Background: an optimization exercise with open tools, aiming at small area. Do not read the settings as production practice. RTL that was checked went through simulation tests only; none was proved equivalent to the original. The series may have gaps, and a smaller design here may also do less where the tests do not look. For run 1, only the layout was checked, not whether the RTL still works. Power figures rest on the tool's default switching activity, not on a simulated workload.

**flow/design.v**
```verilog
module ALU_top (
    input  wire        clk,
    input  wire [31:0] operand1,
    input  wire [31:0] operand2,
    input  wire [2:0]  opcode,
    input  wire        is_signed,
    output reg  [31:0] alu_res
);
    reg [31:0] op1_q, op2_q;
    reg [2:0]  opc_q;
    reg        sgn_q;
    wire [31:0] res;
    always @(posedge clk) begin
        op1_q   <= operand1;
        op2_q   <= operand2;
        opc_q   <= opcode;
        sgn_q   <= is_signed;
        alu_res <= res;
    end
    ALU u_alu (
        .operand1(op1_q),
        .operand2(op2_q),
        .alu_res(res),
        .opcode(opc_q),
        .is_signed(sgn_q)
    );
endmodule

module ALU (
    input wire [31:0] operand1,
    input wire [31:0] operand2,
    output wire [31:0] alu_res,
    input wire [2:0] opcode,
    input wire is_signed
);
    wire n0;
    wire n1;
    wire n2;
    wire n3;
    wire n4;
    wire n5;
    wire n6;
    wire n7;
    wire n8;
    wire n9;
    wire n10;
    wire n11;
    wire n12;
    wire n13;
    wire n14;
    wire n15;
    wire n16;
    wire n17;
    wire n18;
    wire n19;
    wire n20;
    wire n21;
    wire n22;
    wire n23;
    wire n24;
    wire n25;
    wire n26;
    wire n27;
    wire n28;
    wire n29;
    wire n30;
    wire n31;
    wire n32;
    wire n33;
    wire n34;
    wire n35;
    wire n36;
    wire n37;
    wire n38;
    wire n39;
    wire n40;
    wire n41;
    wire n42;
    wire n43;
    wire n44;
    wire n45;
    wire n46;
    wire n47;
    wire n48;
    wire n49;
    wire n50;
    wire n51;
    wire n52;
    wire n53;
    wire n54;
    wire n55;
    wire n56;
    wire n57;
    wire n58;
    wire n59;
    wire n60;
    wire n61;
    wire n62;
    wire n63;
    wire n64;
    wire n65;
    wire n66;
    wire n67;
    wire n68;
    wire n69;
    wire n70;
    wire n71;
    wire n72;
    wire n73;
    wire n74;
    wire n75;
    wire n76;
    wire n77;
    wire n78;
    wire n79;
    wire n80;
    wire n81;
    wire n82;
    wire n83;
    wire n84;
    wire n85;
    wire n86;
    wire n87;
    wire n88;
    wire n89;
    wire n90;
    wire n91;
    wire n92;
    wire n93;
    wire n94;
    wire n95;
    wire n96;
    wire n97;
    wire n98;
    wire n99;
    wire n100;
    wire n101;
    wire n102;
    wire n103;
    wire n104;
    wire n105;
    wire n106;
    wire n107;
    wire n108;
    wire n109;
    wire n110;
    wire n111;
    wire n112;
    wire n113;
    wire n114;
    wire n115;
    wire n116;
    wire n117;
    wire n118;
    wire n119;
    wire n120;
    wire n121;
    wire n122;
    wire n123;
    wire n124;
    wire n125;
    wire n126;
    wire n127;
    wire n128;
    wire n129;
    wire n130;
    wire n131;
    wire n132;
    wire n133;
    wire n134;
    wire n135;
    wire n136;
    wire n137;
    wire n138;
    wire n139;
    wire n140;
    wire n141;
    wire n142;
    wire n143;
    wire n144;
    wire n145;
    wire n146;
    wire n147;
    wire n148;
    wire n149;
    wire n150;
    wire n151;
    wire n152;
    wire n153;
    wire n154;
    wire n155;
    wire n156;
    wire n157;
    wire n158;
    wire n159;
    wire n160;
    wire n161;
    wire n162;
    wire n163;
    wire n164;
    wire n165;
    wire n166;
    wire n167;
    wire n168;
    wire n169;
    wire n170;
    wire n171;
    wire n172;
    wire n173;
    wire n174;
    wire n175;
    wire n176;
    wire n177;
    wire n178;
    wire n179;
    wire n180;
    wire n181;
    wire n182;
    wire n183;
    wire n184;
    wire n185;
    wire n186;
    wire n187;
    wire n188;
    wire n189;
    wire n190;
    wire n191;
    wire n192;
    wire n193;
    wire n194;
    wire n195;
    wire n196;
    wire n197;
    wire n198;
    wire n199;
    wire n200;
    wire n201;
    wire n202;
    wire n203;
    wire n204;
    wire n205;
    wire n206;
    wire n207;
    wire n208;
    wire n209;
    wire n210;
    wire n211;
    wire n212;
    wire n213;
    wire n214;
    wire n215;
    wire n216;
    wire n217;
    wire n218;
    wire n219;
    wire n220;
    wire n221;
    wire n222;
    wire n223;
    wire n224;
    wire n225;
    wire n226;
    wire n227;
    wire n228;
    wire n229;
    wire n230;
    wire n231;
    wire n232;
    wire n233;
    wire n234;
    wire n235;
    wire n236;
    wire n237;
    wire n238;
    wire n239;
    wire n240;
    wire n241;
    wire n242;
    wire n243;
    wire n244;
    wire n245;
    wire n246;
    wire n247;
    wire n248;
    wire n249;
    wire n250;
    wire n251;
    wire n252;
    wire n253;
    wire n254;
    wire n255;
    wire n256;
    wire n257;
    wire n258;
    wire n259;
    wire n260;
    wire n261;
    wire n262;
    wire n263;
    wire n264;
    wire n265;
    wire n266;
    wire n267;
    wire n268;
    wire n269;
    wire n270;
    wire n271;
    wire n272;
    wire n273;
    wire n274;
    wire n275;
    wire n276;
    wire n277;
    wire n278;
    wire n279;
    wire n280;
    wire n281;
    wire n282;
    wire n283;
    wire n284;
    wire n285;
    wire n286;
    wire n287;
    wire n288;
    wire n289;
    wire n290;
    wire n291;
    wire n292;
    wire n293;
    wire n294;
    wire n295;
    wire n296;
    wire n297;
    wire n298;
    wire n299;
    wire n300;
    wire n301;
    wire n302;
    wire n303;
    wire n304;
    wire n305;
    wire n306;
    wire n307;
    wire n308;
    wire n309;
    wire n310;
    wire n311;
    wire n312;
    wire n313;
    wire n314;
    wire n315;
    wire n316;
    wire n317;
    wire n318;
    wire n319;
    wire n320;
    wire n321;
    wire n322;
    wire n323;
    wire n324;
    wire n325;
    wire n326;
    wire n327;
    wire n328;
    wire n329;
    wire n330;
    wire n331;
    wire n332;
    wire n333;
    wire n334;
    wire n335;
    wire n336;
    wire n337;
    wire n338;
    wire n339;
    wire n340;
    wire n341;
    wire n342;
    wire n343;
    wire n344;
    wire n345;
    wire n346;
    wire n347;
    wire n348;
    wire n349;
    wire n350;
    wire n351;
    wire n352;
    wire n353;
    wire n354;
    wire n355;
    wire n356;
    wire n357;
    wire n358;
    wire n359;
    wire n360;
    wire n361;
    wire n362;
    wire n363;
    wire n364;
    wire n365;
    wire n366;
    wire n367;
    wire n368;
    wire n369;
    wire n370;
    wire n371;
    wire n372;
    wire n373;
    wire n374;
    wire n375;
    wire n376;
    wire n377;
    wire n378;
    wire n379;
    wire n380;
    wire n381;
    wire n382;
    wire n383;
    wire n384;
    wire n385;
    wire n386;
    wire n387;
    wire n388;
    wire n389;
    wire n390;
    wire n391;
    wire n392;
    wire n393;
    wire n394;
    wire n395;
    wire n396;
    wire n397;
    wire n398;
    wire n399;
    wire n400;
    wire n401;
    wire n402;
    wire n403;
    wire n404;
    wire n405;
    wire n406;
    wire n407;
    wire n408;
    wire n409;
    wire n410;
    wire n411;
    wire n412;
    wire n413;
    wire n414;
    wire n415;
    wire n416;
    wire n417;
    wire n418;
    wire n419;
    wire n420;
    wire n421;
    wire n422;
    wire n423;
    wire n424;
    wire n425;
    wire n426;
    wire n427;
    wire n428;
    wire n429;
    wire n430;
    wire n431;
    wire n432;
    wire n433;
    wire n434;
    wire n435;
    wire n436;
    wire n437;
    wire n438;
    wire n439;
    wire n440;
    wire n441;
    wire n442;
    wire n443;
    wire n444;
    wire n445;
    wire n446;
    wire n447;
    wire n448;
    wire n449;
    wire n450;
    wire n451;
    wire n452;
    wire n453;
    wire n454;
    wire n455;
    wire n456;
    wire n457;
    wire n458;
    wire n459;
    wire n460;
    wire n461;
    wire n462;
    wire n463;
    wire n464;
    wire n465;
    wire n466;
    wire n467;
    wire n468;
    wire n469;
    wire n470;
    wire n471;
    wire n472;
    wire n473;
    wire n474;
    wire n475;
    wire n476;
    wire n477;
    wire n478;
    wire n479;
    wire n480;
    wire n481;
    wire n482;
    wire n483;
    wire n484;
    wire n485;
    wire n486;
    wire n487;
    wire n488;
    wire n489;
    wire n490;
    wire n491;
    wire n492;
    wire n493;
    wire n494;
    wire n495;
    wire n496;
    wire n497;
    wire n498;
    wire n499;
    wire n500;
    wire n501;
    wire n502;
    wire n503;
    wire n504;
    wire n505;
    wire n506;
    wire n507;
    wire n508;
    wire n509;
    wire n510;
    wire n511;
    wire n512;
    wire n513;
    wire n514;
    wire n515;
    wire n516;
    wire n517;
    wire n518;
    wire n519;
    wire n520;
    wire n521;
    wire n522;
    wire n523;
    wire n524;
    wire n525;
    wire n526;
    wire n527;
    wire n528;
    wire n529;
    wire n530;
    wire n531;
    wire n532;
    wire n533;
    wire n534;
    wire n535;
    wire n536;
    wire n537;
    wire n538;
    wire n539;
    wire n540;
    wire n541;
    wire n542;
    wire n543;
    wire n544;
    wire n545;
    wire n546;
    wire n547;
    wire n548;
    ALU_inv c0 (.A(opcode[0]), .Y(n0));
    ALU_nor2b c1 (.A(opcode[1]), .B_N(is_signed), .Y(n1));
    ALU_nor2 c2 (.A(opcode[2]), .B(n1), .Y(n2));
    ALU_nor2 c3 (.A(opcode[2]), .B(n1), .Y(n3));
    ALU_nor2 c4 (.A(opcode[2]), .B(n1), .Y(n4));
    ALU_nor2 c5 (.A(opcode[2]), .B(n1), .Y(n5));
    ALU_nor3 c6 (.A(opcode[2]), .B(opcode[1]), .C(opcode[0]), .Y(n6));
    ALU_nor3 c7 (.A(opcode[2]), .B(opcode[1]), .C(opcode[0]), .Y(n7));
    ALU_nor2b c8 (.A(opcode[0]), .B_N(opcode[2]), .Y(n8));
    ALU_nor2b c9 (.A(opcode[0]), .B_N(opcode[2]), .Y(n9));
    ALU_and2 c10 (.A(opcode[2]), .B(opcode[1]), .X(n10));
    ALU_and2 c11 (.A(opcode[2]), .B(opcode[1]), .X(n11));
    ALU_nor2b c12 (.A(opcode[2]), .B_N(opcode[1]), .Y(n12));
    ALU_nor4 c13 (.A(operand2[5]), .B(operand2[6]), .C(operand2[7]), .D(operand2[8]), .Y(n13));
    ALU_nor4 c14 (.A(operand2[9]), .B(operand2[10]), .C(operand2[11]), .D(operand2[12]), .Y(n14));
    ALU_nor4 c15 (.A(operand2[13]), .B(operand2[14]), .C(operand2[15]), .D(operand2[16]), .Y(n15));
    ALU_nor4 c16 (.A(operand2[17]), .B(operand2[18]), .C(operand2[19]), .D(operand2[20]), .Y(n16));
    ALU_nor4 c17 (.A(operand2[21]), .B(operand2[22]), .C(operand2[23]), .D(operand2[24]), .Y(n17));
    ALU_nor4 c18 (.A(operand2[25]), .B(operand2[26]), .C(operand2[27]), .D(operand2[28]), .Y(n18));
    ALU_nor3 c19 (.A(operand2[29]), .B(operand2[30]), .C(operand2[31]), .Y(n19));
    ALU_nand4 c20 (.A(n13), .B(n14), .C(n15), .D(n16), .Y(n20));
    ALU_nand3 c21 (.A(n17), .B(n18), .C(n19), .Y(n21));
    ALU_nor4 c22 (.A(n0), .B(opcode[1]), .C(n20), .D(n21), .Y(n22));
    ALU_and2 c23 (.A(n22), .B(opcode[2]), .X(n23));
    ALU_and2 c24 (.A(n22), .B(opcode[2]), .X(n24));
    ALU_nor2b c25 (.A(opcode[2]), .B_N(n22), .Y(n25));
    ALU_nor2b c26 (.A(opcode[2]), .B_N(n22), .Y(n26));
    ALU_xor2 c27 (.A(operand2[0]), .B(n2), .X(n27));
    ALU_ha c28 (.A(operand1[0]), .B(n27), .COUT(n28), .SUM(n29));
    ALU_xor2 c29 (.A(operand2[1]), .B(n2), .X(n30));
    ALU_ha c30 (.A(operand1[1]), .B(n30), .COUT(n31), .SUM(n32));
    ALU_xor2 c31 (.A(operand2[2]), .B(n2), .X(n33));
    ALU_ha c32 (.A(operand1[2]), .B(n33), .COUT(n34), .SUM(n35));
    ALU_xor2 c33 (.A(operand2[3]), .B(n2), .X(n36));
    ALU_ha c34 (.A(operand1[3]), .B(n36), .COUT(n37), .SUM(n38));
    ALU_xor2 c35 (.A(operand2[4]), .B(n2), .X(n39));
    ALU_ha c36 (.A(operand1[4]), .B(n39), .COUT(n40), .SUM(n41));
    ALU_xor2 c37 (.A(operand2[5]), .B(n2), .X(n42));
    ALU_ha c38 (.A(operand1[5]), .B(n42), .COUT(n43), .SUM(n44));
    ALU_xor2 c39 (.A(operand2[6]), .B(n2), .X(n45));
    ALU_ha c40 (.A(operand1[6]), .B(n45), .COUT(n46), .SUM(n47));
    ALU_xor2 c41 (.A(operand2[7]), .B(n2), .X(n48));
    ALU_ha c42 (.A(operand1[7]), .B(n48), .COUT(n49), .SUM(n50));
    ALU_xor2 c43 (.A(operand2[8]), .B(n3), .X(n51));
    ALU_ha c44 (.A(operand1[8]), .B(n51), .COUT(n52), .SUM(n53));
    ALU_xor2 c45 (.A(operand2[9]), .B(n3), .X(n54));
    ALU_ha c46 (.A(operand1[9]), .B(n54), .COUT(n55), .SUM(n56));
    ALU_xor2 c47 (.A(operand2[10]), .B(n3), .X(n57));
    ALU_ha c48 (.A(operand1[10]), .B(n57), .COUT(n58), .SUM(n59));
    ALU_xor2 c49 (.A(operand2[11]), .B(n3), .X(n60));
    ALU_ha c50 (.A(operand1[11]), .B(n60), .COUT(n61), .SUM(n62));
    ALU_xor2 c51 (.A(operand2[12]), .B(n3), .X(n63));
    ALU_ha c52 (.A(operand1[12]), .B(n63), .COUT(n64), .SUM(n65));
    ALU_xor2 c53 (.A(operand2[13]), .B(n3), .X(n66));
    ALU_ha c54 (.A(operand1[13]), .B(n66), .COUT(n67), .SUM(n68));
    ALU_xor2 c55 (.A(operand2[14]), .B(n3), .X(n69));
    ALU_ha c56 (.A(operand1[14]), .B(n69), .COUT(n70), .SUM(n71));
    ALU_xor2 c57 (.A(operand2[15]), .B(n3), .X(n72));
    ALU_ha c58 (.A(operand1[15]), .B(n72), .COUT(n73), .SUM(n74));
    ALU_xor2 c59 (.A(operand2[16]), .B(n4), .X(n75));
    ALU_ha c60 (.A(operand1[16]), .B(n75), .COUT(n76), .SUM(n77));
    ALU_xor2 c61 (.A(operand2[17]), .B(n4), .X(n78));
    ALU_ha c62 (.A(operand1[17]), .B(n78), .COUT(n79), .SUM(n80));
    ALU_xor2 c63 (.A(operand2[18]), .B(n4), .X(n81));
    ALU_ha c64 (.A(operand1[18]), .B(n81), .COUT(n82), .SUM(n83));
    ALU_xor2 c65 (.A(operand2[19]), .B(n4), .X(n84));
    ALU_ha c66 (.A(operand1[19]), .B(n84), .COUT(n85), .SUM(n86));
    ALU_xor2 c67 (.A(operand2[20]), .B(n4), .X(n87));
    ALU_ha c68 (.A(operand1[20]), .B(n87), .COUT(n88), .SUM(n89));
    ALU_xor2 c69 (.A(operand2[21]), .B(n4), .X(n90));
    ALU_ha c70 (.A(operand1[21]), .B(n90), .COUT(n91), .SUM(n92));
    ALU_xor2 c71 (.A(operand2[22]), .B(n4), .X(n93));
    ALU_ha c72 (.A(operand1[22]), .B(n93), .COUT(n94), .SUM(n95));
    ALU_xor2 c73 (.A(operand2[23]), .B(n4), .X(n96));
    ALU_ha c74 (.A(operand1[23]), .B(n96), .COUT(n97), .SUM(n98));
    ALU_xor2 c75 (.A(operand2[24]), .B(n5), .X(n99));
    ALU_ha c76 (.A(operand1[24]), .B(n99), .COUT(n100), .SUM(n101));
    ALU_xor2 c77 (.A(operand2[25]), .B(n5), .X(n102));
    ALU_ha c78 (.A(operand1[25]), .B(n102), .COUT(n103), .SUM(n104));
    ALU_xor2 c79 (.A(operand2[26]), .B(n5), .X(n105));
    ALU_ha c80 (.A(operand1[26]), .B(n105), .COUT(n106), .SUM(n107));
    ALU_xor2 c81 (.A(operand2[27]), .B(n5), .X(n108));
    ALU_ha c82 (.A(operand1[27]), .B(n108), .COUT(n109), .SUM(n110));
    ALU_xor2 c83 (.A(operand2[28]), .B(n5), .X(n111));
    ALU_ha c84 (.A(operand1[28]), .B(n111), .COUT(n112), .SUM(n113));
    ALU_xor2 c85 (.A(operand2[29]), .B(n5), .X(n114));
    ALU_ha c86 (.A(operand1[29]), .B(n114), .COUT(n115), .SUM(n116));
    ALU_xor2 c87 (.A(operand2[30]), .B(n5), .X(n117));
    ALU_ha c88 (.A(operand1[30]), .B(n117), .COUT(n118), .SUM(n119));
    ALU_xor2 c89 (.A(operand2[31]), .B(n5), .X(n120));
    ALU_ha c90 (.A(operand1[31]), .B(n120), .COUT(n121), .SUM(n122));
    ALU_a21oi c91 (.A1(n29), .A2(n2), .B1(n28), .Y(n123));
    ALU_inv c92 (.A(n123), .Y(n124));
    ALU_a21oi c93 (.A1(n32), .A2(n124), .B1(n31), .Y(n125));
    ALU_a21oi c94 (.A1(n38), .A2(n34), .B1(n37), .Y(n126));
    ALU_nand2 c95 (.A(n38), .B(n35), .Y(n127));
    ALU_a21oi c96 (.A1(n44), .A2(n40), .B1(n43), .Y(n128));
    ALU_nand2 c97 (.A(n44), .B(n41), .Y(n129));
    ALU_a21oi c98 (.A1(n50), .A2(n46), .B1(n49), .Y(n130));
    ALU_nand2 c99 (.A(n50), .B(n47), .Y(n131));
    ALU_a21oi c100 (.A1(n56), .A2(n52), .B1(n55), .Y(n132));
    ALU_nand2 c101 (.A(n56), .B(n53), .Y(n133));
    ALU_a21oi c102 (.A1(n62), .A2(n58), .B1(n61), .Y(n134));
    ALU_nand2 c103 (.A(n62), .B(n59), .Y(n135));
    ALU_a21oi c104 (.A1(n68), .A2(n64), .B1(n67), .Y(n136));
    ALU_nand2 c105 (.A(n68), .B(n65), .Y(n137));
    ALU_a21oi c106 (.A1(n74), .A2(n70), .B1(n73), .Y(n138));
    ALU_nand2 c107 (.A(n74), .B(n71), .Y(n139));
    ALU_a21oi c108 (.A1(n80), .A2(n76), .B1(n79), .Y(n140));
    ALU_nand2 c109 (.A(n80), .B(n77), .Y(n141));
    ALU_a21oi c110 (.A1(n86), .A2(n82), .B1(n85), .Y(n142));
    ALU_nand2 c111 (.A(n86), .B(n83), .Y(n143));
    ALU_a21oi c112 (.A1(n92), .A2(n88), .B1(n91), .Y(n144));
    ALU_nand2 c113 (.A(n92), .B(n89), .Y(n145));
    ALU_a21oi c114 (.A1(n98), .A2(n94), .B1(n97), .Y(n146));
    ALU_nand2 c115 (.A(n98), .B(n95), .Y(n147));
    ALU_a21oi c116 (.A1(n104), .A2(n100), .B1(n103), .Y(n148));
    ALU_nand2 c117 (.A(n104), .B(n101), .Y(n149));
    ALU_a21oi c118 (.A1(n110), .A2(n106), .B1(n109), .Y(n150));
    ALU_nand2 c119 (.A(n110), .B(n107), .Y(n151));
    ALU_a21oi c120 (.A1(n116), .A2(n112), .B1(n115), .Y(n152));
    ALU_nand2 c121 (.A(n116), .B(n113), .Y(n153));
    ALU_a21oi c122 (.A1(n122), .A2(n118), .B1(n121), .Y(n154));
    ALU_nand2 c123 (.A(n122), .B(n119), .Y(n155));
    ALU_o21ai c124 (.A1(n127), .A2(n125), .B1(n126), .Y(n156));
    ALU_o21ai c125 (.A1(n131), .A2(n128), .B1(n130), .Y(n157));
    ALU_nor2 c126 (.A(n131), .B(n129), .Y(n158));
    ALU_o21ai c127 (.A1(n135), .A2(n132), .B1(n134), .Y(n159));
    ALU_nor2 c128 (.A(n135), .B(n133), .Y(n160));
    ALU_o21ai c129 (.A1(n139), .A2(n136), .B1(n138), .Y(n161));
    ALU_nor2 c130 (.A(n139), .B(n137), .Y(n162));
    ALU_o21ai c131 (.A1(n143), .A2(n140), .B1(n142), .Y(n163));
    ALU_nor2 c132 (.A(n143), .B(n141), .Y(n164));
    ALU_o21ai c133 (.A1(n147), .A2(n144), .B1(n146), .Y(n165));
    ALU_nor2 c134 (.A(n147), .B(n145), .Y(n166));
    ALU_o21ai c135 (.A1(n151), .A2(n148), .B1(n150), .Y(n167));
    ALU_nor2 c136 (.A(n151), .B(n149), .Y(n168));
    ALU_o21ai c137 (.A1(n155), .A2(n152), .B1(n154), .Y(n169));
    ALU_nor2 c138 (.A(n155), .B(n153), .Y(n170));
    ALU_a21oi c139 (.A1(n158), .A2(n156), .B1(n157), .Y(n171));
    ALU_a21oi c140 (.A1(n162), .A2(n159), .B1(n161), .Y(n172));
    ALU_nand2 c141 (.A(n162), .B(n160), .Y(n173));
    ALU_a21oi c142 (.A1(n166), .A2(n163), .B1(n165), .Y(n174));
    ALU_nand2 c143 (.A(n166), .B(n164), .Y(n175));
    ALU_a21oi c144 (.A1(n170), .A2(n167), .B1(n169), .Y(n176));
    ALU_nand2 c145 (.A(n170), .B(n168), .Y(n177));
    ALU_o21ai c146 (.A1(n173), .A2(n171), .B1(n172), .Y(n178));
    ALU_o21ai c147 (.A1(n177), .A2(n174), .B1(n176), .Y(n179));
    ALU_nor2 c148 (.A(n177), .B(n175), .Y(n180));
    ALU_a21oi c149 (.A1(n180), .A2(n178), .B1(n179), .Y(n181));
    ALU_inv c150 (.A(n178), .Y(n182));
    ALU_o21ai c151 (.A1(n175), .A2(n182), .B1(n174), .Y(n183));
    ALU_inv c152 (.A(n171), .Y(n184));
    ALU_a21oi c153 (.A1(n160), .A2(n184), .B1(n159), .Y(n185));
    ALU_a21oi c154 (.A1(n164), .A2(n178), .B1(n163), .Y(n186));
    ALU_a21oi c155 (.A1(n168), .A2(n183), .B1(n167), .Y(n187));
    ALU_inv c156 (.A(n156), .Y(n188));
    ALU_o21ai c157 (.A1(n129), .A2(n188), .B1(n128), .Y(n189));
    ALU_o21ai c158 (.A1(n133), .A2(n171), .B1(n132), .Y(n190));
    ALU_o21ai c159 (.A1(n137), .A2(n185), .B1(n136), .Y(n191));
    ALU_o21ai c160 (.A1(n141), .A2(n182), .B1(n140), .Y(n192));
    ALU_o21ai c161 (.A1(n145), .A2(n186), .B1(n144), .Y(n193));
    ALU_inv c162 (.A(n183), .Y(n194));
    ALU_o21ai c163 (.A1(n149), .A2(n194), .B1(n148), .Y(n195));
    ALU_o21ai c164 (.A1(n153), .A2(n187), .B1(n152), .Y(n196));
    ALU_inv c165 (.A(n125), .Y(n197));
    ALU_a21oi c166 (.A1(n35), .A2(n197), .B1(n34), .Y(n198));
    ALU_a21oi c167 (.A1(n41), .A2(n156), .B1(n40), .Y(n199));
    ALU_a21oi c168 (.A1(n47), .A2(n189), .B1(n46), .Y(n200));
    ALU_a21oi c169 (.A1(n53), .A2(n184), .B1(n52), .Y(n201));
    ALU_a21oi c170 (.A1(n59), .A2(n190), .B1(n58), .Y(n202));
    ALU_inv c171 (.A(n185), .Y(n203));
    ALU_a21oi c172 (.A1(n65), .A2(n203), .B1(n64), .Y(n204));
    ALU_a21oi c173 (.A1(n71), .A2(n191), .B1(n70), .Y(n205));
    ALU_a21oi c174 (.A1(n77), .A2(n178), .B1(n76), .Y(n206));
    ALU_a21oi c175 (.A1(n83), .A2(n192), .B1(n82), .Y(n207));
    ALU_inv c176 (.A(n186), .Y(n208));
    ALU_a21oi c177 (.A1(n89), .A2(n208), .B1(n88), .Y(n209));
    ALU_a21oi c178 (.A1(n95), .A2(n193), .B1(n94), .Y(n210));
    ALU_a21oi c179 (.A1(n101), .A2(n183), .B1(n100), .Y(n211));
    ALU_a21oi c180 (.A1(n107), .A2(n195), .B1(n106), .Y(n212));
    ALU_inv c181 (.A(n187), .Y(n213));
    ALU_a21oi c182 (.A1(n113), .A2(n213), .B1(n112), .Y(n214));
    ALU_a21oi c183 (.A1(n119), .A2(n196), .B1(n118), .Y(n215));
    ALU_xor2 c184 (.A(n29), .B(n2), .X(n216));
    ALU_xnor2 c185 (.A(n32), .B(n123), .Y(n217));
    ALU_xnor2 c186 (.A(n35), .B(n125), .Y(n218));
    ALU_xnor2 c187 (.A(n38), .B(n198), .Y(n219));
    ALU_xor2 c188 (.A(n41), .B(n156), .X(n220));
    ALU_xnor2 c189 (.A(n44), .B(n199), .Y(n221));
    ALU_xor2 c190 (.A(n47), .B(n189), .X(n222));
    ALU_xnor2 c191 (.A(n50), .B(n200), .Y(n223));
    ALU_xnor2 c192 (.A(n53), .B(n171), .Y(n224));
    ALU_xnor2 c193 (.A(n56), .B(n201), .Y(n225));
    ALU_xor2 c194 (.A(n59), .B(n190), .X(n226));
    ALU_xnor2 c195 (.A(n62), .B(n202), .Y(n227));
    ALU_xnor2 c196 (.A(n65), .B(n185), .Y(n228));
    ALU_xnor2 c197 (.A(n68), .B(n204), .Y(n229));
    ALU_xor2 c198 (.A(n71), .B(n191), .X(n230));
    ALU_xnor2 c199 (.A(n74), .B(n205), .Y(n231));
    ALU_xor2 c200 (.A(n77), .B(n178), .X(n232));
    ALU_xnor2 c201 (.A(n80), .B(n206), .Y(n233));
    ALU_xor2 c202 (.A(n83), .B(n192), .X(n234));
    ALU_xnor2 c203 (.A(n86), .B(n207), .Y(n235));
    ALU_xnor2 c204 (.A(n89), .B(n186), .Y(n236));
    ALU_xnor2 c205 (.A(n92), .B(n209), .Y(n237));
    ALU_xor2 c206 (.A(n95), .B(n193), .X(n238));
    ALU_xnor2 c207 (.A(n98), .B(n210), .Y(n239));
    ALU_xor2 c208 (.A(n101), .B(n183), .X(n240));
    ALU_xnor2 c209 (.A(n104), .B(n211), .Y(n241));
    ALU_xor2 c210 (.A(n107), .B(n195), .X(n242));
    ALU_xnor2 c211 (.A(n110), .B(n212), .Y(n243));
    ALU_xnor2 c212 (.A(n113), .B(n187), .Y(n244));
    ALU_xnor2 c213 (.A(n116), .B(n214), .Y(n245));
    ALU_xor2 c214 (.A(n119), .B(n196), .X(n246));
    ALU_xnor2 c215 (.A(n122), .B(n215), .Y(n247));
    ALU_nor2 c216 (.A(opcode[0]), .B(n122), .Y(n248));
    ALU_xor2 c217 (.A(n181), .B(n248), .X(n249));
    ALU_inv c218 (.A(opcode[2]), .Y(n250));
    ALU_o22ai c219 (.A1(operand1[0]), .A2(n250), .B1(operand1[31]), .B2(opcode[2]), .Y(n251));
    ALU_o22ai c220 (.A1(operand1[1]), .A2(n250), .B1(operand1[30]), .B2(opcode[2]), .Y(n252));
    ALU_o22ai c221 (.A1(operand1[2]), .A2(n250), .B1(operand1[29]), .B2(opcode[2]), .Y(n253));
    ALU_o22ai c222 (.A1(operand1[3]), .A2(n250), .B1(operand1[28]), .B2(opcode[2]), .Y(n254));
    ALU_o22ai c223 (.A1(operand1[4]), .A2(n250), .B1(operand1[27]), .B2(opcode[2]), .Y(n255));
    ALU_o22ai c224 (.A1(operand1[5]), .A2(n250), .B1(operand1[26]), .B2(opcode[2]), .Y(n256));
    ALU_o22ai c225 (.A1(operand1[6]), .A2(n250), .B1(operand1[25]), .B2(opcode[2]), .Y(n257));
    ALU_o22ai c226 (.A1(operand1[7]), .A2(n250), .B1(operand1[24]), .B2(opcode[2]), .Y(n258));
    ALU_o22ai c227 (.A1(operand1[8]), .A2(n250), .B1(operand1[23]), .B2(opcode[2]), .Y(n259));
    ALU_o22ai c228 (.A1(operand1[9]), .A2(n250), .B1(operand1[22]), .B2(opcode[2]), .Y(n260));
    ALU_o22ai c229 (.A1(operand1[10]), .A2(n250), .B1(operand1[21]), .B2(opcode[2]), .Y(n261));
    ALU_o22ai c230 (.A1(operand1[11]), .A2(n250), .B1(operand1[20]), .B2(opcode[2]), .Y(n262));
    ALU_o22ai c231 (.A1(operand1[12]), .A2(n250), .B1(operand1[19]), .B2(opcode[2]), .Y(n263));
    ALU_o22ai c232 (.A1(operand1[13]), .A2(n250), .B1(operand1[18]), .B2(opcode[2]), .Y(n264));
    ALU_o22ai c233 (.A1(operand1[14]), .A2(n250), .B1(operand1[17]), .B2(opcode[2]), .Y(n265));
    ALU_o22ai c234 (.A1(operand1[15]), .A2(n250), .B1(operand1[16]), .B2(opcode[2]), .Y(n266));
    ALU_o22ai c235 (.A1(operand1[16]), .A2(n250), .B1(operand1[15]), .B2(opcode[2]), .Y(n267));
    ALU_o22ai c236 (.A1(operand1[17]), .A2(n250), .B1(operand1[14]), .B2(opcode[2]), .Y(n268));
    ALU_o22ai c237 (.A1(operand1[18]), .A2(n250), .B1(operand1[13]), .B2(opcode[2]), .Y(n269));
    ALU_o22ai c238 (.A1(operand1[19]), .A2(n250), .B1(operand1[12]), .B2(opcode[2]), .Y(n270));
    ALU_o22ai c239 (.A1(operand1[20]), .A2(n250), .B1(operand1[11]), .B2(opcode[2]), .Y(n271));
    ALU_o22ai c240 (.A1(operand1[21]), .A2(n250), .B1(operand1[10]), .B2(opcode[2]), .Y(n272));
    ALU_o22ai c241 (.A1(operand1[22]), .A2(n250), .B1(operand1[9]), .B2(opcode[2]), .Y(n273));
    ALU_o22ai c242 (.A1(operand1[23]), .A2(n250), .B1(operand1[8]), .B2(opcode[2]), .Y(n274));
    ALU_o22ai c243 (.A1(operand1[24]), .A2(n250), .B1(operand1[7]), .B2(opcode[2]), .Y(n275));
    ALU_o22ai c244 (.A1(operand1[25]), .A2(n250), .B1(operand1[6]), .B2(opcode[2]), .Y(n276));
    ALU_o22ai c245 (.A1(operand1[26]), .A2(n250), .B1(operand1[5]), .B2(opcode[2]), .Y(n277));
    ALU_o22ai c246 (.A1(operand1[27]), .A2(n250), .B1(operand1[4]), .B2(opcode[2]), .Y(n278));
    ALU_o22ai c247 (.A1(operand1[28]), .A2(n250), .B1(operand1[3]), .B2(opcode[2]), .Y(n279));
    ALU_o22ai c248 (.A1(operand1[29]), .A2(n250), .B1(operand1[2]), .B2(opcode[2]), .Y(n280));
    ALU_o22ai c249 (.A1(operand1[30]), .A2(n250), .B1(operand1[1]), .B2(opcode[2]), .Y(n281));
    ALU_o22ai c250 (.A1(operand1[31]), .A2(n250), .B1(operand1[0]), .B2(opcode[2]), .Y(n282));
    ALU_inv c251 (.A(operand2[0]), .Y(n283));
    ALU_inv c252 (.A(operand2[0]), .Y(n284));
    ALU_o22ai c253 (.A1(n252), .A2(n283), .B1(n251), .B2(operand2[0]), .Y(n285));
    ALU_o22ai c254 (.A1(n253), .A2(n283), .B1(n252), .B2(operand2[0]), .Y(n286));
    ALU_o22ai c255 (.A1(n254), .A2(n283), .B1(n253), .B2(operand2[0]), .Y(n287));
    ALU_o22ai c256 (.A1(n255), .A2(n283), .B1(n254), .B2(operand2[0]), .Y(n288));
    ALU_o22ai c257 (.A1(n256), .A2(n283), .B1(n255), .B2(operand2[0]), .Y(n289));
    ALU_o22ai c258 (.A1(n257), .A2(n283), .B1(n256), .B2(operand2[0]), .Y(n290));
    ALU_o22ai c259 (.A1(n258), .A2(n283), .B1(n257), .B2(operand2[0]), .Y(n291));
    ALU_o22ai c260 (.A1(n259), .A2(n283), .B1(n258), .B2(operand2[0]), .Y(n292));
    ALU_o22ai c261 (.A1(n260), .A2(n283), .B1(n259), .B2(operand2[0]), .Y(n293));
    ALU_o22ai c262 (.A1(n261), .A2(n283), .B1(n260), .B2(operand2[0]), .Y(n294));
    ALU_o22ai c263 (.A1(n262), .A2(n283), .B1(n261), .B2(operand2[0]), .Y(n295));
    ALU_o22ai c264 (.A1(n263), .A2(n283), .B1(n262), .B2(operand2[0]), .Y(n296));
    ALU_o22ai c265 (.A1(n264), .A2(n283), .B1(n263), .B2(operand2[0]), .Y(n297));
    ALU_o22ai c266 (.A1(n265), .A2(n283), .B1(n264), .B2(operand2[0]), .Y(n298));
    ALU_o22ai c267 (.A1(n266), .A2(n283), .B1(n265), .B2(operand2[0]), .Y(n299));
    ALU_o22ai c268 (.A1(n267), .A2(n283), .B1(n266), .B2(operand2[0]), .Y(n300));
    ALU_o22ai c269 (.A1(n268), .A2(n284), .B1(n267), .B2(operand2[0]), .Y(n301));
    ALU_o22ai c270 (.A1(n269), .A2(n284), .B1(n268), .B2(operand2[0]), .Y(n302));
    ALU_o22ai c271 (.A1(n270), .A2(n284), .B1(n269), .B2(operand2[0]), .Y(n303));
    ALU_o22ai c272 (.A1(n271), .A2(n284), .B1(n270), .B2(operand2[0]), .Y(n304));
    ALU_o22ai c273 (.A1(n272), .A2(n284), .B1(n271), .B2(operand2[0]), .Y(n305));
    ALU_o22ai c274 (.A1(n273), .A2(n284), .B1(n272), .B2(operand2[0]), .Y(n306));
    ALU_o22ai c275 (.A1(n274), .A2(n284), .B1(n273), .B2(operand2[0]), .Y(n307));
    ALU_o22ai c276 (.A1(n275), .A2(n284), .B1(n274), .B2(operand2[0]), .Y(n308));
    ALU_o22ai c277 (.A1(n276), .A2(n284), .B1(n275), .B2(operand2[0]), .Y(n309));
    ALU_o22ai c278 (.A1(n277), .A2(n284), .B1(n276), .B2(operand2[0]), .Y(n310));
    ALU_o22ai c279 (.A1(n278), .A2(n284), .B1(n277), .B2(operand2[0]), .Y(n311));
    ALU_o22ai c280 (.A1(n279), .A2(n284), .B1(n278), .B2(operand2[0]), .Y(n312));
    ALU_o22ai c281 (.A1(n280), .A2(n284), .B1(n279), .B2(operand2[0]), .Y(n313));
    ALU_o22ai c282 (.A1(n281), .A2(n284), .B1(n280), .B2(operand2[0]), .Y(n314));
    ALU_o22ai c283 (.A1(n282), .A2(n284), .B1(n281), .B2(operand2[0]), .Y(n315));
    ALU_nor2 c284 (.A(operand2[0]), .B(n282), .Y(n316));
    ALU_inv c285 (.A(operand2[1]), .Y(n317));
    ALU_inv c286 (.A(operand2[1]), .Y(n318));
    ALU_o22ai c287 (.A1(n287), .A2(n317), .B1(n285), .B2(operand2[1]), .Y(n319));
    ALU_o22ai c288 (.A1(n288), .A2(n317), .B1(n286), .B2(operand2[1]), .Y(n320));
    ALU_o22ai c289 (.A1(n289), .A2(n317), .B1(n287), .B2(operand2[1]), .Y(n321));
    ALU_o22ai c290 (.A1(n290), .A2(n317), .B1(n288), .B2(operand2[1]), .Y(n322));
    ALU_o22ai c291 (.A1(n291), .A2(n317), .B1(n289), .B2(operand2[1]), .Y(n323));
    ALU_o22ai c292 (.A1(n292), .A2(n317), .B1(n290), .B2(operand2[1]), .Y(n324));
    ALU_o22ai c293 (.A1(n293), .A2(n317), .B1(n291), .B2(operand2[1]), .Y(n325));
    ALU_o22ai c294 (.A1(n294), .A2(n317), .B1(n292), .B2(operand2[1]), .Y(n326));
    ALU_o22ai c295 (.A1(n295), .A2(n317), .B1(n293), .B2(operand2[1]), .Y(n327));
    ALU_o22ai c296 (.A1(n296), .A2(n317), .B1(n294), .B2(operand2[1]), .Y(n328));
    ALU_o22ai c297 (.A1(n297), .A2(n317), .B1(n295), .B2(operand2[1]), .Y(n329));
    ALU_o22ai c298 (.A1(n298), .A2(n317), .B1(n296), .B2(operand2[1]), .Y(n330));
    ALU_o22ai c299 (.A1(n299), .A2(n317), .B1(n297), .B2(operand2[1]), .Y(n331));
    ALU_o22ai c300 (.A1(n300), .A2(n317), .B1(n298), .B2(operand2[1]), .Y(n332));
    ALU_o22ai c301 (.A1(n301), .A2(n317), .B1(n299), .B2(operand2[1]), .Y(n333));
    ALU_o22ai c302 (.A1(n302), .A2(n317), .B1(n300), .B2(operand2[1]), .Y(n334));
    ALU_o22ai c303 (.A1(n303), .A2(n318), .B1(n301), .B2(operand2[1]), .Y(n335));
    ALU_o22ai c304 (.A1(n304), .A2(n318), .B1(n302), .B2(operand2[1]), .Y(n336));
    ALU_o22ai c305 (.A1(n305), .A2(n318), .B1(n303), .B2(operand2[1]), .Y(n337));
    ALU_o22ai c306 (.A1(n306), .A2(n318), .B1(n304), .B2(operand2[1]), .Y(n338));
    ALU_o22ai c307 (.A1(n307), .A2(n318), .B1(n305), .B2(operand2[1]), .Y(n339));
    ALU_o22ai c308 (.A1(n308), .A2(n318), .B1(n306), .B2(operand2[1]), .Y(n340));
    ALU_o22ai c309 (.A1(n309), .A2(n318), .B1(n307), .B2(operand2[1]), .Y(n341));
    ALU_o22ai c310 (.A1(n310), .A2(n318), .B1(n308), .B2(operand2[1]), .Y(n342));
    ALU_o22ai c311 (.A1(n311), .A2(n318), .B1(n309), .B2(operand2[1]), .Y(n343));
    ALU_o22ai c312 (.A1(n312), .A2(n318), .B1(n310), .B2(operand2[1]), .Y(n344));
    ALU_o22ai c313 (.A1(n313), .A2(n318), .B1(n311), .B2(operand2[1]), .Y(n345));
    ALU_o22ai c314 (.A1(n314), .A2(n318), .B1(n312), .B2(operand2[1]), .Y(n346));
    ALU_o22ai c315 (.A1(n315), .A2(n318), .B1(n313), .B2(operand2[1]), .Y(n347));
    ALU_o22ai c316 (.A1(n316), .A2(n318), .B1(n314), .B2(operand2[1]), .Y(n348));
    ALU_nand2 c317 (.A(n318), .B(n315), .Y(n349));
    ALU_nand2 c318 (.A(n318), .B(n316), .Y(n350));
    ALU_inv c319 (.A(operand2[2]), .Y(n351));
    ALU_inv c320 (.A(operand2[2]), .Y(n352));
    ALU_o22ai c321 (.A1(n323), .A2(n351), .B1(n319), .B2(operand2[2]), .Y(n353));
    ALU_o22ai c322 (.A1(n324), .A2(n351), .B1(n320), .B2(operand2[2]), .Y(n354));
    ALU_o22ai c323 (.A1(n325), .A2(n351), .B1(n321), .B2(operand2[2]), .Y(n355));
    ALU_o22ai c324 (.A1(n326), .A2(n351), .B1(n322), .B2(operand2[2]), .Y(n356));
    ALU_o22ai c325 (.A1(n327), .A2(n351), .B1(n323), .B2(operand2[2]), .Y(n357));
    ALU_o22ai c326 (.A1(n328), .A2(n351), .B1(n324), .B2(operand2[2]), .Y(n358));
    ALU_o22ai c327 (.A1(n329), .A2(n351), .B1(n325), .B2(operand2[2]), .Y(n359));
    ALU_o22ai c328 (.A1(n330), .A2(n351), .B1(n326), .B2(operand2[2]), .Y(n360));
    ALU_o22ai c329 (.A1(n331), .A2(n351), .B1(n327), .B2(operand2[2]), .Y(n361));
    ALU_o22ai c330 (.A1(n332), .A2(n351), .B1(n328), .B2(operand2[2]), .Y(n362));
    ALU_o22ai c331 (.A1(n333), .A2(n351), .B1(n329), .B2(operand2[2]), .Y(n363));
    ALU_o22ai c332 (.A1(n334), .A2(n351), .B1(n330), .B2(operand2[2]), .Y(n364));
    ALU_o22ai c333 (.A1(n335), .A2(n351), .B1(n331), .B2(operand2[2]), .Y(n365));
    ALU_o22ai c334 (.A1(n336), .A2(n351), .B1(n332), .B2(operand2[2]), .Y(n366));
    ALU_o22ai c335 (.A1(n337), .A2(n351), .B1(n333), .B2(operand2[2]), .Y(n367));
    ALU_o22ai c336 (.A1(n338), .A2(n351), .B1(n334), .B2(operand2[2]), .Y(n368));
    ALU_o22ai c337 (.A1(n339), .A2(n352), .B1(n335), .B2(operand2[2]), .Y(n369));
    ALU_o22ai c338 (.A1(n340), .A2(n352), .B1(n336), .B2(operand2[2]), .Y(n370));
    ALU_o22ai c339 (.A1(n341), .A2(n352), .B1(n337), .B2(operand2[2]), .Y(n371));
    ALU_o22ai c340 (.A1(n342), .A2(n352), .B1(n338), .B2(operand2[2]), .Y(n372));
    ALU_o22ai c341 (.A1(n343), .A2(n352), .B1(n339), .B2(operand2[2]), .Y(n373));
    ALU_o22ai c342 (.A1(n344), .A2(n352), .B1(n340), .B2(operand2[2]), .Y(n374));
    ALU_o22ai c343 (.A1(n345), .A2(n352), .B1(n341), .B2(operand2[2]), .Y(n375));
    ALU_o22ai c344 (.A1(n346), .A2(n352), .B1(n342), .B2(operand2[2]), .Y(n376));
    ALU_o22ai c345 (.A1(n347), .A2(n352), .B1(n343), .B2(operand2[2]), .Y(n377));
    ALU_o22ai c346 (.A1(n348), .A2(n352), .B1(n344), .B2(operand2[2]), .Y(n378));
    ALU_o22ai c347 (.A1(n349), .A2(n352), .B1(n345), .B2(operand2[2]), .Y(n379));
    ALU_o22ai c348 (.A1(n350), .A2(n352), .B1(n346), .B2(operand2[2]), .Y(n380));
    ALU_nor2 c349 (.A(operand2[2]), .B(n347), .Y(n381));
    ALU_nor2 c350 (.A(operand2[2]), .B(n348), .Y(n382));
    ALU_nor2 c351 (.A(operand2[2]), .B(n349), .Y(n383));
    ALU_nor2 c352 (.A(operand2[2]), .B(n350), .Y(n384));
    ALU_inv c353 (.A(operand2[3]), .Y(n385));
    ALU_inv c354 (.A(operand2[3]), .Y(n386));
    ALU_o22ai c355 (.A1(n361), .A2(n385), .B1(n353), .B2(operand2[3]), .Y(n387));
    ALU_o22ai c356 (.A1(n362), .A2(n385), .B1(n354), .B2(operand2[3]), .Y(n388));
    ALU_o22ai c357 (.A1(n363), .A2(n385), .B1(n355), .B2(operand2[3]), .Y(n389));
    ALU_o22ai c358 (.A1(n364), .A2(n385), .B1(n356), .B2(operand2[3]), .Y(n390));
    ALU_o22ai c359 (.A1(n365), .A2(n385), .B1(n357), .B2(operand2[3]), .Y(n391));
    ALU_o22ai c360 (.A1(n366), .A2(n385), .B1(n358), .B2(operand2[3]), .Y(n392));
    ALU_o22ai c361 (.A1(n367), .A2(n385), .B1(n359), .B2(operand2[3]), .Y(n393));
    ALU_o22ai c362 (.A1(n368), .A2(n385), .B1(n360), .B2(operand2[3]), .Y(n394));
    ALU_o22ai c363 (.A1(n369), .A2(n385), .B1(n361), .B2(operand2[3]), .Y(n395));
    ALU_o22ai c364 (.A1(n370), .A2(n385), .B1(n362), .B2(operand2[3]), .Y(n396));
    ALU_o22ai c365 (.A1(n371), .A2(n385), .B1(n363), .B2(operand2[3]), .Y(n397));
    ALU_o22ai c366 (.A1(n372), .A2(n385), .B1(n364), .B2(operand2[3]), .Y(n398));
    ALU_o22ai c367 (.A1(n373), .A2(n385), .B1(n365), .B2(operand2[3]), .Y(n399));
    ALU_o22ai c368 (.A1(n374), .A2(n385), .B1(n366), .B2(operand2[3]), .Y(n400));
    ALU_o22ai c369 (.A1(n375), .A2(n385), .B1(n367), .B2(operand2[3]), .Y(n401));
    ALU_o22ai c370 (.A1(n376), .A2(n385), .B1(n368), .B2(operand2[3]), .Y(n402));
    ALU_o22ai c371 (.A1(n377), .A2(n386), .B1(n369), .B2(operand2[3]), .Y(n403));
    ALU_o22ai c372 (.A1(n378), .A2(n386), .B1(n370), .B2(operand2[3]), .Y(n404));
    ALU_o22ai c373 (.A1(n379), .A2(n386), .B1(n371), .B2(operand2[3]), .Y(n405));
    ALU_o22ai c374 (.A1(n380), .A2(n386), .B1(n372), .B2(operand2[3]), .Y(n406));
    ALU_o22ai c375 (.A1(n381), .A2(n386), .B1(n373), .B2(operand2[3]), .Y(n407));
    ALU_o22ai c376 (.A1(n382), .A2(n386), .B1(n374), .B2(operand2[3]), .Y(n408));
    ALU_o22ai c377 (.A1(n383), .A2(n386), .B1(n375), .B2(operand2[3]), .Y(n409));
    ALU_o22ai c378 (.A1(n384), .A2(n386), .B1(n376), .B2(operand2[3]), .Y(n410));
    ALU_nand2 c379 (.A(n386), .B(n377), .Y(n411));
    ALU_nand2 c380 (.A(n386), .B(n378), .Y(n412));
    ALU_nand2 c381 (.A(n386), .B(n379), .Y(n413));
    ALU_nand2 c382 (.A(n386), .B(n380), .Y(n414));
    ALU_nand2 c383 (.A(n386), .B(n381), .Y(n415));
    ALU_nand2 c384 (.A(n386), .B(n382), .Y(n416));
    ALU_nand2 c385 (.A(n386), .B(n383), .Y(n417));
    ALU_nand2 c386 (.A(n386), .B(n384), .Y(n418));
    ALU_inv c387 (.A(operand2[4]), .Y(n419));
    ALU_inv c388 (.A(operand2[4]), .Y(n420));
    ALU_o22ai c389 (.A1(n403), .A2(n419), .B1(n387), .B2(operand2[4]), .Y(n421));
    ALU_o22ai c390 (.A1(n404), .A2(n419), .B1(n388), .B2(operand2[4]), .Y(n422));
    ALU_o22ai c391 (.A1(n405), .A2(n419), .B1(n389), .B2(operand2[4]), .Y(n423));
    ALU_o22ai c392 (.A1(n406), .A2(n419), .B1(n390), .B2(operand2[4]), .Y(n424));
    ALU_o22ai c393 (.A1(n407), .A2(n419), .B1(n391), .B2(operand2[4]), .Y(n425));
    ALU_o22ai c394 (.A1(n408), .A2(n419), .B1(n392), .B2(operand2[4]), .Y(n426));
    ALU_o22ai c395 (.A1(n409), .A2(n419), .B1(n393), .B2(operand2[4]), .Y(n427));
    ALU_o22ai c396 (.A1(n410), .A2(n419), .B1(n394), .B2(operand2[4]), .Y(n428));
    ALU_o22ai c397 (.A1(n411), .A2(n419), .B1(n395), .B2(operand2[4]), .Y(n429));
    ALU_o22ai c398 (.A1(n412), .A2(n419), .B1(n396), .B2(operand2[4]), .Y(n430));
    ALU_o22ai c399 (.A1(n413), .A2(n419), .B1(n397), .B2(operand2[4]), .Y(n431));
    ALU_o22ai c400 (.A1(n414), .A2(n419), .B1(n398), .B2(operand2[4]), .Y(n432));
    ALU_o22ai c401 (.A1(n415), .A2(n419), .B1(n399), .B2(operand2[4]), .Y(n433));
    ALU_o22ai c402 (.A1(n416), .A2(n419), .B1(n400), .B2(operand2[4]), .Y(n434));
    ALU_o22ai c403 (.A1(n417), .A2(n419), .B1(n401), .B2(operand2[4]), .Y(n435));
    ALU_o22ai c404 (.A1(n418), .A2(n419), .B1(n402), .B2(operand2[4]), .Y(n436));
    ALU_nor2 c405 (.A(operand2[4]), .B(n403), .Y(n437));
    ALU_nor2 c406 (.A(operand2[4]), .B(n404), .Y(n438));
    ALU_nor2 c407 (.A(operand2[4]), .B(n405), .Y(n439));
    ALU_nor2 c408 (.A(operand2[4]), .B(n406), .Y(n440));
    ALU_nor2 c409 (.A(operand2[4]), .B(n407), .Y(n441));
    ALU_nor2 c410 (.A(operand2[4]), .B(n408), .Y(n442));
    ALU_nor2 c411 (.A(operand2[4]), .B(n409), .Y(n443));
    ALU_nor2 c412 (.A(operand2[4]), .B(n410), .Y(n444));
    ALU_nor2 c413 (.A(operand2[4]), .B(n411), .Y(n445));
    ALU_nor2 c414 (.A(operand2[4]), .B(n412), .Y(n446));
    ALU_nor2 c415 (.A(operand2[4]), .B(n413), .Y(n447));
    ALU_nor2 c416 (.A(operand2[4]), .B(n414), .Y(n448));
    ALU_nor2 c417 (.A(operand2[4]), .B(n415), .Y(n449));
    ALU_nor2 c418 (.A(operand2[4]), .B(n416), .Y(n450));
    ALU_nor2 c419 (.A(operand2[4]), .B(n417), .Y(n451));
    ALU_nor2 c420 (.A(operand2[4]), .B(n418), .Y(n452));
    ALU_a222oi c421 (.A1(n216), .A2(n6), .B1(n29), .B2(n8), .C1(n28), .C2(n10), .Y(n453));
    ALU_a222oi c422 (.A1(n421), .A2(n23), .B1(n452), .B2(n25), .C1(n249), .C2(n12), .Y(n454));
    ALU_nand2 c423 (.A(n453), .B(n454), .Y(n455));
    ALU_a222oi c424 (.A1(n217), .A2(n6), .B1(n32), .B2(n8), .C1(n31), .C2(n10), .Y(n456));
    ALU_a22oi c425 (.A1(n422), .A2(n23), .B1(n451), .B2(n25), .Y(n457));
    ALU_nand2 c426 (.A(n456), .B(n457), .Y(n458));
    ALU_a222oi c427 (.A1(n218), .A2(n6), .B1(n35), .B2(n8), .C1(n34), .C2(n10), .Y(n459));
    ALU_a22oi c428 (.A1(n423), .A2(n23), .B1(n450), .B2(n25), .Y(n460));
    ALU_nand2 c429 (.A(n459), .B(n460), .Y(n461));
    ALU_a222oi c430 (.A1(n219), .A2(n6), .B1(n38), .B2(n8), .C1(n37), .C2(n10), .Y(n462));
    ALU_a22oi c431 (.A1(n424), .A2(n23), .B1(n449), .B2(n25), .Y(n463));
    ALU_nand2 c432 (.A(n462), .B(n463), .Y(n464));
    ALU_a222oi c433 (.A1(n220), .A2(n6), .B1(n41), .B2(n8), .C1(n40), .C2(n10), .Y(n465));
    ALU_a22oi c434 (.A1(n425), .A2(n23), .B1(n448), .B2(n25), .Y(n466));
    ALU_nand2 c435 (.A(n465), .B(n466), .Y(n467));
    ALU_a222oi c436 (.A1(n221), .A2(n6), .B1(n44), .B2(n8), .C1(n43), .C2(n10), .Y(n468));
    ALU_a22oi c437 (.A1(n426), .A2(n23), .B1(n447), .B2(n25), .Y(n469));
    ALU_nand2 c438 (.A(n468), .B(n469), .Y(n470));
    ALU_a222oi c439 (.A1(n222), .A2(n6), .B1(n47), .B2(n8), .C1(n46), .C2(n10), .Y(n471));
    ALU_a22oi c440 (.A1(n427), .A2(n23), .B1(n446), .B2(n25), .Y(n472));
    ALU_nand2 c441 (.A(n471), .B(n472), .Y(n473));
    ALU_a222oi c442 (.A1(n223), .A2(n6), .B1(n50), .B2(n8), .C1(n49), .C2(n10), .Y(n474));
    ALU_a22oi c443 (.A1(n428), .A2(n23), .B1(n445), .B2(n25), .Y(n475));
    ALU_nand2 c444 (.A(n474), .B(n475), .Y(n476));
    ALU_a222oi c445 (.A1(n224), .A2(n6), .B1(n53), .B2(n8), .C1(n52), .C2(n10), .Y(n477));
    ALU_a22oi c446 (.A1(n429), .A2(n23), .B1(n444), .B2(n25), .Y(n478));
    ALU_nand2 c447 (.A(n477), .B(n478), .Y(n479));
    ALU_a222oi c448 (.A1(n225), .A2(n6), .B1(n56), .B2(n8), .C1(n55), .C2(n10), .Y(n480));
    ALU_a22oi c449 (.A1(n430), .A2(n23), .B1(n443), .B2(n25), .Y(n481));
    ALU_nand2 c450 (.A(n480), .B(n481), .Y(n482));
    ALU_a222oi c451 (.A1(n226), .A2(n6), .B1(n59), .B2(n8), .C1(n58), .C2(n10), .Y(n483));
    ALU_a22oi c452 (.A1(n431), .A2(n23), .B1(n442), .B2(n25), .Y(n484));
    ALU_nand2 c453 (.A(n483), .B(n484), .Y(n485));
    ALU_a222oi c454 (.A1(n227), .A2(n6), .B1(n62), .B2(n8), .C1(n61), .C2(n10), .Y(n486));
    ALU_a22oi c455 (.A1(n432), .A2(n23), .B1(n441), .B2(n25), .Y(n487));
    ALU_nand2 c456 (.A(n486), .B(n487), .Y(n488));
    ALU_a222oi c457 (.A1(n228), .A2(n6), .B1(n65), .B2(n8), .C1(n64), .C2(n10), .Y(n489));
    ALU_a22oi c458 (.A1(n433), .A2(n23), .B1(n440), .B2(n25), .Y(n490));
    ALU_nand2 c459 (.A(n489), .B(n490), .Y(n491));
    ALU_a222oi c460 (.A1(n229), .A2(n6), .B1(n68), .B2(n8), .C1(n67), .C2(n10), .Y(n492));
    ALU_a22oi c461 (.A1(n434), .A2(n23), .B1(n439), .B2(n25), .Y(n493));
    ALU_nand2 c462 (.A(n492), .B(n493), .Y(n494));
    ALU_a222oi c463 (.A1(n230), .A2(n6), .B1(n71), .B2(n8), .C1(n70), .C2(n10), .Y(n495));
    ALU_a22oi c464 (.A1(n435), .A2(n23), .B1(n438), .B2(n25), .Y(n496));
    ALU_nand2 c465 (.A(n495), .B(n496), .Y(n497));
    ALU_a222oi c466 (.A1(n231), .A2(n6), .B1(n74), .B2(n8), .C1(n73), .C2(n10), .Y(n498));
    ALU_a22oi c467 (.A1(n436), .A2(n23), .B1(n437), .B2(n25), .Y(n499));
    ALU_nand2 c468 (.A(n498), .B(n499), .Y(n500));
    ALU_a222oi c469 (.A1(n232), .A2(n7), .B1(n77), .B2(n9), .C1(n76), .C2(n11), .Y(n501));
    ALU_a22oi c470 (.A1(n437), .A2(n24), .B1(n436), .B2(n26), .Y(n502));
    ALU_nand2 c471 (.A(n501), .B(n502), .Y(n503));
    ALU_a222oi c472 (.A1(n233), .A2(n7), .B1(n80), .B2(n9), .C1(n79), .C2(n11), .Y(n504));
    ALU_a22oi c473 (.A1(n438), .A2(n24), .B1(n435), .B2(n26), .Y(n505));
    ALU_nand2 c474 (.A(n504), .B(n505), .Y(n506));
    ALU_a222oi c475 (.A1(n234), .A2(n7), .B1(n83), .B2(n9), .C1(n82), .C2(n11), .Y(n507));
    ALU_a22oi c476 (.A1(n439), .A2(n24), .B1(n434), .B2(n26), .Y(n508));
    ALU_nand2 c477 (.A(n507), .B(n508), .Y(n509));
    ALU_a222oi c478 (.A1(n235), .A2(n7), .B1(n86), .B2(n9), .C1(n85), .C2(n11), .Y(n510));
    ALU_a22oi c479 (.A1(n440), .A2(n24), .B1(n433), .B2(n26), .Y(n511));
    ALU_nand2 c480 (.A(n510), .B(n511), .Y(n512));
    ALU_a222oi c481 (.A1(n236), .A2(n7), .B1(n89), .B2(n9), .C1(n88), .C2(n11), .Y(n513));
    ALU_a22oi c482 (.A1(n441), .A2(n24), .B1(n432), .B2(n26), .Y(n514));
    ALU_nand2 c483 (.A(n513), .B(n514), .Y(n515));
    ALU_a222oi c484 (.A1(n237), .A2(n7), .B1(n92), .B2(n9), .C1(n91), .C2(n11), .Y(n516));
    ALU_a22oi c485 (.A1(n442), .A2(n24), .B1(n431), .B2(n26), .Y(n517));
    ALU_nand2 c486 (.A(n516), .B(n517), .Y(n518));
    ALU_a222oi c487 (.A1(n238), .A2(n7), .B1(n95), .B2(n9), .C1(n94), .C2(n11), .Y(n519));
    ALU_a22oi c488 (.A1(n443), .A2(n24), .B1(n430), .B2(n26), .Y(n520));
    ALU_nand2 c489 (.A(n519), .B(n520), .Y(n521));
    ALU_a222oi c490 (.A1(n239), .A2(n7), .B1(n98), .B2(n9), .C1(n97), .C2(n11), .Y(n522));
    ALU_a22oi c491 (.A1(n444), .A2(n24), .B1(n429), .B2(n26), .Y(n523));
    ALU_nand2 c492 (.A(n522), .B(n523), .Y(n524));
    ALU_a222oi c493 (.A1(n240), .A2(n7), .B1(n101), .B2(n9), .C1(n100), .C2(n11), .Y(n525));
    ALU_a22oi c494 (.A1(n445), .A2(n24), .B1(n428), .B2(n26), .Y(n526));
    ALU_nand2 c495 (.A(n525), .B(n526), .Y(n527));
    ALU_a222oi c496 (.A1(n241), .A2(n7), .B1(n104), .B2(n9), .C1(n103), .C2(n11), .Y(n528));
    ALU_a22oi c497 (.A1(n446), .A2(n24), .B1(n427), .B2(n26), .Y(n529));
    ALU_nand2 c498 (.A(n528), .B(n529), .Y(n530));
    ALU_a222oi c499 (.A1(n242), .A2(n7), .B1(n107), .B2(n9), .C1(n106), .C2(n11), .Y(n531));
    ALU_a22oi c500 (.A1(n447), .A2(n24), .B1(n426), .B2(n26), .Y(n532));
    ALU_nand2 c501 (.A(n531), .B(n532), .Y(n533));
    ALU_a222oi c502 (.A1(n243), .A2(n7), .B1(n110), .B2(n9), .C1(n109), .C2(n11), .Y(n534));
    ALU_a22oi c503 (.A1(n448), .A2(n24), .B1(n425), .B2(n26), .Y(n535));
    ALU_nand2 c504 (.A(n534), .B(n535), .Y(n536));
    ALU_a222oi c505 (.A1(n244), .A2(n7), .B1(n113), .B2(n9), .C1(n112), .C2(n11), .Y(n537));
    ALU_a22oi c506 (.A1(n449), .A2(n24), .B1(n424), .B2(n26), .Y(n538));
    ALU_nand2 c507 (.A(n537), .B(n538), .Y(n539));
    ALU_a222oi c508 (.A1(n245), .A2(n7), .B1(n116), .B2(n9), .C1(n115), .C2(n11), .Y(n540));
    ALU_a22oi c509 (.A1(n450), .A2(n24), .B1(n423), .B2(n26), .Y(n541));
    ALU_nand2 c510 (.A(n540), .B(n541), .Y(n542));
    ALU_a222oi c511 (.A1(n246), .A2(n7), .B1(n119), .B2(n9), .C1(n118), .C2(n11), .Y(n543));
    ALU_a22oi c512 (.A1(n451), .A2(n24), .B1(n422), .B2(n26), .Y(n544));
    ALU_nand2 c513 (.A(n543), .B(n544), .Y(n545));
    ALU_a222oi c514 (.A1(n247), .A2(n7), .B1(n122), .B2(n9), .C1(n121), .C2(n11), .Y(n546));
    ALU_a22oi c515 (.A1(n452), .A2(n24), .B1(n421), .B2(n26), .Y(n547));
    ALU_nand2 c516 (.A(n546), .B(n547), .Y(n548));
    assign alu_res[0] = n455;
    assign alu_res[1] = n458;
    assign alu_res[2] = n461;
    assign alu_res[3] = n464;
    assign alu_res[4] = n467;
    assign alu_res[5] = n470;
    assign alu_res[6] = n473;
    assign alu_res[7] = n476;
    assign alu_res[8] = n479;
    assign alu_res[9] = n482;
    assign alu_res[10] = n485;
    assign alu_res[11] = n488;
    assign alu_res[12] = n491;
    assign alu_res[13] = n494;
    assign alu_res[14] = n497;
    assign alu_res[15] = n500;
    assign alu_res[16] = n503;
    assign alu_res[17] = n506;
    assign alu_res[18] = n509;
    assign alu_res[19] = n512;
    assign alu_res[20] = n515;
    assign alu_res[21] = n518;
    assign alu_res[22] = n521;
    assign alu_res[23] = n524;
    assign alu_res[24] = n527;
    assign alu_res[25] = n530;
    assign alu_res[26] = n533;
    assign alu_res[27] = n536;
    assign alu_res[28] = n539;
    assign alu_res[29] = n542;
    assign alu_res[30] = n545;
    assign alu_res[31] = n548;
endmodule
module ALU_a21oi (input wire A1, input wire A2, input wire B1, output wire Y);
    assign Y = ~((A1 & A2) | B1);
endmodule
module ALU_a222oi (input wire A1, input wire A2, input wire B1, input wire B2, input wire C1, input wire C2, output wire Y);
    assign Y = ~((A1 & A2) | (B1 & B2) | (C1 & C2));
endmodule
module ALU_a22oi (input wire A1, input wire A2, input wire B1, input wire B2, output wire Y);
    assign Y = ~((A1 & A2) | (B1 & B2));
endmodule
module ALU_and2 (input wire A, input wire B, output wire X);
    assign X = A & B;
endmodule
module ALU_ha (input wire A, input wire B, output wire COUT, output wire SUM);
    assign COUT = A & B;
    assign SUM = A ^ B;
endmodule
module ALU_inv (input wire A, output wire Y);
    assign Y = ~A;
endmodule
module ALU_nand2 (input wire A, input wire B, output wire Y);
    assign Y = ~(A & B);
endmodule
module ALU_nand3 (input wire A, input wire B, input wire C, output wire Y);
    assign Y = ~(A & B & C);
endmodule
module ALU_nand4 (input wire A, input wire B, input wire C, input wire D, output wire Y);
    assign Y = ~(A & B & C & D);
endmodule
module ALU_nor2 (input wire A, input wire B, output wire Y);
    assign Y = ~(A | B);
endmodule
module ALU_nor2b (input wire A, input wire B_N, output wire Y);
    assign Y = ~A & B_N;
endmodule
module ALU_nor3 (input wire A, input wire B, input wire C, output wire Y);
    assign Y = ~(A | B | C);
endmodule
module ALU_nor4 (input wire A, input wire B, input wire C, input wire D, output wire Y);
    assign Y = ~(A | B | C | D);
endmodule
module ALU_o21ai (input wire A1, input wire A2, input wire B1, output wire Y);
    assign Y = ~((A1 | A2) & B1);
endmodule
module ALU_o22ai (input wire A1, input wire A2, input wire B1, input wire B2, output wire Y);
    assign Y = ~((A1 | A2) & (B1 | B2));
endmodule
module ALU_xnor2 (input wire A, input wire B, output wire Y);
    assign Y = ~(A ^ B);
endmodule
module ALU_xor2 (input wire A, input wire B, output wire X);
    assign X = A ^ B;
endmodule
```
**flow/flow/run.sh**
```bash
#!/bin/bash
# Own flow: the ALU is written as a netlist of cell models (ALU_<cell>, see gen/).
# Swap each model for the sky130 cell of the same function and pins, then run the
# standard ORFS flow on that design, with plain buf_1 cells as the port buffers and
# a clock tree of clkbuf_8 without dummy loads.
set -euo pipefail
cd "$(dirname "$0")/.."
DESIGN=${FLOW_DESIGN:-$PWD/design.v}
sed -e '/CELL MODELS BEGIN/,/CELL MODELS END/d' \
    -e 's/^\(\s*\)ALU_\([a-z0-9]*\) /\1sky130_fd_sc_hd__\2_1 /' "$DESIGN" > "$PWD/mapped.v"
grep -c 'sky130_fd_sc_hd__' "$PWD/mapped.v" > map.log
bash standard.sh VERILOG_FILES="$PWD/mapped.v" \
    BUFFER_PORTS_ARGS="-buffer_cell sky130_fd_sc_hd__buf_1" \
    CTS_ARGS="-sink_clustering_enable -repair_clock_nets -dont_use_dummy_load -buf_list sky130_fd_sc_hd__clkbuf_8" \
    finish > standard.log 2>&1
```
**flow/standard.sh**
```bash
#!/bin/bash
# synth_recipe.tcl (not shown) runs the flow's synth.tcl, then flattens the netlist and writes it again
# the make line also repeats each setting of config.mk as NAME=value (left out here)
make -C /OpenROAD-flow-scripts/flow DESIGN_CONFIG=/design/flow/config.mk WORK_HOME=/design/flow/orfs CLKGATE_MAP_FILE= SYNTH_SCRIPT=/design/flow/synth_recipe.tcl "${@:-finish}"
```
**flow/config.mk**
```make
export PLATFORM = sky130hd
export DESIGN_NAME = ALU_top
export DESIGN_NICKNAME = ALU_top
export VERILOG_FILES = /design/flow/design.v
export SDC_FILE = /design/flow/constraint.sdc
export NUM_CORES = 4
export LEC_CHECK = 0
export CAP_MARGIN = 20
export CORE_MARGIN = 2
export CORE_UTILIZATION = 45
export GPL_TIMING_DRIVEN = 0
export SLEW_MARGIN = 20
```
**flow/constraint.sdc**
```tcl
create_clock -name core_clock -period 4.5 [get_ports {clk}]
set_input_delay 0.9000 -clock core_clock [delete_from_list [all_inputs] [get_ports {clk}]]
set_output_delay 0.9000 -clock core_clock [all_outputs]
set_load 0.01 [all_outputs]
```
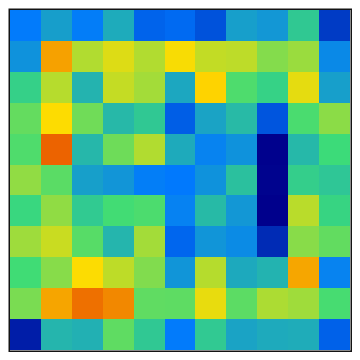
Fig. 1. Cell density map (run 1).
(3 px per um) The die is cut into 11 by 11 equal tiles; dark blue is low, red is high, 0 to 100% covered.
fullest tile: 89%
nearly empty tiles: 2.5%
tiles over 75% full: 5.8%
mean over tiles: 47%

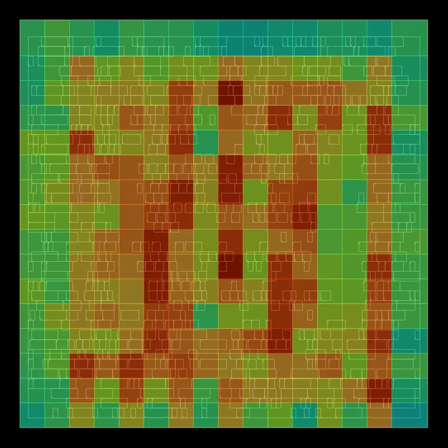
Fig. 2. Congestion heat map (run 1).
DR WL/cell: 20.7 um
grt met2 use: 43.7%
GRT Max-Usage Layer: met2

==> qor.yml, run 1 <==
status: "no timing/DRC/antenna violations"
dpl_cell_area_um2: 5980
ios: 101
syn_inst: 616
grt_max_degree: 49
hold_viol_final: 0
maxSlewViolCount: 0
design.die.area_um2: 12900
syn-num-nets: 717
worst_pin_slew_ps: 879
met1_length_um: 7910
antenna_found_initial: 0
fin_setup_tns_ps: 0
synth_top_family_by_area: "compound AO/OA/AOI/OAI gates"
numPortBuffers: 100
drc: 0
min_from: "operand1[28]"
yosysMostFrequentCell: "o22ai_1"
seq_share_pct: 32.6
ir_worst_vdd_mv: 0.312
cts_tree: "built"
via_per_inst: 6.49
synth_xor_area_share_pct: 10.6
dominantRegCellSynth: "dfxtp_1"
synthTopCellsByArea: "dfxtp_1 37%, o22ai_1 19%, ha_1 7.4%, xor2_1 7.1%, a222oi_1 6.1%"
post-route-util_pct: 53.5
routed-via-count: 5670
gr-usage-met3_pct: 6.32
r2r-end: "alu_res[29]"
power_frac_seq_pct: 47.0
worstReg2RegStart: "opc_q[1]"
p_per_area_nw_per_um2: 353
synthArstFlopShare_pct: 0
largest_class: "multi-input combinational cells"
holdWs_ps: 597
clkPwrFrac_pct: 20.3
synth_top_area_cell: "dfxtp_1"
dpl_worst_slack_ps: -791
cp_top_family: "compound AO/OA/AOI/OAI gates"
htreeDepth: 3
die_x_um: 113
drive_above_1_share_pct: 4.52
start_util_pct: 46.6
cts_resized: 8
dpl.cell_count: 861
cp_slowest_cell: "a222oi_1"
fmax_mhz: 238
drtPass1Iterations: 6
p_sw_mw: 0.756
cp.depth: 18
start_kind: "register"
yosys.area_share.adder_pct: 7.42
fin_area_um2: 6190
grt_overflow: 0
num-nets-final: 833
ys_warn_count: 1
synth_area_um2: 5390
clock_buffers: 9
synth_edf_count: 0
layout_common_cells: "161 x o22ai_1, 100 x buf_1, 93 x dfxtp_1, 60 x nand2_1, 44 x xor2_1"
use_met1_pct: 36.8
largestRegisters: "alu_res x32, op1_q x32, op2_q x32"
cts_max_path_buffers: 2
muxShareOfSynthArea_pct: 0
comb_power_share_pct: 32.7
multi_input_area_um2: 3360
cap_violations: 0
ant_nets: 0
power_leakage_nw: 2.35
min_path_type: "in2reg"
skew_ps: 27.1
inv_count: 20
multi_input_comb_cells: 496
worstHoldEndpoint: "op1_q[28]"
seq_cells: 100
finalCritPeriodShare_pct: 93.6
relSlewSlack_pct: 41.3
area_growth_pct: 14.8
reg2reg_depth: 18
synthSimpleGateAreaFrac_pct: 9.00
clkSinkCount: 100
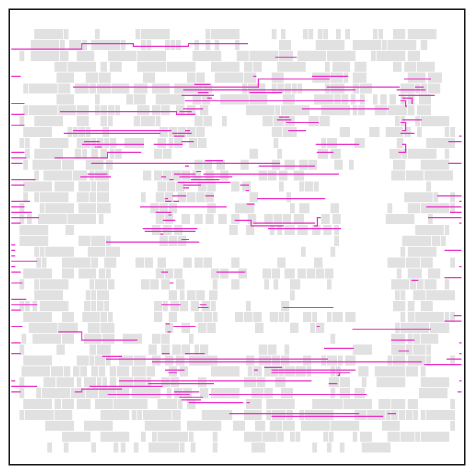
Fig. 3. Metal 3 (run 1).
(4 px per um) Cells faint in the background.
share of all routed wire: 8.3%
nets with wire on the layer: 141
wire length on this layer: 1510 um
longest straight run: 67.2 um

Fig. 4: run 1, clock distribution
(3 px per um)
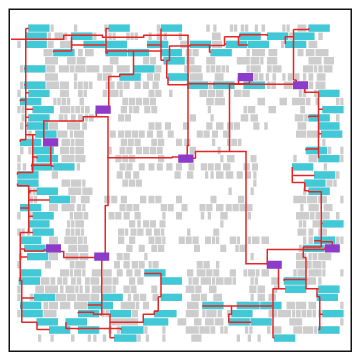

==> run 2: too many edits to list; what changed since run 1 <==
flow/design.v: 1186 -> 1164 lines; modules unchanged: 18
  ALU: edited, 1106 -> 1084 lines
==> flow/flow/run.sh (replaced) <==
#!/bin/bash
# Own flow: the ALU is written as a netlist of cell models (ALU_<cell>, see gen/).
# Swap each model for the sky130 cell of the same function and pins, then run the
# standard ORFS flow on that design. Everything else is the standard layout.
set -euo pipefail
cd "$(dirname "$0")/.."
DESIGN=${FLOW_DESIGN:-$PWD/design.v}
sed -e '/CELL MODELS BEGIN/,/CELL MODELS END/d' \
    -e 's/^\(\s*\)ALU_\([a-z0-9]*\) /\1sky130_fd_sc_hd__\2_1 /' "$DESIGN" > "$PWD/mapped.v"
grep -c 'sky130_fd_sc_hd__' "$PWD/mapped.v" > map.log
bash standard.sh VERILOG_FILES="$PWD/mapped.v" finish > standard.log 2>&1
--- a/flow/config.mk
+++ b/flow/config.mk
@@ -9,4 +9,3 @@
 export CORE_MARGIN = 2
 export CORE_UTILIZATION = 45
-export GPL_TIMING_DRIVEN = 0
 export SLEW_MARGIN = 20
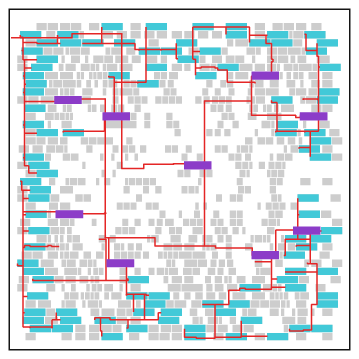
Fig. 5. Clock distribution (run 2).
(3 px per um)
[cyan] flip-flops | count: 100
[red] clock wires | length: 1170 um
[purple] clock drivers | count: 9
flops lie: spread over the die

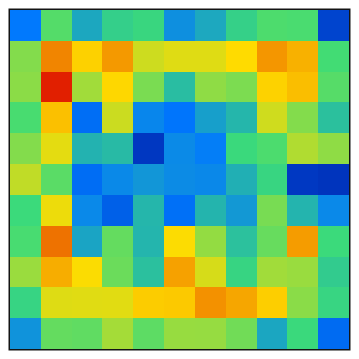
Fig. 6. Cell density map (run 2).
(3 px per um) The die is cut into 11 by 11 equal tiles; dark blue is low, red is high, 0 to 100% covered.
emptiest ninth of the die: centre
mean over tiles: 53%
fullest tile: 97%
tiles over 75% full: 17%

==> run 2 against run 1 <==
  * Core utilization grew 7.0 points
  * Sequential power is essentially flat
  * Power grew 20%
  * Final area grew 13%
  * Still clean on timing, DRC and antenna
  * Setup slack gained 95 ps
==> qor.yml, run 2 <==
status: "no timing/DRC/antenna violations"
wl_per_cell_um: 22.2
highest_layer: "met4"
antenna_found_initial: 0
skew_ps: 5.96
synth_edf_count: 0
clk_share_pct: 4.20
finalPower_mw: 2.63
rsz0062_at_grt: "false"
yosys.area_share.adder_pct: 7.49
core_area_um2: 11500
design.die.area_um2: 12800
cp_max_fo: 7
clock_buffers: 10
cp.arrival_ps: 4350
worstReg2RegStart: "opc_q[1]"
num_tap_cells: 143
switching_share_pct: 32.3
fmax_mhz: 243
grt_max_degree: 40
grt_use_total_pct: 30.2
synth_cell_types: 18
start_util_pct: 46.4
largest_class: "multi-input combinational cells"
muxShareOfSynthArea_pct: 0
synth_top_family_by_area: "compound AO/OA/AOI/OAI gates"
comb_power_share_pct: 32.7
routed-via-count: 5819
ir_worst_vdd_mv: 0.240
fin_setup_tns_ps: 0
antennaDiodeCount: 0
worstSetupPathType: "reg2reg"
worst_pin_slew_ps: 1020
r2r-end: "alu_res[31]"
synthTopCellsByArea: "dfxtp_1 37%, o22ai_1 19%, ha_1 7.5%, xor2_1 7.2%, a222oi_1 6.2%"
seq_cells: 100
area_share_nonclk_buffers_pct: 16.3
grt_overflow: 0
met1_length_um: 8700
fin_area_um2: 6970
ant_nets: 0
cp_cell_sequence: "nor2b_1, nor2_4, xor2_1, ha_1, a21oi_1, inv_1, a21oi_1, o21ai_1, a21oi_1, buf_4, o21ai_1, inv_1, o21ai_1, a21oi_1, o21ai_1, a21oi_1, xnor2_1, a222oi_1, nand2_1"
synth_top_area_cell: "dfxtp_1"
seq_area_frac_synth_pct: 37.5
crit_buf_inv: 3
dominantRegCellSynth: "dfxtp_1"
post-route-util_pct: 60.5
cap_violations: 0
nNonClkBuffers: 116
hold_depth: 3
gp_congestion: 1.01
r2r_slack_ps: 380
num-nets-final: 834
pg_comb_mw: 0.861
seq_cell_power_mw: 1.00
cts_max_path_buffers: 2
maxSlewViolCount: 0
multi_input_area_share_pct: 47.3
regArea_um2: 2000
setup-violations-final: 0
slowest_delay_ps: 490
synth_compound_area_share_pct: 34.8
postCtsHoldBufs: 0
drive_above_1_share_pct: 4.74
numPortBuffers: 100
htreeDepth: 3
avgSynthCellArea_um2: 8.82
ys_warn_count: 1
cts_setup_buffers: 0
drc: 0
clk_latency_ps: 350
use_met1_pct: 41.4
drt_iter0_drc: 643
min_from: "op1_q[11]"
yosysMostFrequentCell: "o22ai_1"
cts_buffers: 9
top_usage_layer: "met2"
ios: 101
synthArstFlopShare_pct: 0
row_count: 39
clkPwrFrac_pct: 29.0
pwr.group.clock_mw: 0.763
wl_met3_um: 1530
cts_tree: "built"
area_growth_pct: 30.4
largestRegisters: "alu_res x32, op1_q x32, op2_q x32"
via_per_inst: 6.60
crit_start: "opc_q[1]"
finalCritPeriodShare_pct: 91.5
fin_ws_ps: 385
synth_top_area_share_pct: 37.5
grt_pass1_vias: 5454
syn-num-nets: 707
clockRootBuffer: "clkbuf_16"
synth_area_um2: 5340
power_leakage_nw: 2.71
relSlewSlack_pct: 31.6
die_h_um: 113
yosys_register_bits: 100
drt-total-wl_um: 19600
layout_commonest_cell: "o22ai_1"
seq_share_pct: 28.7
cp_slowest_cell: "a21oi_1"
clkSinkCount: 100
synthSimpleGateAreaFrac_pct: 8.31
start_kind: "register"
yosys-top-cells-count: "161 x o22ai_1, 100 x dfxtp_1, 60 x nand2_1"
grt_pass1_wl_um: 29500
hold_viol_final: 0
cts_resized: 0
finalNonFillerCells: 881
worstHoldEndpoint: "alu_res[11]"
clk_pin_slew_worst_paths_ps: 70
cp_top_family: "compound AO/OA/AOI/OAI gates"
nFillCells: 1032
cp.depth: 19
wl_met2_um: 8910
gr-usage-met3_pct: 5.62
multi_input_comb_cells: 488
dpl_worst_slack_ps: 492
drtPass1Iterations: 18
grt_use_met2_pct: 47.8
maxPowerGroup: "registers"
inv_count: 18
crit_end: "alu_res[31]"
syn_inst: 606
power_frac_seq_pct: 38.2
reg2reg_depth: 19
layout_common_cells: "161 x o22ai_1, 100 x dfxtp_1, 100 x clkdlybuf4s50_1, 60 x nand2_1, 44 x xor2_1"
holdWs_ps: 704
dp_hpwl_um: 14800
critPathCaptureType: "register"
p_per_area_nw_per_um2: 377
die_x_um: 113
multi_input_area_um2: 3290
path_common_cell: "a21oi_1"
finalWorstPathRequiredPeriod_ps: 4120
dpl.cell_count: 865
synth_xor_area_share_pct: 10.7
cp_data_required_time_ps: 4730
dpl_cell_area_um2: 6670
min_path_type: "reg2reg"
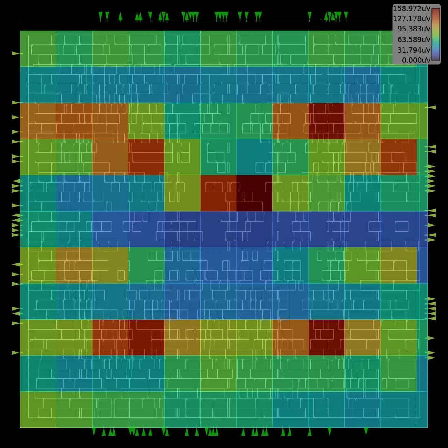
Fig. 7. Supply voltage drop heat map (run 2).
Int Power: 1.78 mW
net switching power: 0.850 mW

Fig. 8: run 2, congestion heat map
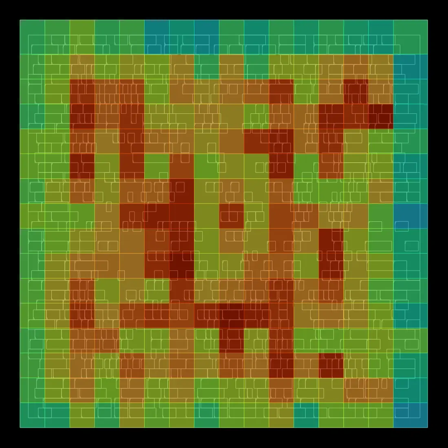

## Run 3: what changed since run 2
==> flow/flow/run.sh (replaced) <==
#!/bin/bash
# Own flow: the ALU is written as a netlist of cell models (ALU_<cell>, see gen/).
# Swap each model for the sky130 cell of the same function and pins, then run the
# standard ORFS flow on that design, with plain buf_1 cells as the port buffers.
set -euo pipefail
cd "$(dirname "$0")/.."
DESIGN=${FLOW_DESIGN:-$PWD/design.v}
sed -e '/CELL MODELS BEGIN/,/CELL MODELS END/d' \
    -e 's/^\(\s*\)ALU_\([a-z0-9]*\) /\1sky130_fd_sc_hd__\2_1 /' "$DESIGN" > "$PWD/mapped.v"
grep -c 'sky130_fd_sc_hd__' "$PWD/mapped.v" > map.log
bash standard.sh VERILOG_FILES="$PWD/mapped.v" \
    BUFFER_PORTS_ARGS="-buffer_cell sky130_fd_sc_hd__buf_1" \
    finish > standard.log 2>&1
--- a/flow/config.mk
+++ b/flow/config.mk
@@ -8,4 +8,5 @@
 export CAP_MARGIN = 20
 export CORE_MARGIN = 2
 export CORE_UTILIZATION = 45
+export CTS_BUF_LIST = sky130_fd_sc_hd__clkbuf_8
 export SLEW_MARGIN = 20
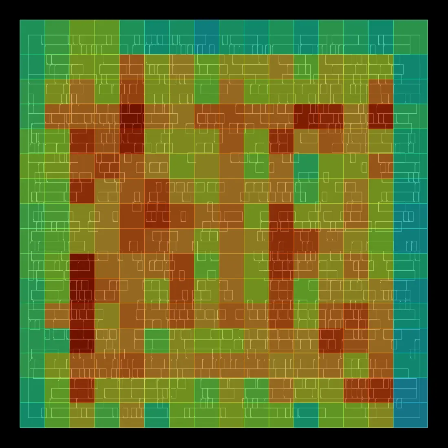
Fig. 9. Congestion heat map (run 3).
grt met2 use: 43.9%
DR WL/cell: 21.2 um
Global Route Usage Sum: 28.3%
met1 Track Usage GR: 39.4%
final core utilization: 54.3%

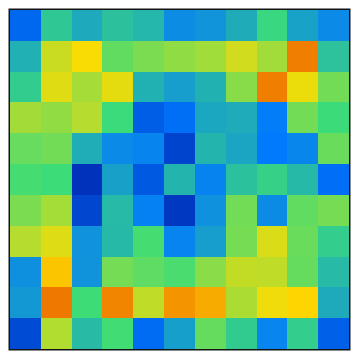
Fig. 10. Cell density map (run 3).
(3 px per um) The die is cut into 11 by 11 equal tiles; dark blue is low, red is high, 0 to 100% covered.
emptiest ninth of the die: centre
mean over tiles: 48%
fullest tile: 86%
tiles over 75% full: 6.6%

==> run 3 against run 2 <==
  * Still clean on timing, DRC and antenna
  * Sequential cell count unchanged
  * Sequential power about the same
  * Register-to-register slack got worse by 130 ps
  * Core utilization decreased by 6.2 points
  * Via count decreased by 1.7%
  * Synthesized area unchanged
  * Final cell count unchanged
  * Clock skew increased by 1.1 ps
  * Final area decreased by 10%
  * Non-clock buffer count increased by 1
==> qor.yml, run 3 <==
drt-total-wl_um: 18600
cp.depth: 19
numPortBuffers: 100
cts_resized: 0
grt_max_degree: 40
die_x_um: 113
power_leakage_nw: 2.41
seq_cell_power_mw: 1.00
grt_pass1_vias: 5014
synth_top_area_cell: "dfxtp_1"
ir_worst_vdd_mv: 0.286
synth_top_family_by_area: "compound AO/OA/AOI/OAI gates"
synth_edf_count: 0
drt_iter0_drc: 778
drive_above_1_share_pct: 4.74
cp_data_required_time_ps: 4770
ant_nets: 0
grt_pass1_wl_um: 27600
cts_tree: "built"
start_kind: "register"
switching_share_pct: 33.9
seq_area_frac_synth_pct: 37.5
skew_ps: 7.11
finalCritPeriodShare_pct: 94.3
drtPass1Iterations: 25
core_area_um2: 11500
synth_cell_types: 18
clk_latency_ps: 380
maxPowerGroup: "registers"
min_path_type: "in2reg"
slowest_delay_ps: 500
cp_top_family: "compound AO/OA/AOI/OAI gates"
hold_viol_final: 0
synthTopCellsByArea: "dfxtp_1 37%, o22ai_1 19%, ha_1 7.5%, xor2_1 7.2%, a222oi_1 6.2%"
crit_buf_inv: 3
routed-via-count: 5718
dpl_worst_slack_ps: 426
clkPwrFrac_pct: 25.4
top_usage_layer: "met2"
dpl.cell_count: 866
cts_buffers: 9
avgSynthCellArea_um2: 8.82
syn-num-nets: 707
cts_max_path_buffers: 2
fin_area_um2: 6250
design.die.area_um2: 12800
area_growth_pct: 17.0
comb_power_share_pct: 32.2
pwr.group.clock_mw: 0.601
r2r-end: "alu_res[31]"
num_tap_cells: 143
start_util_pct: 46.4
critPathCaptureType: "register"
crit_start: "opc_q[1]"
multi_input_comb_cells: 488
layout_commonest_cell: "o22ai_1"
synthSimpleGateAreaFrac_pct: 8.31
cp_max_fo: 8
hold_depth: 1
inv_count: 18
cp_slowest_cell: "a21oi_1"
via_per_inst: 6.49
crit_end: "alu_res[31]"
syn_inst: 606
maxSlewViolCount: 0
htreeDepth: 3
fin_ws_ps: 258
rsz0062_at_grt: "false"
path_common_cell: "a21oi_1"
min_from: "operand1[31]"
seq_share_pct: 32.0
wl_met3_um: 1330
cp.arrival_ps: 4510
die_h_um: 113
clock_buffers: 9
antenna_found_initial: 0
postCtsHoldBufs: 0
synthArstFlopShare_pct: 0
status: "no timing/DRC/antenna violations"
fmax_mhz: 236
ios: 101
row_count: 39
gp_congestion: 0.994
dp_hpwl_um: 14300
fin_setup_tns_ps: 0
p_sw_mw: 0.800
num-nets-final: 835
yosys-top-cells-count: "161 x o22ai_1, 100 x dfxtp_1, 60 x nand2_1"
clockRootBuffer: "clkbuf_8"
muxShareOfSynthArea_pct: 0
ys_warn_count: 1
met1_length_um: 8380
yosys_register_bits: 100
reg2reg_depth: 19
synth_area_um2: 5340
wl_met2_um: 8440
highest_layer: "met4"
yosys.area_share.adder_pct: 7.49
clk_pin_slew_worst_paths_ps: 90
worstSetupPathType: "reg2reg"
area_share_nonclk_buffers_pct: 8.04
cp_cell_sequence: "nor2b_1, nor2_4, xor2_1, ha_1, a21oi_1, inv_1, a21oi_1, o21ai_1, a21oi_1, buf_4, o21ai_1, inv_1, o21ai_1, a21oi_1, o21ai_1, a21oi_1, xnor2_1, a222oi_1, nand2_1"
layout_common_cells: "161 x o22ai_1, 100 x dfxtp_1, 100 x buf_1, 60 x nand2_1, 44 x xor2_1"
worstReg2RegStart: "opc_q[1]"
r2r_slack_ps: 260
clk_share_pct: 3.28
synth_top_area_share_pct: 37.5
synth_xor_area_share_pct: 10.7
multi_input_area_um2: 3300
dpl_cell_area_um2: 6050
relSlewSlack_pct: 35.6
seq_cells: 100
drc: 0
clkSinkCount: 100
antennaDiodeCount: 0
worstHoldEndpoint: "op1_q[31]"
multi_input_area_share_pct: 52.7
dominantRegCellSynth: "dfxtp_1"
largestRegisters: "alu_res x32, op1_q x32, op2_q x32"
largest_class: "multi-input combinational cells"
setup-violations-final: 0
finalPower_mw: 2.36
worst_pin_slew_ps: 965
finalWorstPathRequiredPeriod_ps: 4240
pg_comb_mw: 0.760
yosysMostFrequentCell: "o22ai_1"
cts_setup_buffers: 0
nFillCells: 1089
finalNonFillerCells: 881
power_frac_seq_pct: 42.4
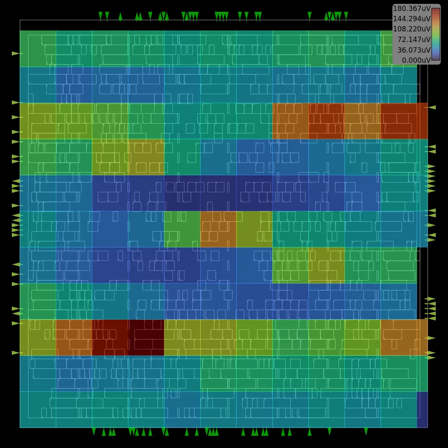
Fig. 11. Supply voltage drop heat map (run 3).
Int Power: 1.56 mW
Power Density: 378 nW/um^2

Fig. 12: run 3, clock distribution
(3 px per um)
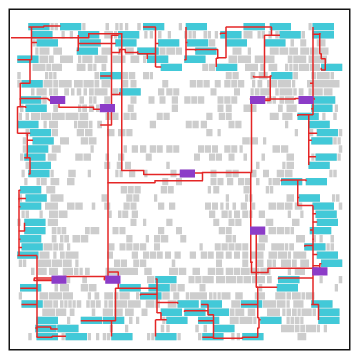

## Run 4: what changed since run 3
==> flow/flow/run.sh (replaced) <==
#!/bin/bash
# Own flow: the ALU is written as a netlist of cell models (ALU_<cell>, see gen/).
# Swap each model for the sky130 cell of the same function and pins, then run the
# standard ORFS flow on that design, with plain buf_1 cells as the port buffers and
# a clock tree of clkbuf_8 without dummy loads.
set -euo pipefail
cd "$(dirname "$0")/.."
DESIGN=${FLOW_DESIGN:-$PWD/design.v}
sed -e '/CELL MODELS BEGIN/,/CELL MODELS END/d' \
    -e 's/^\(\s*\)ALU_\([a-z0-9]*\) /\1sky130_fd_sc_hd__\2_1 /' "$DESIGN" > "$PWD/mapped.v"
grep -c 'sky130_fd_sc_hd__' "$PWD/mapped.v" > map.log
bash standard.sh VERILOG_FILES="$PWD/mapped.v" \
    BUFFER_PORTS_ARGS="-buffer_cell sky130_fd_sc_hd__buf_1" \
    CTS_ARGS="-sink_clustering_enable -repair_clock_nets -dont_use_dummy_load -buf_list sky130_fd_sc_hd__clkbuf_8" \
    finish > standard.log 2>&1
--- a/flow/config.mk
+++ b/flow/config.mk
@@ -8,5 +8,4 @@
 export CAP_MARGIN = 20
 export CORE_MARGIN = 2
 export CORE_UTILIZATION = 45
-export CTS_BUF_LIST = sky130_fd_sc_hd__clkbuf_8
 export SLEW_MARGIN = 20
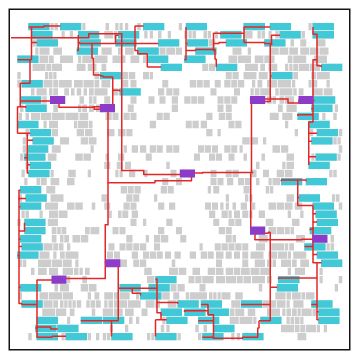
Fig. 13. Clock distribution (run 4).
(3 px per um)
worst skew pair latency: 370 ps
Worst Clk Skew: 13.5 ps

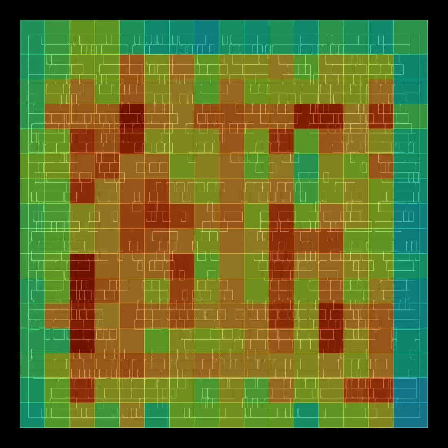
Fig. 14. Congestion heat map (run 4).
met1 Track Usage GR: 39.3%
final core utilization: 53.6%
met3 usage: 5.73%
Global Route Usage Sum: 28.1%

==> run 4 against run 3 <==
  * Power down 6.8%
  * Combinational power about the same
  * Core utilization down 0.71 points
  * Synthesized area unchanged
  * Worst hold slack better by 10 ps
  * Sequential cell count unchanged
  * Maximum frequency down 0.31%
  * Final area down 1.3%
  * Synthesized cell count unchanged
  * Sequential power about the same
  * Setup slack worse by 13 ps
==> qor.yml, run 4 <==
crit_buf_inv: 3
dpl.cell_count: 866
inv_count: 18
cts_buffers: 9
drtPass1Iterations: 26
finalCritPeriodShare_pct: 94.6
antenna_found_initial: 0
seq_area_frac_synth_pct: 37.5
cp.arrival_ps: 4510
cts_tree: "built"
finalPower_mw: 2.20
yosys-top-cells-count: "161 x o22ai_1, 100 x dfxtp_1, 60 x nand2_1"
fin_area_um2: 6170
top_usage_layer: "met2"
r2r_slack_ps: 250
drt_iter0_drc: 794
area_share_nonclk_buffers_pct: 8.15
grt_max_degree: 40
avgSynthCellArea_um2: 8.82
seq_share_pct: 32.4
hold_viol_final: 0
num-nets-final: 835
nNonClkBuffers: 117
die_x_um: 113
die_h_um: 113
cap_violations: 0
layout_commonest_cell: "o22ai_1"
drc: 0
synth_edf_count: 0
met1_length_um: 8320
power_frac_seq_pct: 45.5
relSlewSlack_pct: 36.0
synth_xor_area_share_pct: 10.7
ios: 101
cp_max_fo: 8
synth_compound_area_share_pct: 34.8
yosys_register_bits: 100
cp_data_required_time_ps: 4760
worstReg2RegStart: "opc_q[1]"
synth_top_area_cell: "dfxtp_1"
holdWs_ps: 612
synth_cell_types: 18
drive_above_1_share_pct: 4.10
fin_setup_tns_ps: 0
multi_input_comb_cells: 488
seq_cell_power_mw: 1.00
seq_cells: 100
critPathCaptureType: "register"
grt_overflow: 0
synthArstFlopShare_pct: 0
ant_nets: 0
syn-num-nets: 707
synth_top_area_share_pct: 37.5
syn_inst: 606
min_from: "operand2[22]"
largestRegisters: "alu_res x32, op1_q x32, op2_q x32"
cp.depth: 19
dpl_cell_area_um2: 6050
cp_slowest_cell: "a21oi_1"
pg_comb_mw: 0.759
clkPwrFrac_pct: 20.1
finalNonFillerCells: 875
maxPowerGroup: "registers"
worst_pin_slew_ps: 959
worstSetupPathType: "reg2reg"
grt_pass1_vias: 4987
grt_use_met2_pct: 43.4
p_sw_mw: 0.765
rsz0062_at_grt: "false"
reg2reg_depth: 19
wl_met3_um: 1410
ys_warn_count: 1
setup-violations-final: 0
maxSlewViolCount: 0
num_tap_cells: 143
fmax_mhz: 235
status: "no timing/DRC/antenna violations"
cp_cell_sequence: "nor2b_1, nor2_4, xor2_1, ha_1, a21oi_1, inv_1, a21oi_1, o21ai_1, a21oi_1, buf_4, o21ai_1, inv_1, o21ai_1, a21oi_1, o21ai_1, a21oi_1, xnor2_1, a222oi_1, nand2_1"
design.die.area_um2: 12800
largest_class: "multi-input combinational cells"
drt-total-wl_um: 18500
gp_congestion: 0.994
switching_share_pct: 34.8
worstHoldEndpoint: "op2_q[22]"
core_area_um2: 11500
highest_layer: "met4"
clk_share_pct: 2.01
start_kind: "register"
multi_input_area_um2: 3300
synth_top_family_by_area: "compound AO/OA/AOI/OAI gates"
crit_start: "opc_q[1]"
clock_buffers: 9
pwr.group.clock_mw: 0.442
yosys.area_share.adder_pct: 7.49
start_util_pct: 46.4
routed-via-count: 5702
finalWorstPathRequiredPeriod_ps: 4250
multi_input_area_share_pct: 53.4
muxShareOfSynthArea_pct: 0
regArea_um2: 2000
dp_hpwl_um: 14300
postCtsHoldBufs: 0
power_leakage_nw: 2.37
synthTopCellsByArea: "dfxtp_1 37%, o22ai_1 19%, ha_1 7.5%, xor2_1 7.2%, a222oi_1 6.2%"
crit_end: "alu_res[31]"
area_growth_pct: 15.5
cts_resized: 0
p_per_area_nw_per_um2: 357
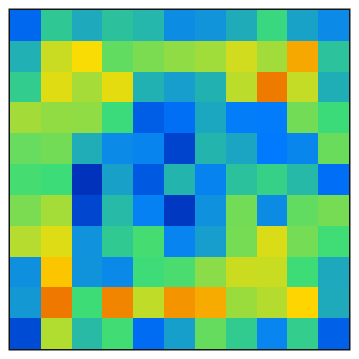
Fig. 15. Cell density map (run 4).
(3 px per um) The die is cut into 11 by 11 equal tiles; dark blue is low, red is high, 0 to 100% covered.
fullest tile: 86%
emptiest ninth of the die: centre
mean over tiles: 47%
tiles over 75% full: 6.6%

Fig. 16: run 4, metal 3
(4 px per um) Cells faint in the background.
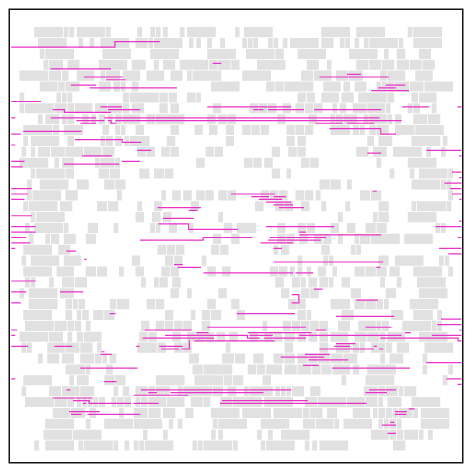

## Run 5: what changed since run 4
--- a/flow/config.mk
+++ b/flow/config.mk
@@ -8,4 +8,5 @@
 export CAP_MARGIN = 20
 export CORE_MARGIN = 2
 export CORE_UTILIZATION = 45
+export GPL_TIMING_DRIVEN = 0
 export SLEW_MARGIN = 20
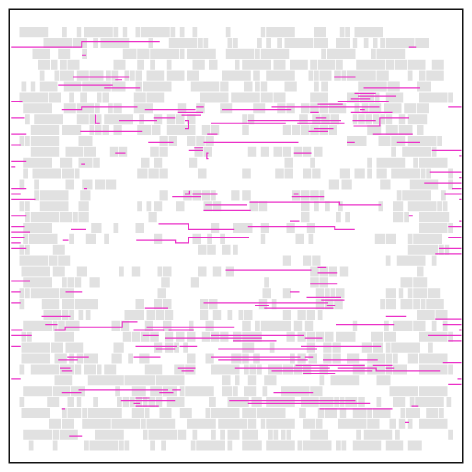
Fig. 17. Metal 3 (run 5).
(4 px per um) Cells faint in the background.
longest straight run: 31.3 um
nets with wire on the layer: 135
main direction: horizontal
wire length on this layer: 1400 um

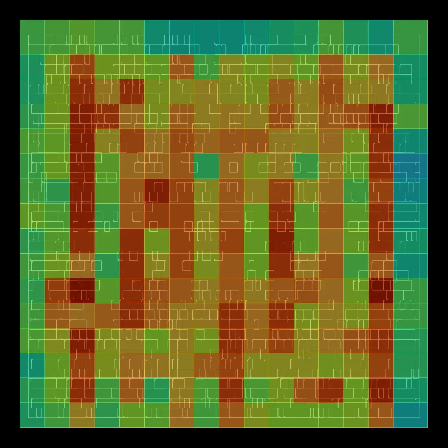
Fig. 18. Congestion heat map (run 5).
Global Route Usage Sum: 28.7%
DR WL/cell: 21.6 um
grt met2 use: 45.5%
final core utilization: 53.6%

==> run 5 against run 4 <==
  * Die area unchanged
  * Sequential cell count unchanged
  * Synthesized cell count unchanged
  * Combinational power down 2%
  * Worst hold slack worse by 10 ps
  * Setup slack better by 130 ps
==> qor.yml, run 5 <==
status: "no timing/DRC/antenna violations"
clk_latency_ps: 380
synth_edf_count: 0
fin_setup_tns_ps: 0
rsz0062_at_grt: "false"
dpl_worst_slack_ps: -937
maxPowerGroup: "registers"
maxSlewViolCount: 0
pg_comb_mw: 0.741
row_count: 39
cap_violations: 0
largest_class: "multi-input combinational cells"
synthTopCellsByArea: "dfxtp_1 37%, o22ai_1 19%, ha_1 7.5%, xor2_1 7.2%, a222oi_1 6.2%"
seq_cells: 100
ir_worst_vdd_mv: 0.239
synth_area_um2: 5340
skew_ps: 20.3
drtPass1Iterations: 17
gr-usage-met3_pct: 4.71
clockRootBuffer: "clkbuf_8"
clkSinkCount: 100
inv_count: 18
power_frac_seq_pct: 46.3
cp_data_required_time_ps: 4760
dpl_cell_area_um2: 5980
layout_commonest_cell: "o22ai_1"
finalWorstPathRequiredPeriod_ps: 4130
grt_overflow: 0
avgSynthCellArea_um2: 8.82
switching_share_pct: 35.1
cp_cell_sequence: "nor2b_1, nor2_4, buf_12, xor2_1, ha_1, a21oi_1, inv_1, a21oi_1, o21ai_2, a21oi_4, o21ai_2, inv_1, o21ai_2, a21oi_2, o21ai_1, a21oi_1, xnor2_1, a222oi_1, nand2_1"
setup-violations-final: 0
reg2reg_depth: 19
cts_max_path_buffers: 2
fin_ws_ps: 373
num_tap_cells: 143
worstSetupPathType: "reg2reg"
cp_slowest_cell: "dfxtp_1"
routed-via-count: 5624
die_h_um: 113
synth_cell_types: 18
synth_compound_area_share_pct: 34.8
hold_viol_final: 0
wl_met2_um: 8590
cts_tree: "built"
ios: 101
highest_layer: "met4"
worst_pin_slew_ps: 995
antennaDiodeCount: 0
synth_top_family_by_area: "compound AO/OA/AOI/OAI gates"
area_share_nonclk_buffers_pct: 7.42
drt_iter0_drc: 810
met1_length_um: 8300
gp_congestion: 0.917
yosys.area_share.adder_pct: 7.49
yosysMostFrequentCell: "o22ai_1"
yosys_register_bits: 100
top_usage_layer: "met2"
start_util_pct: 46.4
hold_depth: 1
clock_buffers: 9
yosys-top-cells-count: "161 x o22ai_1, 100 x dfxtp_1, 60 x nand2_1"
dp_hpwl_um: 13800
layout_common_cells: "161 x o22ai_1, 100 x buf_1, 95 x dfxtp_1, 60 x nand2_1, 44 x xor2_1"
drc: 0
ys_warn_count: 1
r2r_slack_ps: 370
p_int_mw: 1.44
antenna_found_initial: 0
cp_top_family: "compound AO/OA/AOI/OAI gates"
dominantRegCellSynth: "dfxtp_1"
core_area_um2: 11500
seq_cell_power_mw: 1.02
min_from: "operand2[12]"
fmax_mhz: 242
drive_above_1_share_pct: 4.30
synth_top_area_cell: "dfxtp_1"
muxShareOfSynthArea_pct: 0
worstReg2RegStart: "opc_q[1]"
die_x_um: 113
use_met1_pct: 39.9
nNonClkBuffers: 106
finalCritPeriodShare_pct: 91.7
cts_setup_buffers: 1
power_leakage_nw: 2.34
largestRegisters: "alu_res x32, op1_q x32, op2_q x32"
r2r-end: "alu_res[31]"
synthArstFlopShare_pct: 0
synth_xor_area_share_pct: 10.7
seq_area_frac_synth_pct: 37.5
synthSimpleGateAreaFrac_pct: 8.31
syn_inst: 606
multi_input_area_um2: 3330
wl_met3_um: 1400
clk_pin_slew_worst_paths_ps: 90
htreeDepth: 3
syn-num-nets: 707
finalNonFillerCells: 864
crit_end: "alu_res[31]"
num-nets-final: 824
min_path_type: "in2reg"
slowest_delay_ps: 360
seq_share_pct: 32.6
crit_start: "opc_q[1]"
drt-total-wl_um: 18700
area_growth_pct: 15.5
pwr.group.clock_mw: 0.446
clk_share_pct: 2.01
cts_buffers: 9
cp.arrival_ps: 4380
multi_input_comb_cells: 488
regArea_um2: 2010
via_per_inst: 6.51
design.die.area_um2: 12800
cts_resized: 5
numPortBuffers: 100
crit_buf_inv: 3
fin_area_um2: 6170
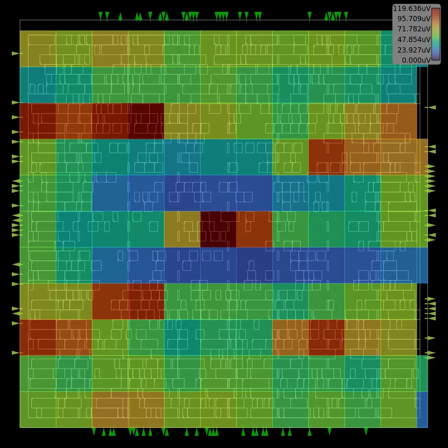
Fig. 19. Supply voltage drop heat map (run 5).
Power Density: 358 nW/um^2
Design Power: 2.21 mW
net switching power: 0.775 mW

Fig. 20: run 5, sequential cells grouped by signal name
(3 px per um) Other sequential cells in the stronger grey, the rest of the logic in the fainter grey.
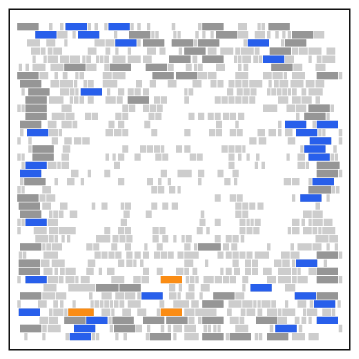

## Run 6: what changed since run 5
--- a/flow/config.mk
+++ b/flow/config.mk
@@ -7,6 +7,6 @@
 export LEC_CHECK = 0
 export CAP_MARGIN = 20
 export CORE_MARGIN = 2
-export CORE_UTILIZATION = 45
+export CORE_UTILIZATION = 65
 export GPL_TIMING_DRIVEN = 0
 export SLEW_MARGIN = 20
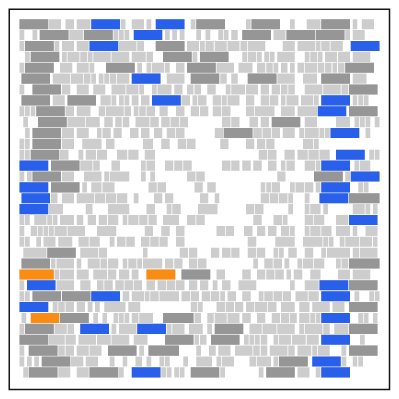
Fig. 21. Sequential cells grouped by signal name (run 6).
(4 px per um) Other sequential cells in the stronger grey, the rest of the logic in the fainter grey.
| colour | signal | flops |
|---|---|---|
| blue | alu_res | 32 |
| orange | opc_q | 3 |
not coloured: 65

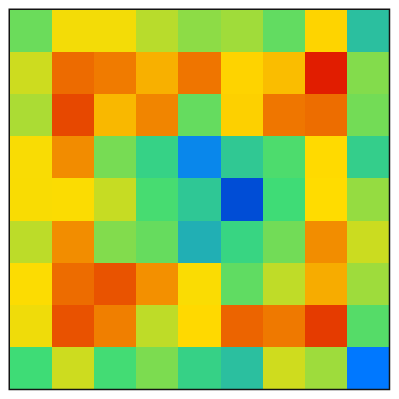
Fig. 22. Cell density map (run 6).
(4 px per um) The die is cut into 9 by 9 equal tiles; dark blue is low, red is high, 0 to 100% covered.
Initial Utilization: 66.0%
final core utilization: 75.7%

==> run 6 against run 5 <==
  * Setup slack got worse by 230 ps
  * Non-clock buffer count increased by 1
  * Sequential share of layout area increased by 0.23 points
  * Global-route usage increased by 11 points
  * Worst hold slack improved by 4.8 ps
  * Critical endpoint unchanged
  * Largest cell class unchanged
  * Largest power group unchanged
==> qor.yml, run 6 <==
gp_congestion: 0.976
worst_pin_slew_ps: 1060
slowest_delay_ps: 420
avgSynthCellArea_um2: 8.82
cp.arrival_ps: 4570
area_share_nonclk_buffers_pct: 7.29
clkPwrFrac_pct: 20.3
grt_pass1_wl_um: 27400
reg2reg_depth: 17
fmax_mhz: 230
grt_use_total_pct: 39.9
synth_top_area_share_pct: 37.5
clock_buffers: 9
critPathCaptureType: "register"
fin_area_um2: 6130
htreeDepth: 3
yosys.area_share.adder_pct: 7.49
inv_count: 18
drive_above_1_share_pct: 4.56
start_kind: "register"
cp_max_fo: 9
row_count: 33
r2r-end: "alu_res[31]"
crit_start: "opc_q[1]"
cp_data_required_time_ps: 4720
yosysMostFrequentCell: "o22ai_1"
seq_share_pct: 32.8
muxShareOfSynthArea_pct: 0
dpl_cell_area_um2: 5910
hold_viol_final: 0
yosys-top-cells-count: "161 x o22ai_1, 100 x dfxtp_1, 60 x nand2_1"
hold_depth: 1
power_leakage_nw: 2.34
worstReg2RegStart: "opc_q[1]"
cp.depth: 17
cts_buffers: 9
dominantRegCellSynth: "dfxtp_1"
multi_input_area_share_pct: 54.6
multi_input_area_um2: 3350
synth_cell_types: 18
regArea_um2: 2010
fin_ws_ps: 147
synth_xor_area_share_pct: 10.7
dpl_worst_slack_ps: -1100
syn-num-nets: 707
grt_use_met2_pct: 62.7
design.die.area_um2: 8960
syn_inst: 606
cts_max_path_buffers: 2
holdWs_ps: 606
r2r_slack_ps: 150
largest_class: "multi-input combinational cells"
min_from: "operand2[5]"
setup-violations-final: 0
rsz0062_at_grt: "false"
crit_end: "alu_res[31]"
fin_setup_tns_ps: 0
nNonClkBuffers: 107
grt_max_degree: 42
die_h_um: 94.7
cp_cell_sequence: "nor2b_2, nor2_4, buf_4, xor2_1, ha_1, a21oi_1, o21ai_1, a21oi_4, o21ai_2, inv_1, o21ai_1, a21oi_2, o21ai_1, a21oi_1, xnor2_1, a222oi_1, nand2_1"
worstHoldEndpoint: "op2_q[5]"
yosys_register_bits: 100
seq_cells: 100
drtPass1Iterations: 8
wl_per_cell_um: 22.1
finalCritPeriodShare_pct: 96.7
clockRootBuffer: "clkbuf_8"
pg_comb_mw: 0.754
status: "no timing/DRC/antenna violations"
p_sw_mw: 0.800
drc: 0
use_met1_pct: 50.6
path_common_cell: "o21ai_1"
antenna_found_initial: 0
multi_input_comb_cells: 489
min_path_type: "in2reg"
clk_latency_ps: 370
pwr.group.clock_mw: 0.455
cp_slowest_cell: "o21ai_1"
num-nets-final: 826
seq_area_frac_synth_pct: 37.5
routed-via-count: 5996
ios: 101
synth_top_area_cell: "dfxtp_1"
maxSlewViolCount: 0
ir_worst_vdd_mv: 0.214
largestRegisters: "alu_res x32, op1_q x32, op2_q x32"
wl_met2_um: 8350
power_frac_seq_pct: 45.9
crit_buf_inv: 2
dpl.cell_count: 814
cts_resized: 5
worstSetupPathType: "reg2reg"
gr-usage-met3_pct: 9.98
layout_commonest_cell: "o22ai_1"
antennaDiodeCount: 0
core_area_um2: 8090
grt_pass1_vias: 5460
clk_share_pct: 2.02
synth_edf_count: 0
highest_layer: "met4"
area_growth_pct: 14.6
synth_top_family_by_area: "compound AO/OA/AOI/OAI gates"
synthTopCellsByArea: "dfxtp_1 37%, o22ai_1 19%, ha_1 7.5%, xor2_1 7.2%, a222oi_1 6.2%"
via_per_inst: 7.24
synthSimpleGateAreaFrac_pct: 8.31
synth_compound_area_share_pct: 34.8
maxPowerGroup: "registers"
seq_cell_power_mw: 1.03
layout_common_cells: "161 x o22ai_1, 100 x buf_1, 95 x dfxtp_1, 60 x nand2_1, 44 x xor2_1"
ys_warn_count: 1
finalNonFillerCells: 828
met1_length_um: 6860
cts_setup_buffers: 3
p_per_area_nw_per_um2: 365
numPortBuffers: 100
top_usage_layer: "met2"
clkSinkCount: 100
dp_hpwl_um: 12900
die_x_um: 94.7
cts_tree: "built"
finalWorstPathRequiredPeriod_ps: 4350
postCtsHoldBufs: 0
cap_violations: 0
switching_share_pct: 35.8
wl_met3_um: 2220
relSlewSlack_pct: 29.4
grt_overflow: 0
drt-total-wl_um: 18300
finalPower_mw: 2.23
skew_ps: 38.0
synthArstFlopShare_pct: 0
comb_power_share_pct: 33.8
p_int_mw: 1.44
clk_pin_slew_worst_paths_ps: 110
ant_nets: 0
synth_area_um2: 5340
nFillCells: 587
drt_iter0_drc: 968
cp_top_family: "compound AO/OA/AOI/OAI gates"
num_tap_cells: 105
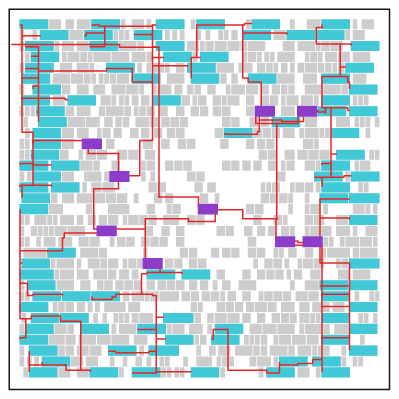
Fig. 23. Clock distribution (run 6).
(4 px per um)
[cyan] flip-flops | count: 100
[purple] clock drivers | count: 9
[red] clock wires | length: 1090 um
routed clock nets: 10

Fig. 24: run 6, congestion heat map
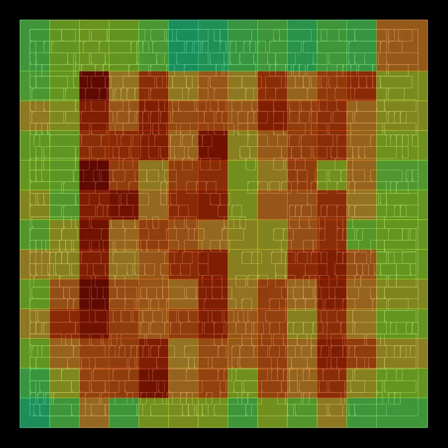

## Run 7: what changed since run 6
==> flow/config.mk (replaced) <==
export PLATFORM = sky130hd
export DESIGN_NAME = ALU_top
export DESIGN_NICKNAME = ALU_top
export VERILOG_FILES = /design/flow/design.v
export SDC_FILE = /design/flow/constraint.sdc
export NUM_CORES = 4
export LEC_CHECK = 0
export CAP_MARGIN = 0
export CORE_MARGIN = 2
export CORE_UTILIZATION = 45
export GPL_TIMING_DRIVEN = 0
export SLEW_MARGIN = 0
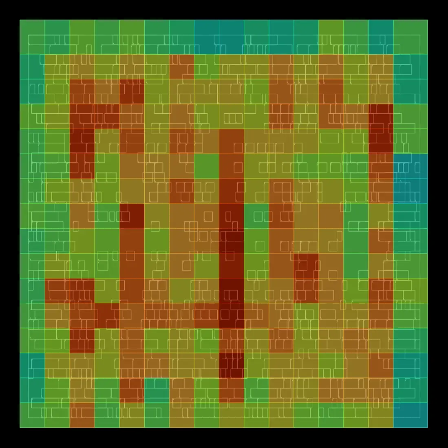
Fig. 25. Congestion heat map (run 7).
met1 Track Usage GR: 40.5%
final core utilization: 53.4%

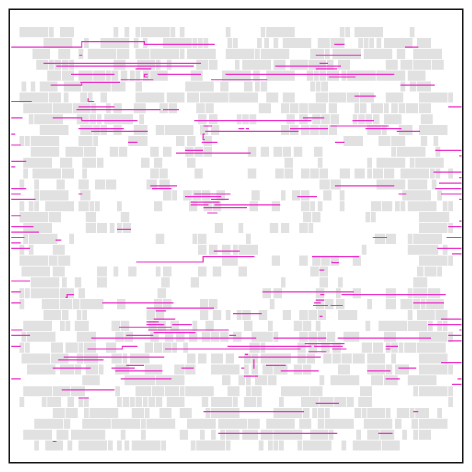
Fig. 26. Metal 3 (run 7).
(4 px per um) Cells faint in the background.
longest straight run: 41.9 um
nets with wire on the layer: 141
main direction: horizontal
wire length on this layer: 1370 um
share of all routed wire: 7.3%

==> run 7 against run 6 <==
  * Still clean on timing, DRC and antenna
  * First-iteration DRC count fell by 12%
  * Count of clock-buffer cells in the layout did not move
  * Sequential share of layout area fell by 0.15 points
  * Critical path depth fell by 3
  * Setup slack improved by 100 ps
  * Combinational power fell by 2.7%
  * Clock skew fell by 15 ps
  * Worst hold slack got worse by 7.4 ps
  * Non-clock buffer count fell by 1
  * Via count fell by 6.0%
  * Final area rose by 0.45%
  * Wire length rose by 2.2%
==> qor.yml, run 7 <==
top_usage_layer: "met2"
grt_pass1_wl_um: 28100
seq_share_pct: 32.7
grt_max_degree: 42
cts_setup_buffers: 2
design.die.area_um2: 12800
synth_top_area_share_pct: 37.5
clkSinkCount: 100
gp_congestion: 0.917
crit_start: "op2_q[3]"
synth_area_um2: 5340
ant_nets: 0
pwr.group.clock_mw: 0.448
drc: 0
cp_slowest_cell: "dfxtp_1"
p_sw_mw: 0.777
drive_above_1_share_pct: 4.29
hold_viol_final: 0
largest_class: "multi-input combinational cells"
skew_ps: 23.0
cts_buffers: 9
area_growth_pct: 15.1
fmax_mhz: 235
routed-via-count: 5634
clkPwrFrac_pct: 20.3
start_kind: "register"
antenna_found_initial: 0
core_area_um2: 11500
drt_iter0_drc: 853
status: "no timing/DRC/antenna violations"
crit_buf_inv: 1
synth_top_area_cell: "dfxtp_1"
reg2reg_depth: 14
cp.depth: 14
pg_comb_mw: 0.734
finalCritPeriodShare_pct: 94.5
critPathCaptureType: "register"
finalNonFillerCells: 865
synthSimpleGateAreaFrac_pct: 8.31
postCtsHoldBufs: 0
wl_met3_um: 1370
p_per_area_nw_per_um2: 359
via_per_inst: 6.51
worstHoldEndpoint: "op2_q[12]"
synth_edf_count: 0
power_leakage_nw: 2.33
regArea_um2: 2010
fin_setup_tns_ps: 0
dpl_worst_slack_ps: -1560
multi_input_area_um2: 3330
inv_count: 18
cap_violations: 0
worstReg2RegStart: "op2_q[3]"
yosys-top-cells-count: "161 x o22ai_1, 100 x dfxtp_1, 60 x nand2_1"
die_h_um: 113
min_path_type: "in2reg"
muxShareOfSynthArea_pct: 0
maxPowerGroup: "registers"
r2r_slack_ps: 250
power_frac_seq_pct: 46.5
num_tap_cells: 143
fin_ws_ps: 247
clk_share_pct: 2.01
die_x_um: 113
yosysMostFrequentCell: "o22ai_1"
drt-total-wl_um: 18700
dpl.cell_count: 853
clockRootBuffer: "clkbuf_8"
min_from: "operand2[12]"
avgSynthCellArea_um2: 8.82
holdWs_ps: 599
relSlewSlack_pct: 23.8
dpl_cell_area_um2: 5970
switching_share_pct: 35.2
ir_worst_vdd_mv: 0.292
met1_length_um: 8320
r2r-end: "alu_res[31]"
antennaDiodeCount: 0
area_share_nonclk_buffers_pct: 7.20
rsz0062_at_grt: "false"
row_count: 39
slowest_delay_ps: 990
synth_top_family_by_area: "compound AO/OA/AOI/OAI gates"
nFillCells: 1131
seq_cells: 100
cts_resized: 9
grt_use_total_pct: 28.9
clk_latency_ps: 380
synthArstFlopShare_pct: 0
htreeDepth: 3
yosys_register_bits: 100
worst_pin_slew_ps: 1140
hold_depth: 1
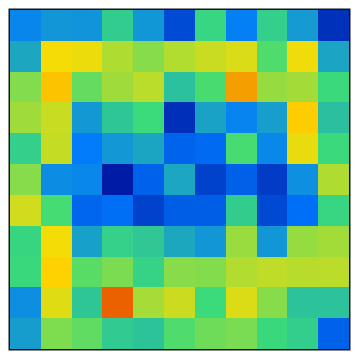
Fig. 27. Cell density map (run 7).
(3 px per um) The die is cut into 11 by 11 equal tiles; dark blue is low, red is high, 0 to 100% covered.
tiles over 75% full: 4.1%
fullest tile: 89%
emptiest ninth of the die: centre
mean over tiles: 47%

Fig. 28: run 7, supply voltage drop heat map
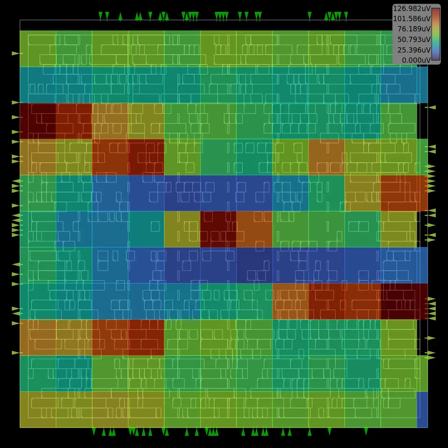

==> run 8: too many edits to list; what changed since run 7 <==
flow/design.v: 1164 -> 1160 lines; modules unchanged: 18
  ALU: edited, 1084 -> 1080 lines
--- a/flow/config.mk
+++ b/flow/config.mk
@@ -6,7 +6,7 @@
 export NUM_CORES = 4
 export LEC_CHECK = 0
-export CAP_MARGIN = 0
+export CAP_MARGIN = 20
 export CORE_MARGIN = 2
 export CORE_UTILIZATION = 45
 export GPL_TIMING_DRIVEN = 0
-export SLEW_MARGIN = 0
+export SLEW_MARGIN = 20
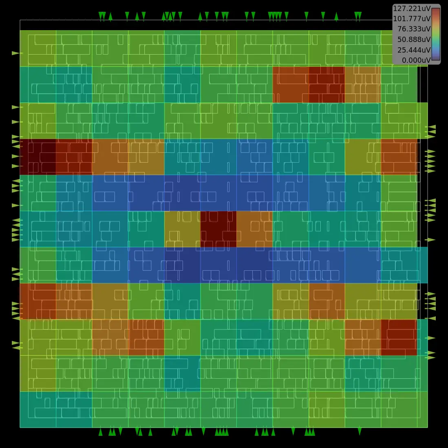
Fig. 29. Supply voltage drop heat map (run 8).
Int Power: 1.43 mW
Power Density: 358 nW/um^2

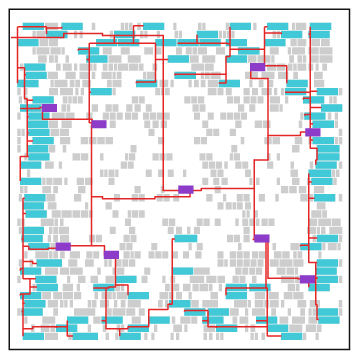
Fig. 30. Clock distribution (run 8).
(3 px per um)
power share of the clock group: 20.2%
worst skew pair latency: 380 ps
Power Clock: 0.443 mW
Worst Clk Skew: 22.2 ps

==> run 8 against run 7 <==
  * Still clean
  * Register-to-register slack improved by 30 ps
  * Wire length decreased by 2.0%
  * Setup slack improved by 27 ps
  * Clock skew decreased by 0.87 ps
  * Largest cell class unchanged
  * Largest power group unchanged
==> qor.yml, run 8 <==
power_frac_seq_pct: 46.6
crit_buf_inv: 2
htreeDepth: 3
start_util_pct: 46.3
clock_buffers: 9
cts_resized: 8
syn-num-nets: 705
layout_commonest_cell: "o22ai_1"
wl_met2_um: 8530
grt_overflow: 0
synth_edf_count: 0
multi_input_area_share_pct: 53.9
finalWorstPathRequiredPeriod_ps: 4230
drt-total-wl_um: 18300
wl_met3_um: 1320
worstReg2RegStart: "opc_q[2]"
dp_hpwl_um: 14000
yosys_register_bits: 100
finalPower_mw: 2.20
area_share_nonclk_buffers_pct: 7.40
dpl_cell_area_um2: 5980
core_area_um2: 11500
numPortBuffers: 100
num_tap_cells: 143
clockRootBuffer: "clkbuf_8"
area_growth_pct: 15.3
synth_xor_area_share_pct: 10.7
seq_cell_power_mw: 1.03
pg_comb_mw: 0.731
comb_power_share_pct: 33.2
die_x_um: 113
post-route-util_pct: 53.4
cts_buffers: 9
cts_max_path_buffers: 2
worstHoldEndpoint: "opc_q[2]"
ir_worst_vdd_mv: 0.266
cap_violations: 0
relSlewSlack_pct: 34.3
num-nets-final: 823
hold_viol_final: 0
muxShareOfSynthArea_pct: 0
setup-violations-final: 0
maxPowerGroup: "registers"
switching_share_pct: 34.9
grt_pass1_vias: 5009
fin_setup_tns_ps: 0
r2r-end: "alu_res[31]"
crit_start: "opc_q[2]"
finalCritPeriodShare_pct: 93.9
worstSetupPathType: "reg2reg"
status: "no timing/DRC/antenna violations"
seq_area_frac_synth_pct: 37.5
drc: 0
grt_use_total_pct: 28.4
fmax_mhz: 237
power_leakage_nw: 2.33
cp_cell_sequence: "nor2_4, xor2_1, ha_1, a21oi_1, inv_1, a21oi_1, o21ai_2, a21oi_2, o21ai_2, inv_1, o21ai_2, a21oi_2, o21ai_1, a21oi_1, xnor2_1, a222oi_1, nand2_1"
gr-usage-met3_pct: 5.84
synth_cell_types: 18
row_count: 39
multi_input_comb_cells: 488
cts_setup_buffers: 2
rsz0062_at_grt: "false"
gp_congestion: 0.929
antenna_found_initial: 0
via_per_inst: 6.51
synth_top_family_by_area: "compound AO/OA/AOI/OAI gates"
fin_ws_ps: 274
seq_share_pct: 32.8
grt_max_degree: 41
routed-via-count: 5617
design.die.area_um2: 12700
avgSynthCellArea_um2: 8.84
synth_compound_area_share_pct: 34.9
grt_pass1_wl_um: 27700
crit_end: "alu_res[31]"
die_h_um: 113
ios: 101
synth_area_um2: 5340
yosys-top-cells-count: "161 x o22ai_1, 100 x dfxtp_1, 60 x nand2_1"
start_kind: "register"
slowest_delay_ps: 640
wl_per_cell_um: 21.2
nFillCells: 1117
largestRegisters: "alu_res x32, op1_q x32, op2_q x32"
worst_pin_slew_ps: 985
clkSinkCount: 100
layout_common_cells: "161 x o22ai_1, 100 x buf_1, 94 x dfxtp_1, 60 x nand2_1, 44 x xor2_1"
r2r_slack_ps: 270
seq_cells: 100
synth_top_area_cell: "dfxtp_1"
yosysMostFrequentCell: "o22ai_1"
dpl.cell_count: 852
hold_depth: 1
synthArstFlopShare_pct: 0
ys_warn_count: 1
fin_area_um2: 6150
cp.arrival_ps: 4470
drtPass1Iterations: 18
inv_count: 16
clk_share_pct: 2.01
cp.depth: 17
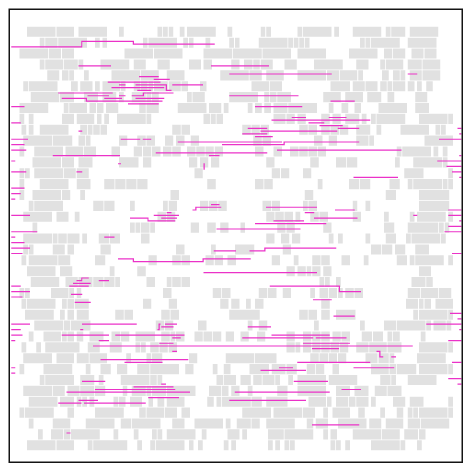
Fig. 31. Metal 3 (run 8).
(4 px per um) Cells faint in the background.
main direction: horizontal
share of all routed wire: 7.2%

-- re-timing with driven ports --
The results above use ideal ports. As a check the final layouts listed here were re-extracted and re-timed, cells and wires unchanged.
Step 1: set_driving_cell puts a clkbuf_16 on clk and a buf_2 on each other input, an assumption about the parent block.
Step 2 adds t to the input delays and takes it off the output delays; t is the mean of the earliest and latest rising clock arrival at the registers after step 1. Input paths then give back, and output paths get back, about the clock's delay inside the block.
Three values: ideal, step 1, step 2; two values: the first two.
| run | t, ns | setup WS [ns] | worst slew at a driven data input, ns |
|---|---|---|---|
| run 1 | 0.405 | 0.290 / 0.290 / 0.290 | 0.04 |
| run 2 | 0.392 | 0.385 / 0.385 / 0.385 | 0.05 |
| run 3 | 0.414 | 0.258 / 0.258 / 0.258 | 0.04 |
| run 4 | 0.401 | 0.245 / 0.245 / 0.245 | 0.05 |
| run 5 | 0.407 | 0.373 / 0.373 / 0.373 | 0.04 |
| run 6 | 0.388 | 0.147 / 0.147 / 0.147 | 0.04 |
| run 7 | 0.408 | 0.247 / 0.247 / 0.247 | 0.04 |
| run 8 | 0.410 | 0.274 / 0.274 / 0.274 | 0.04 |
After both steps setup and hold are still met in every run listed.
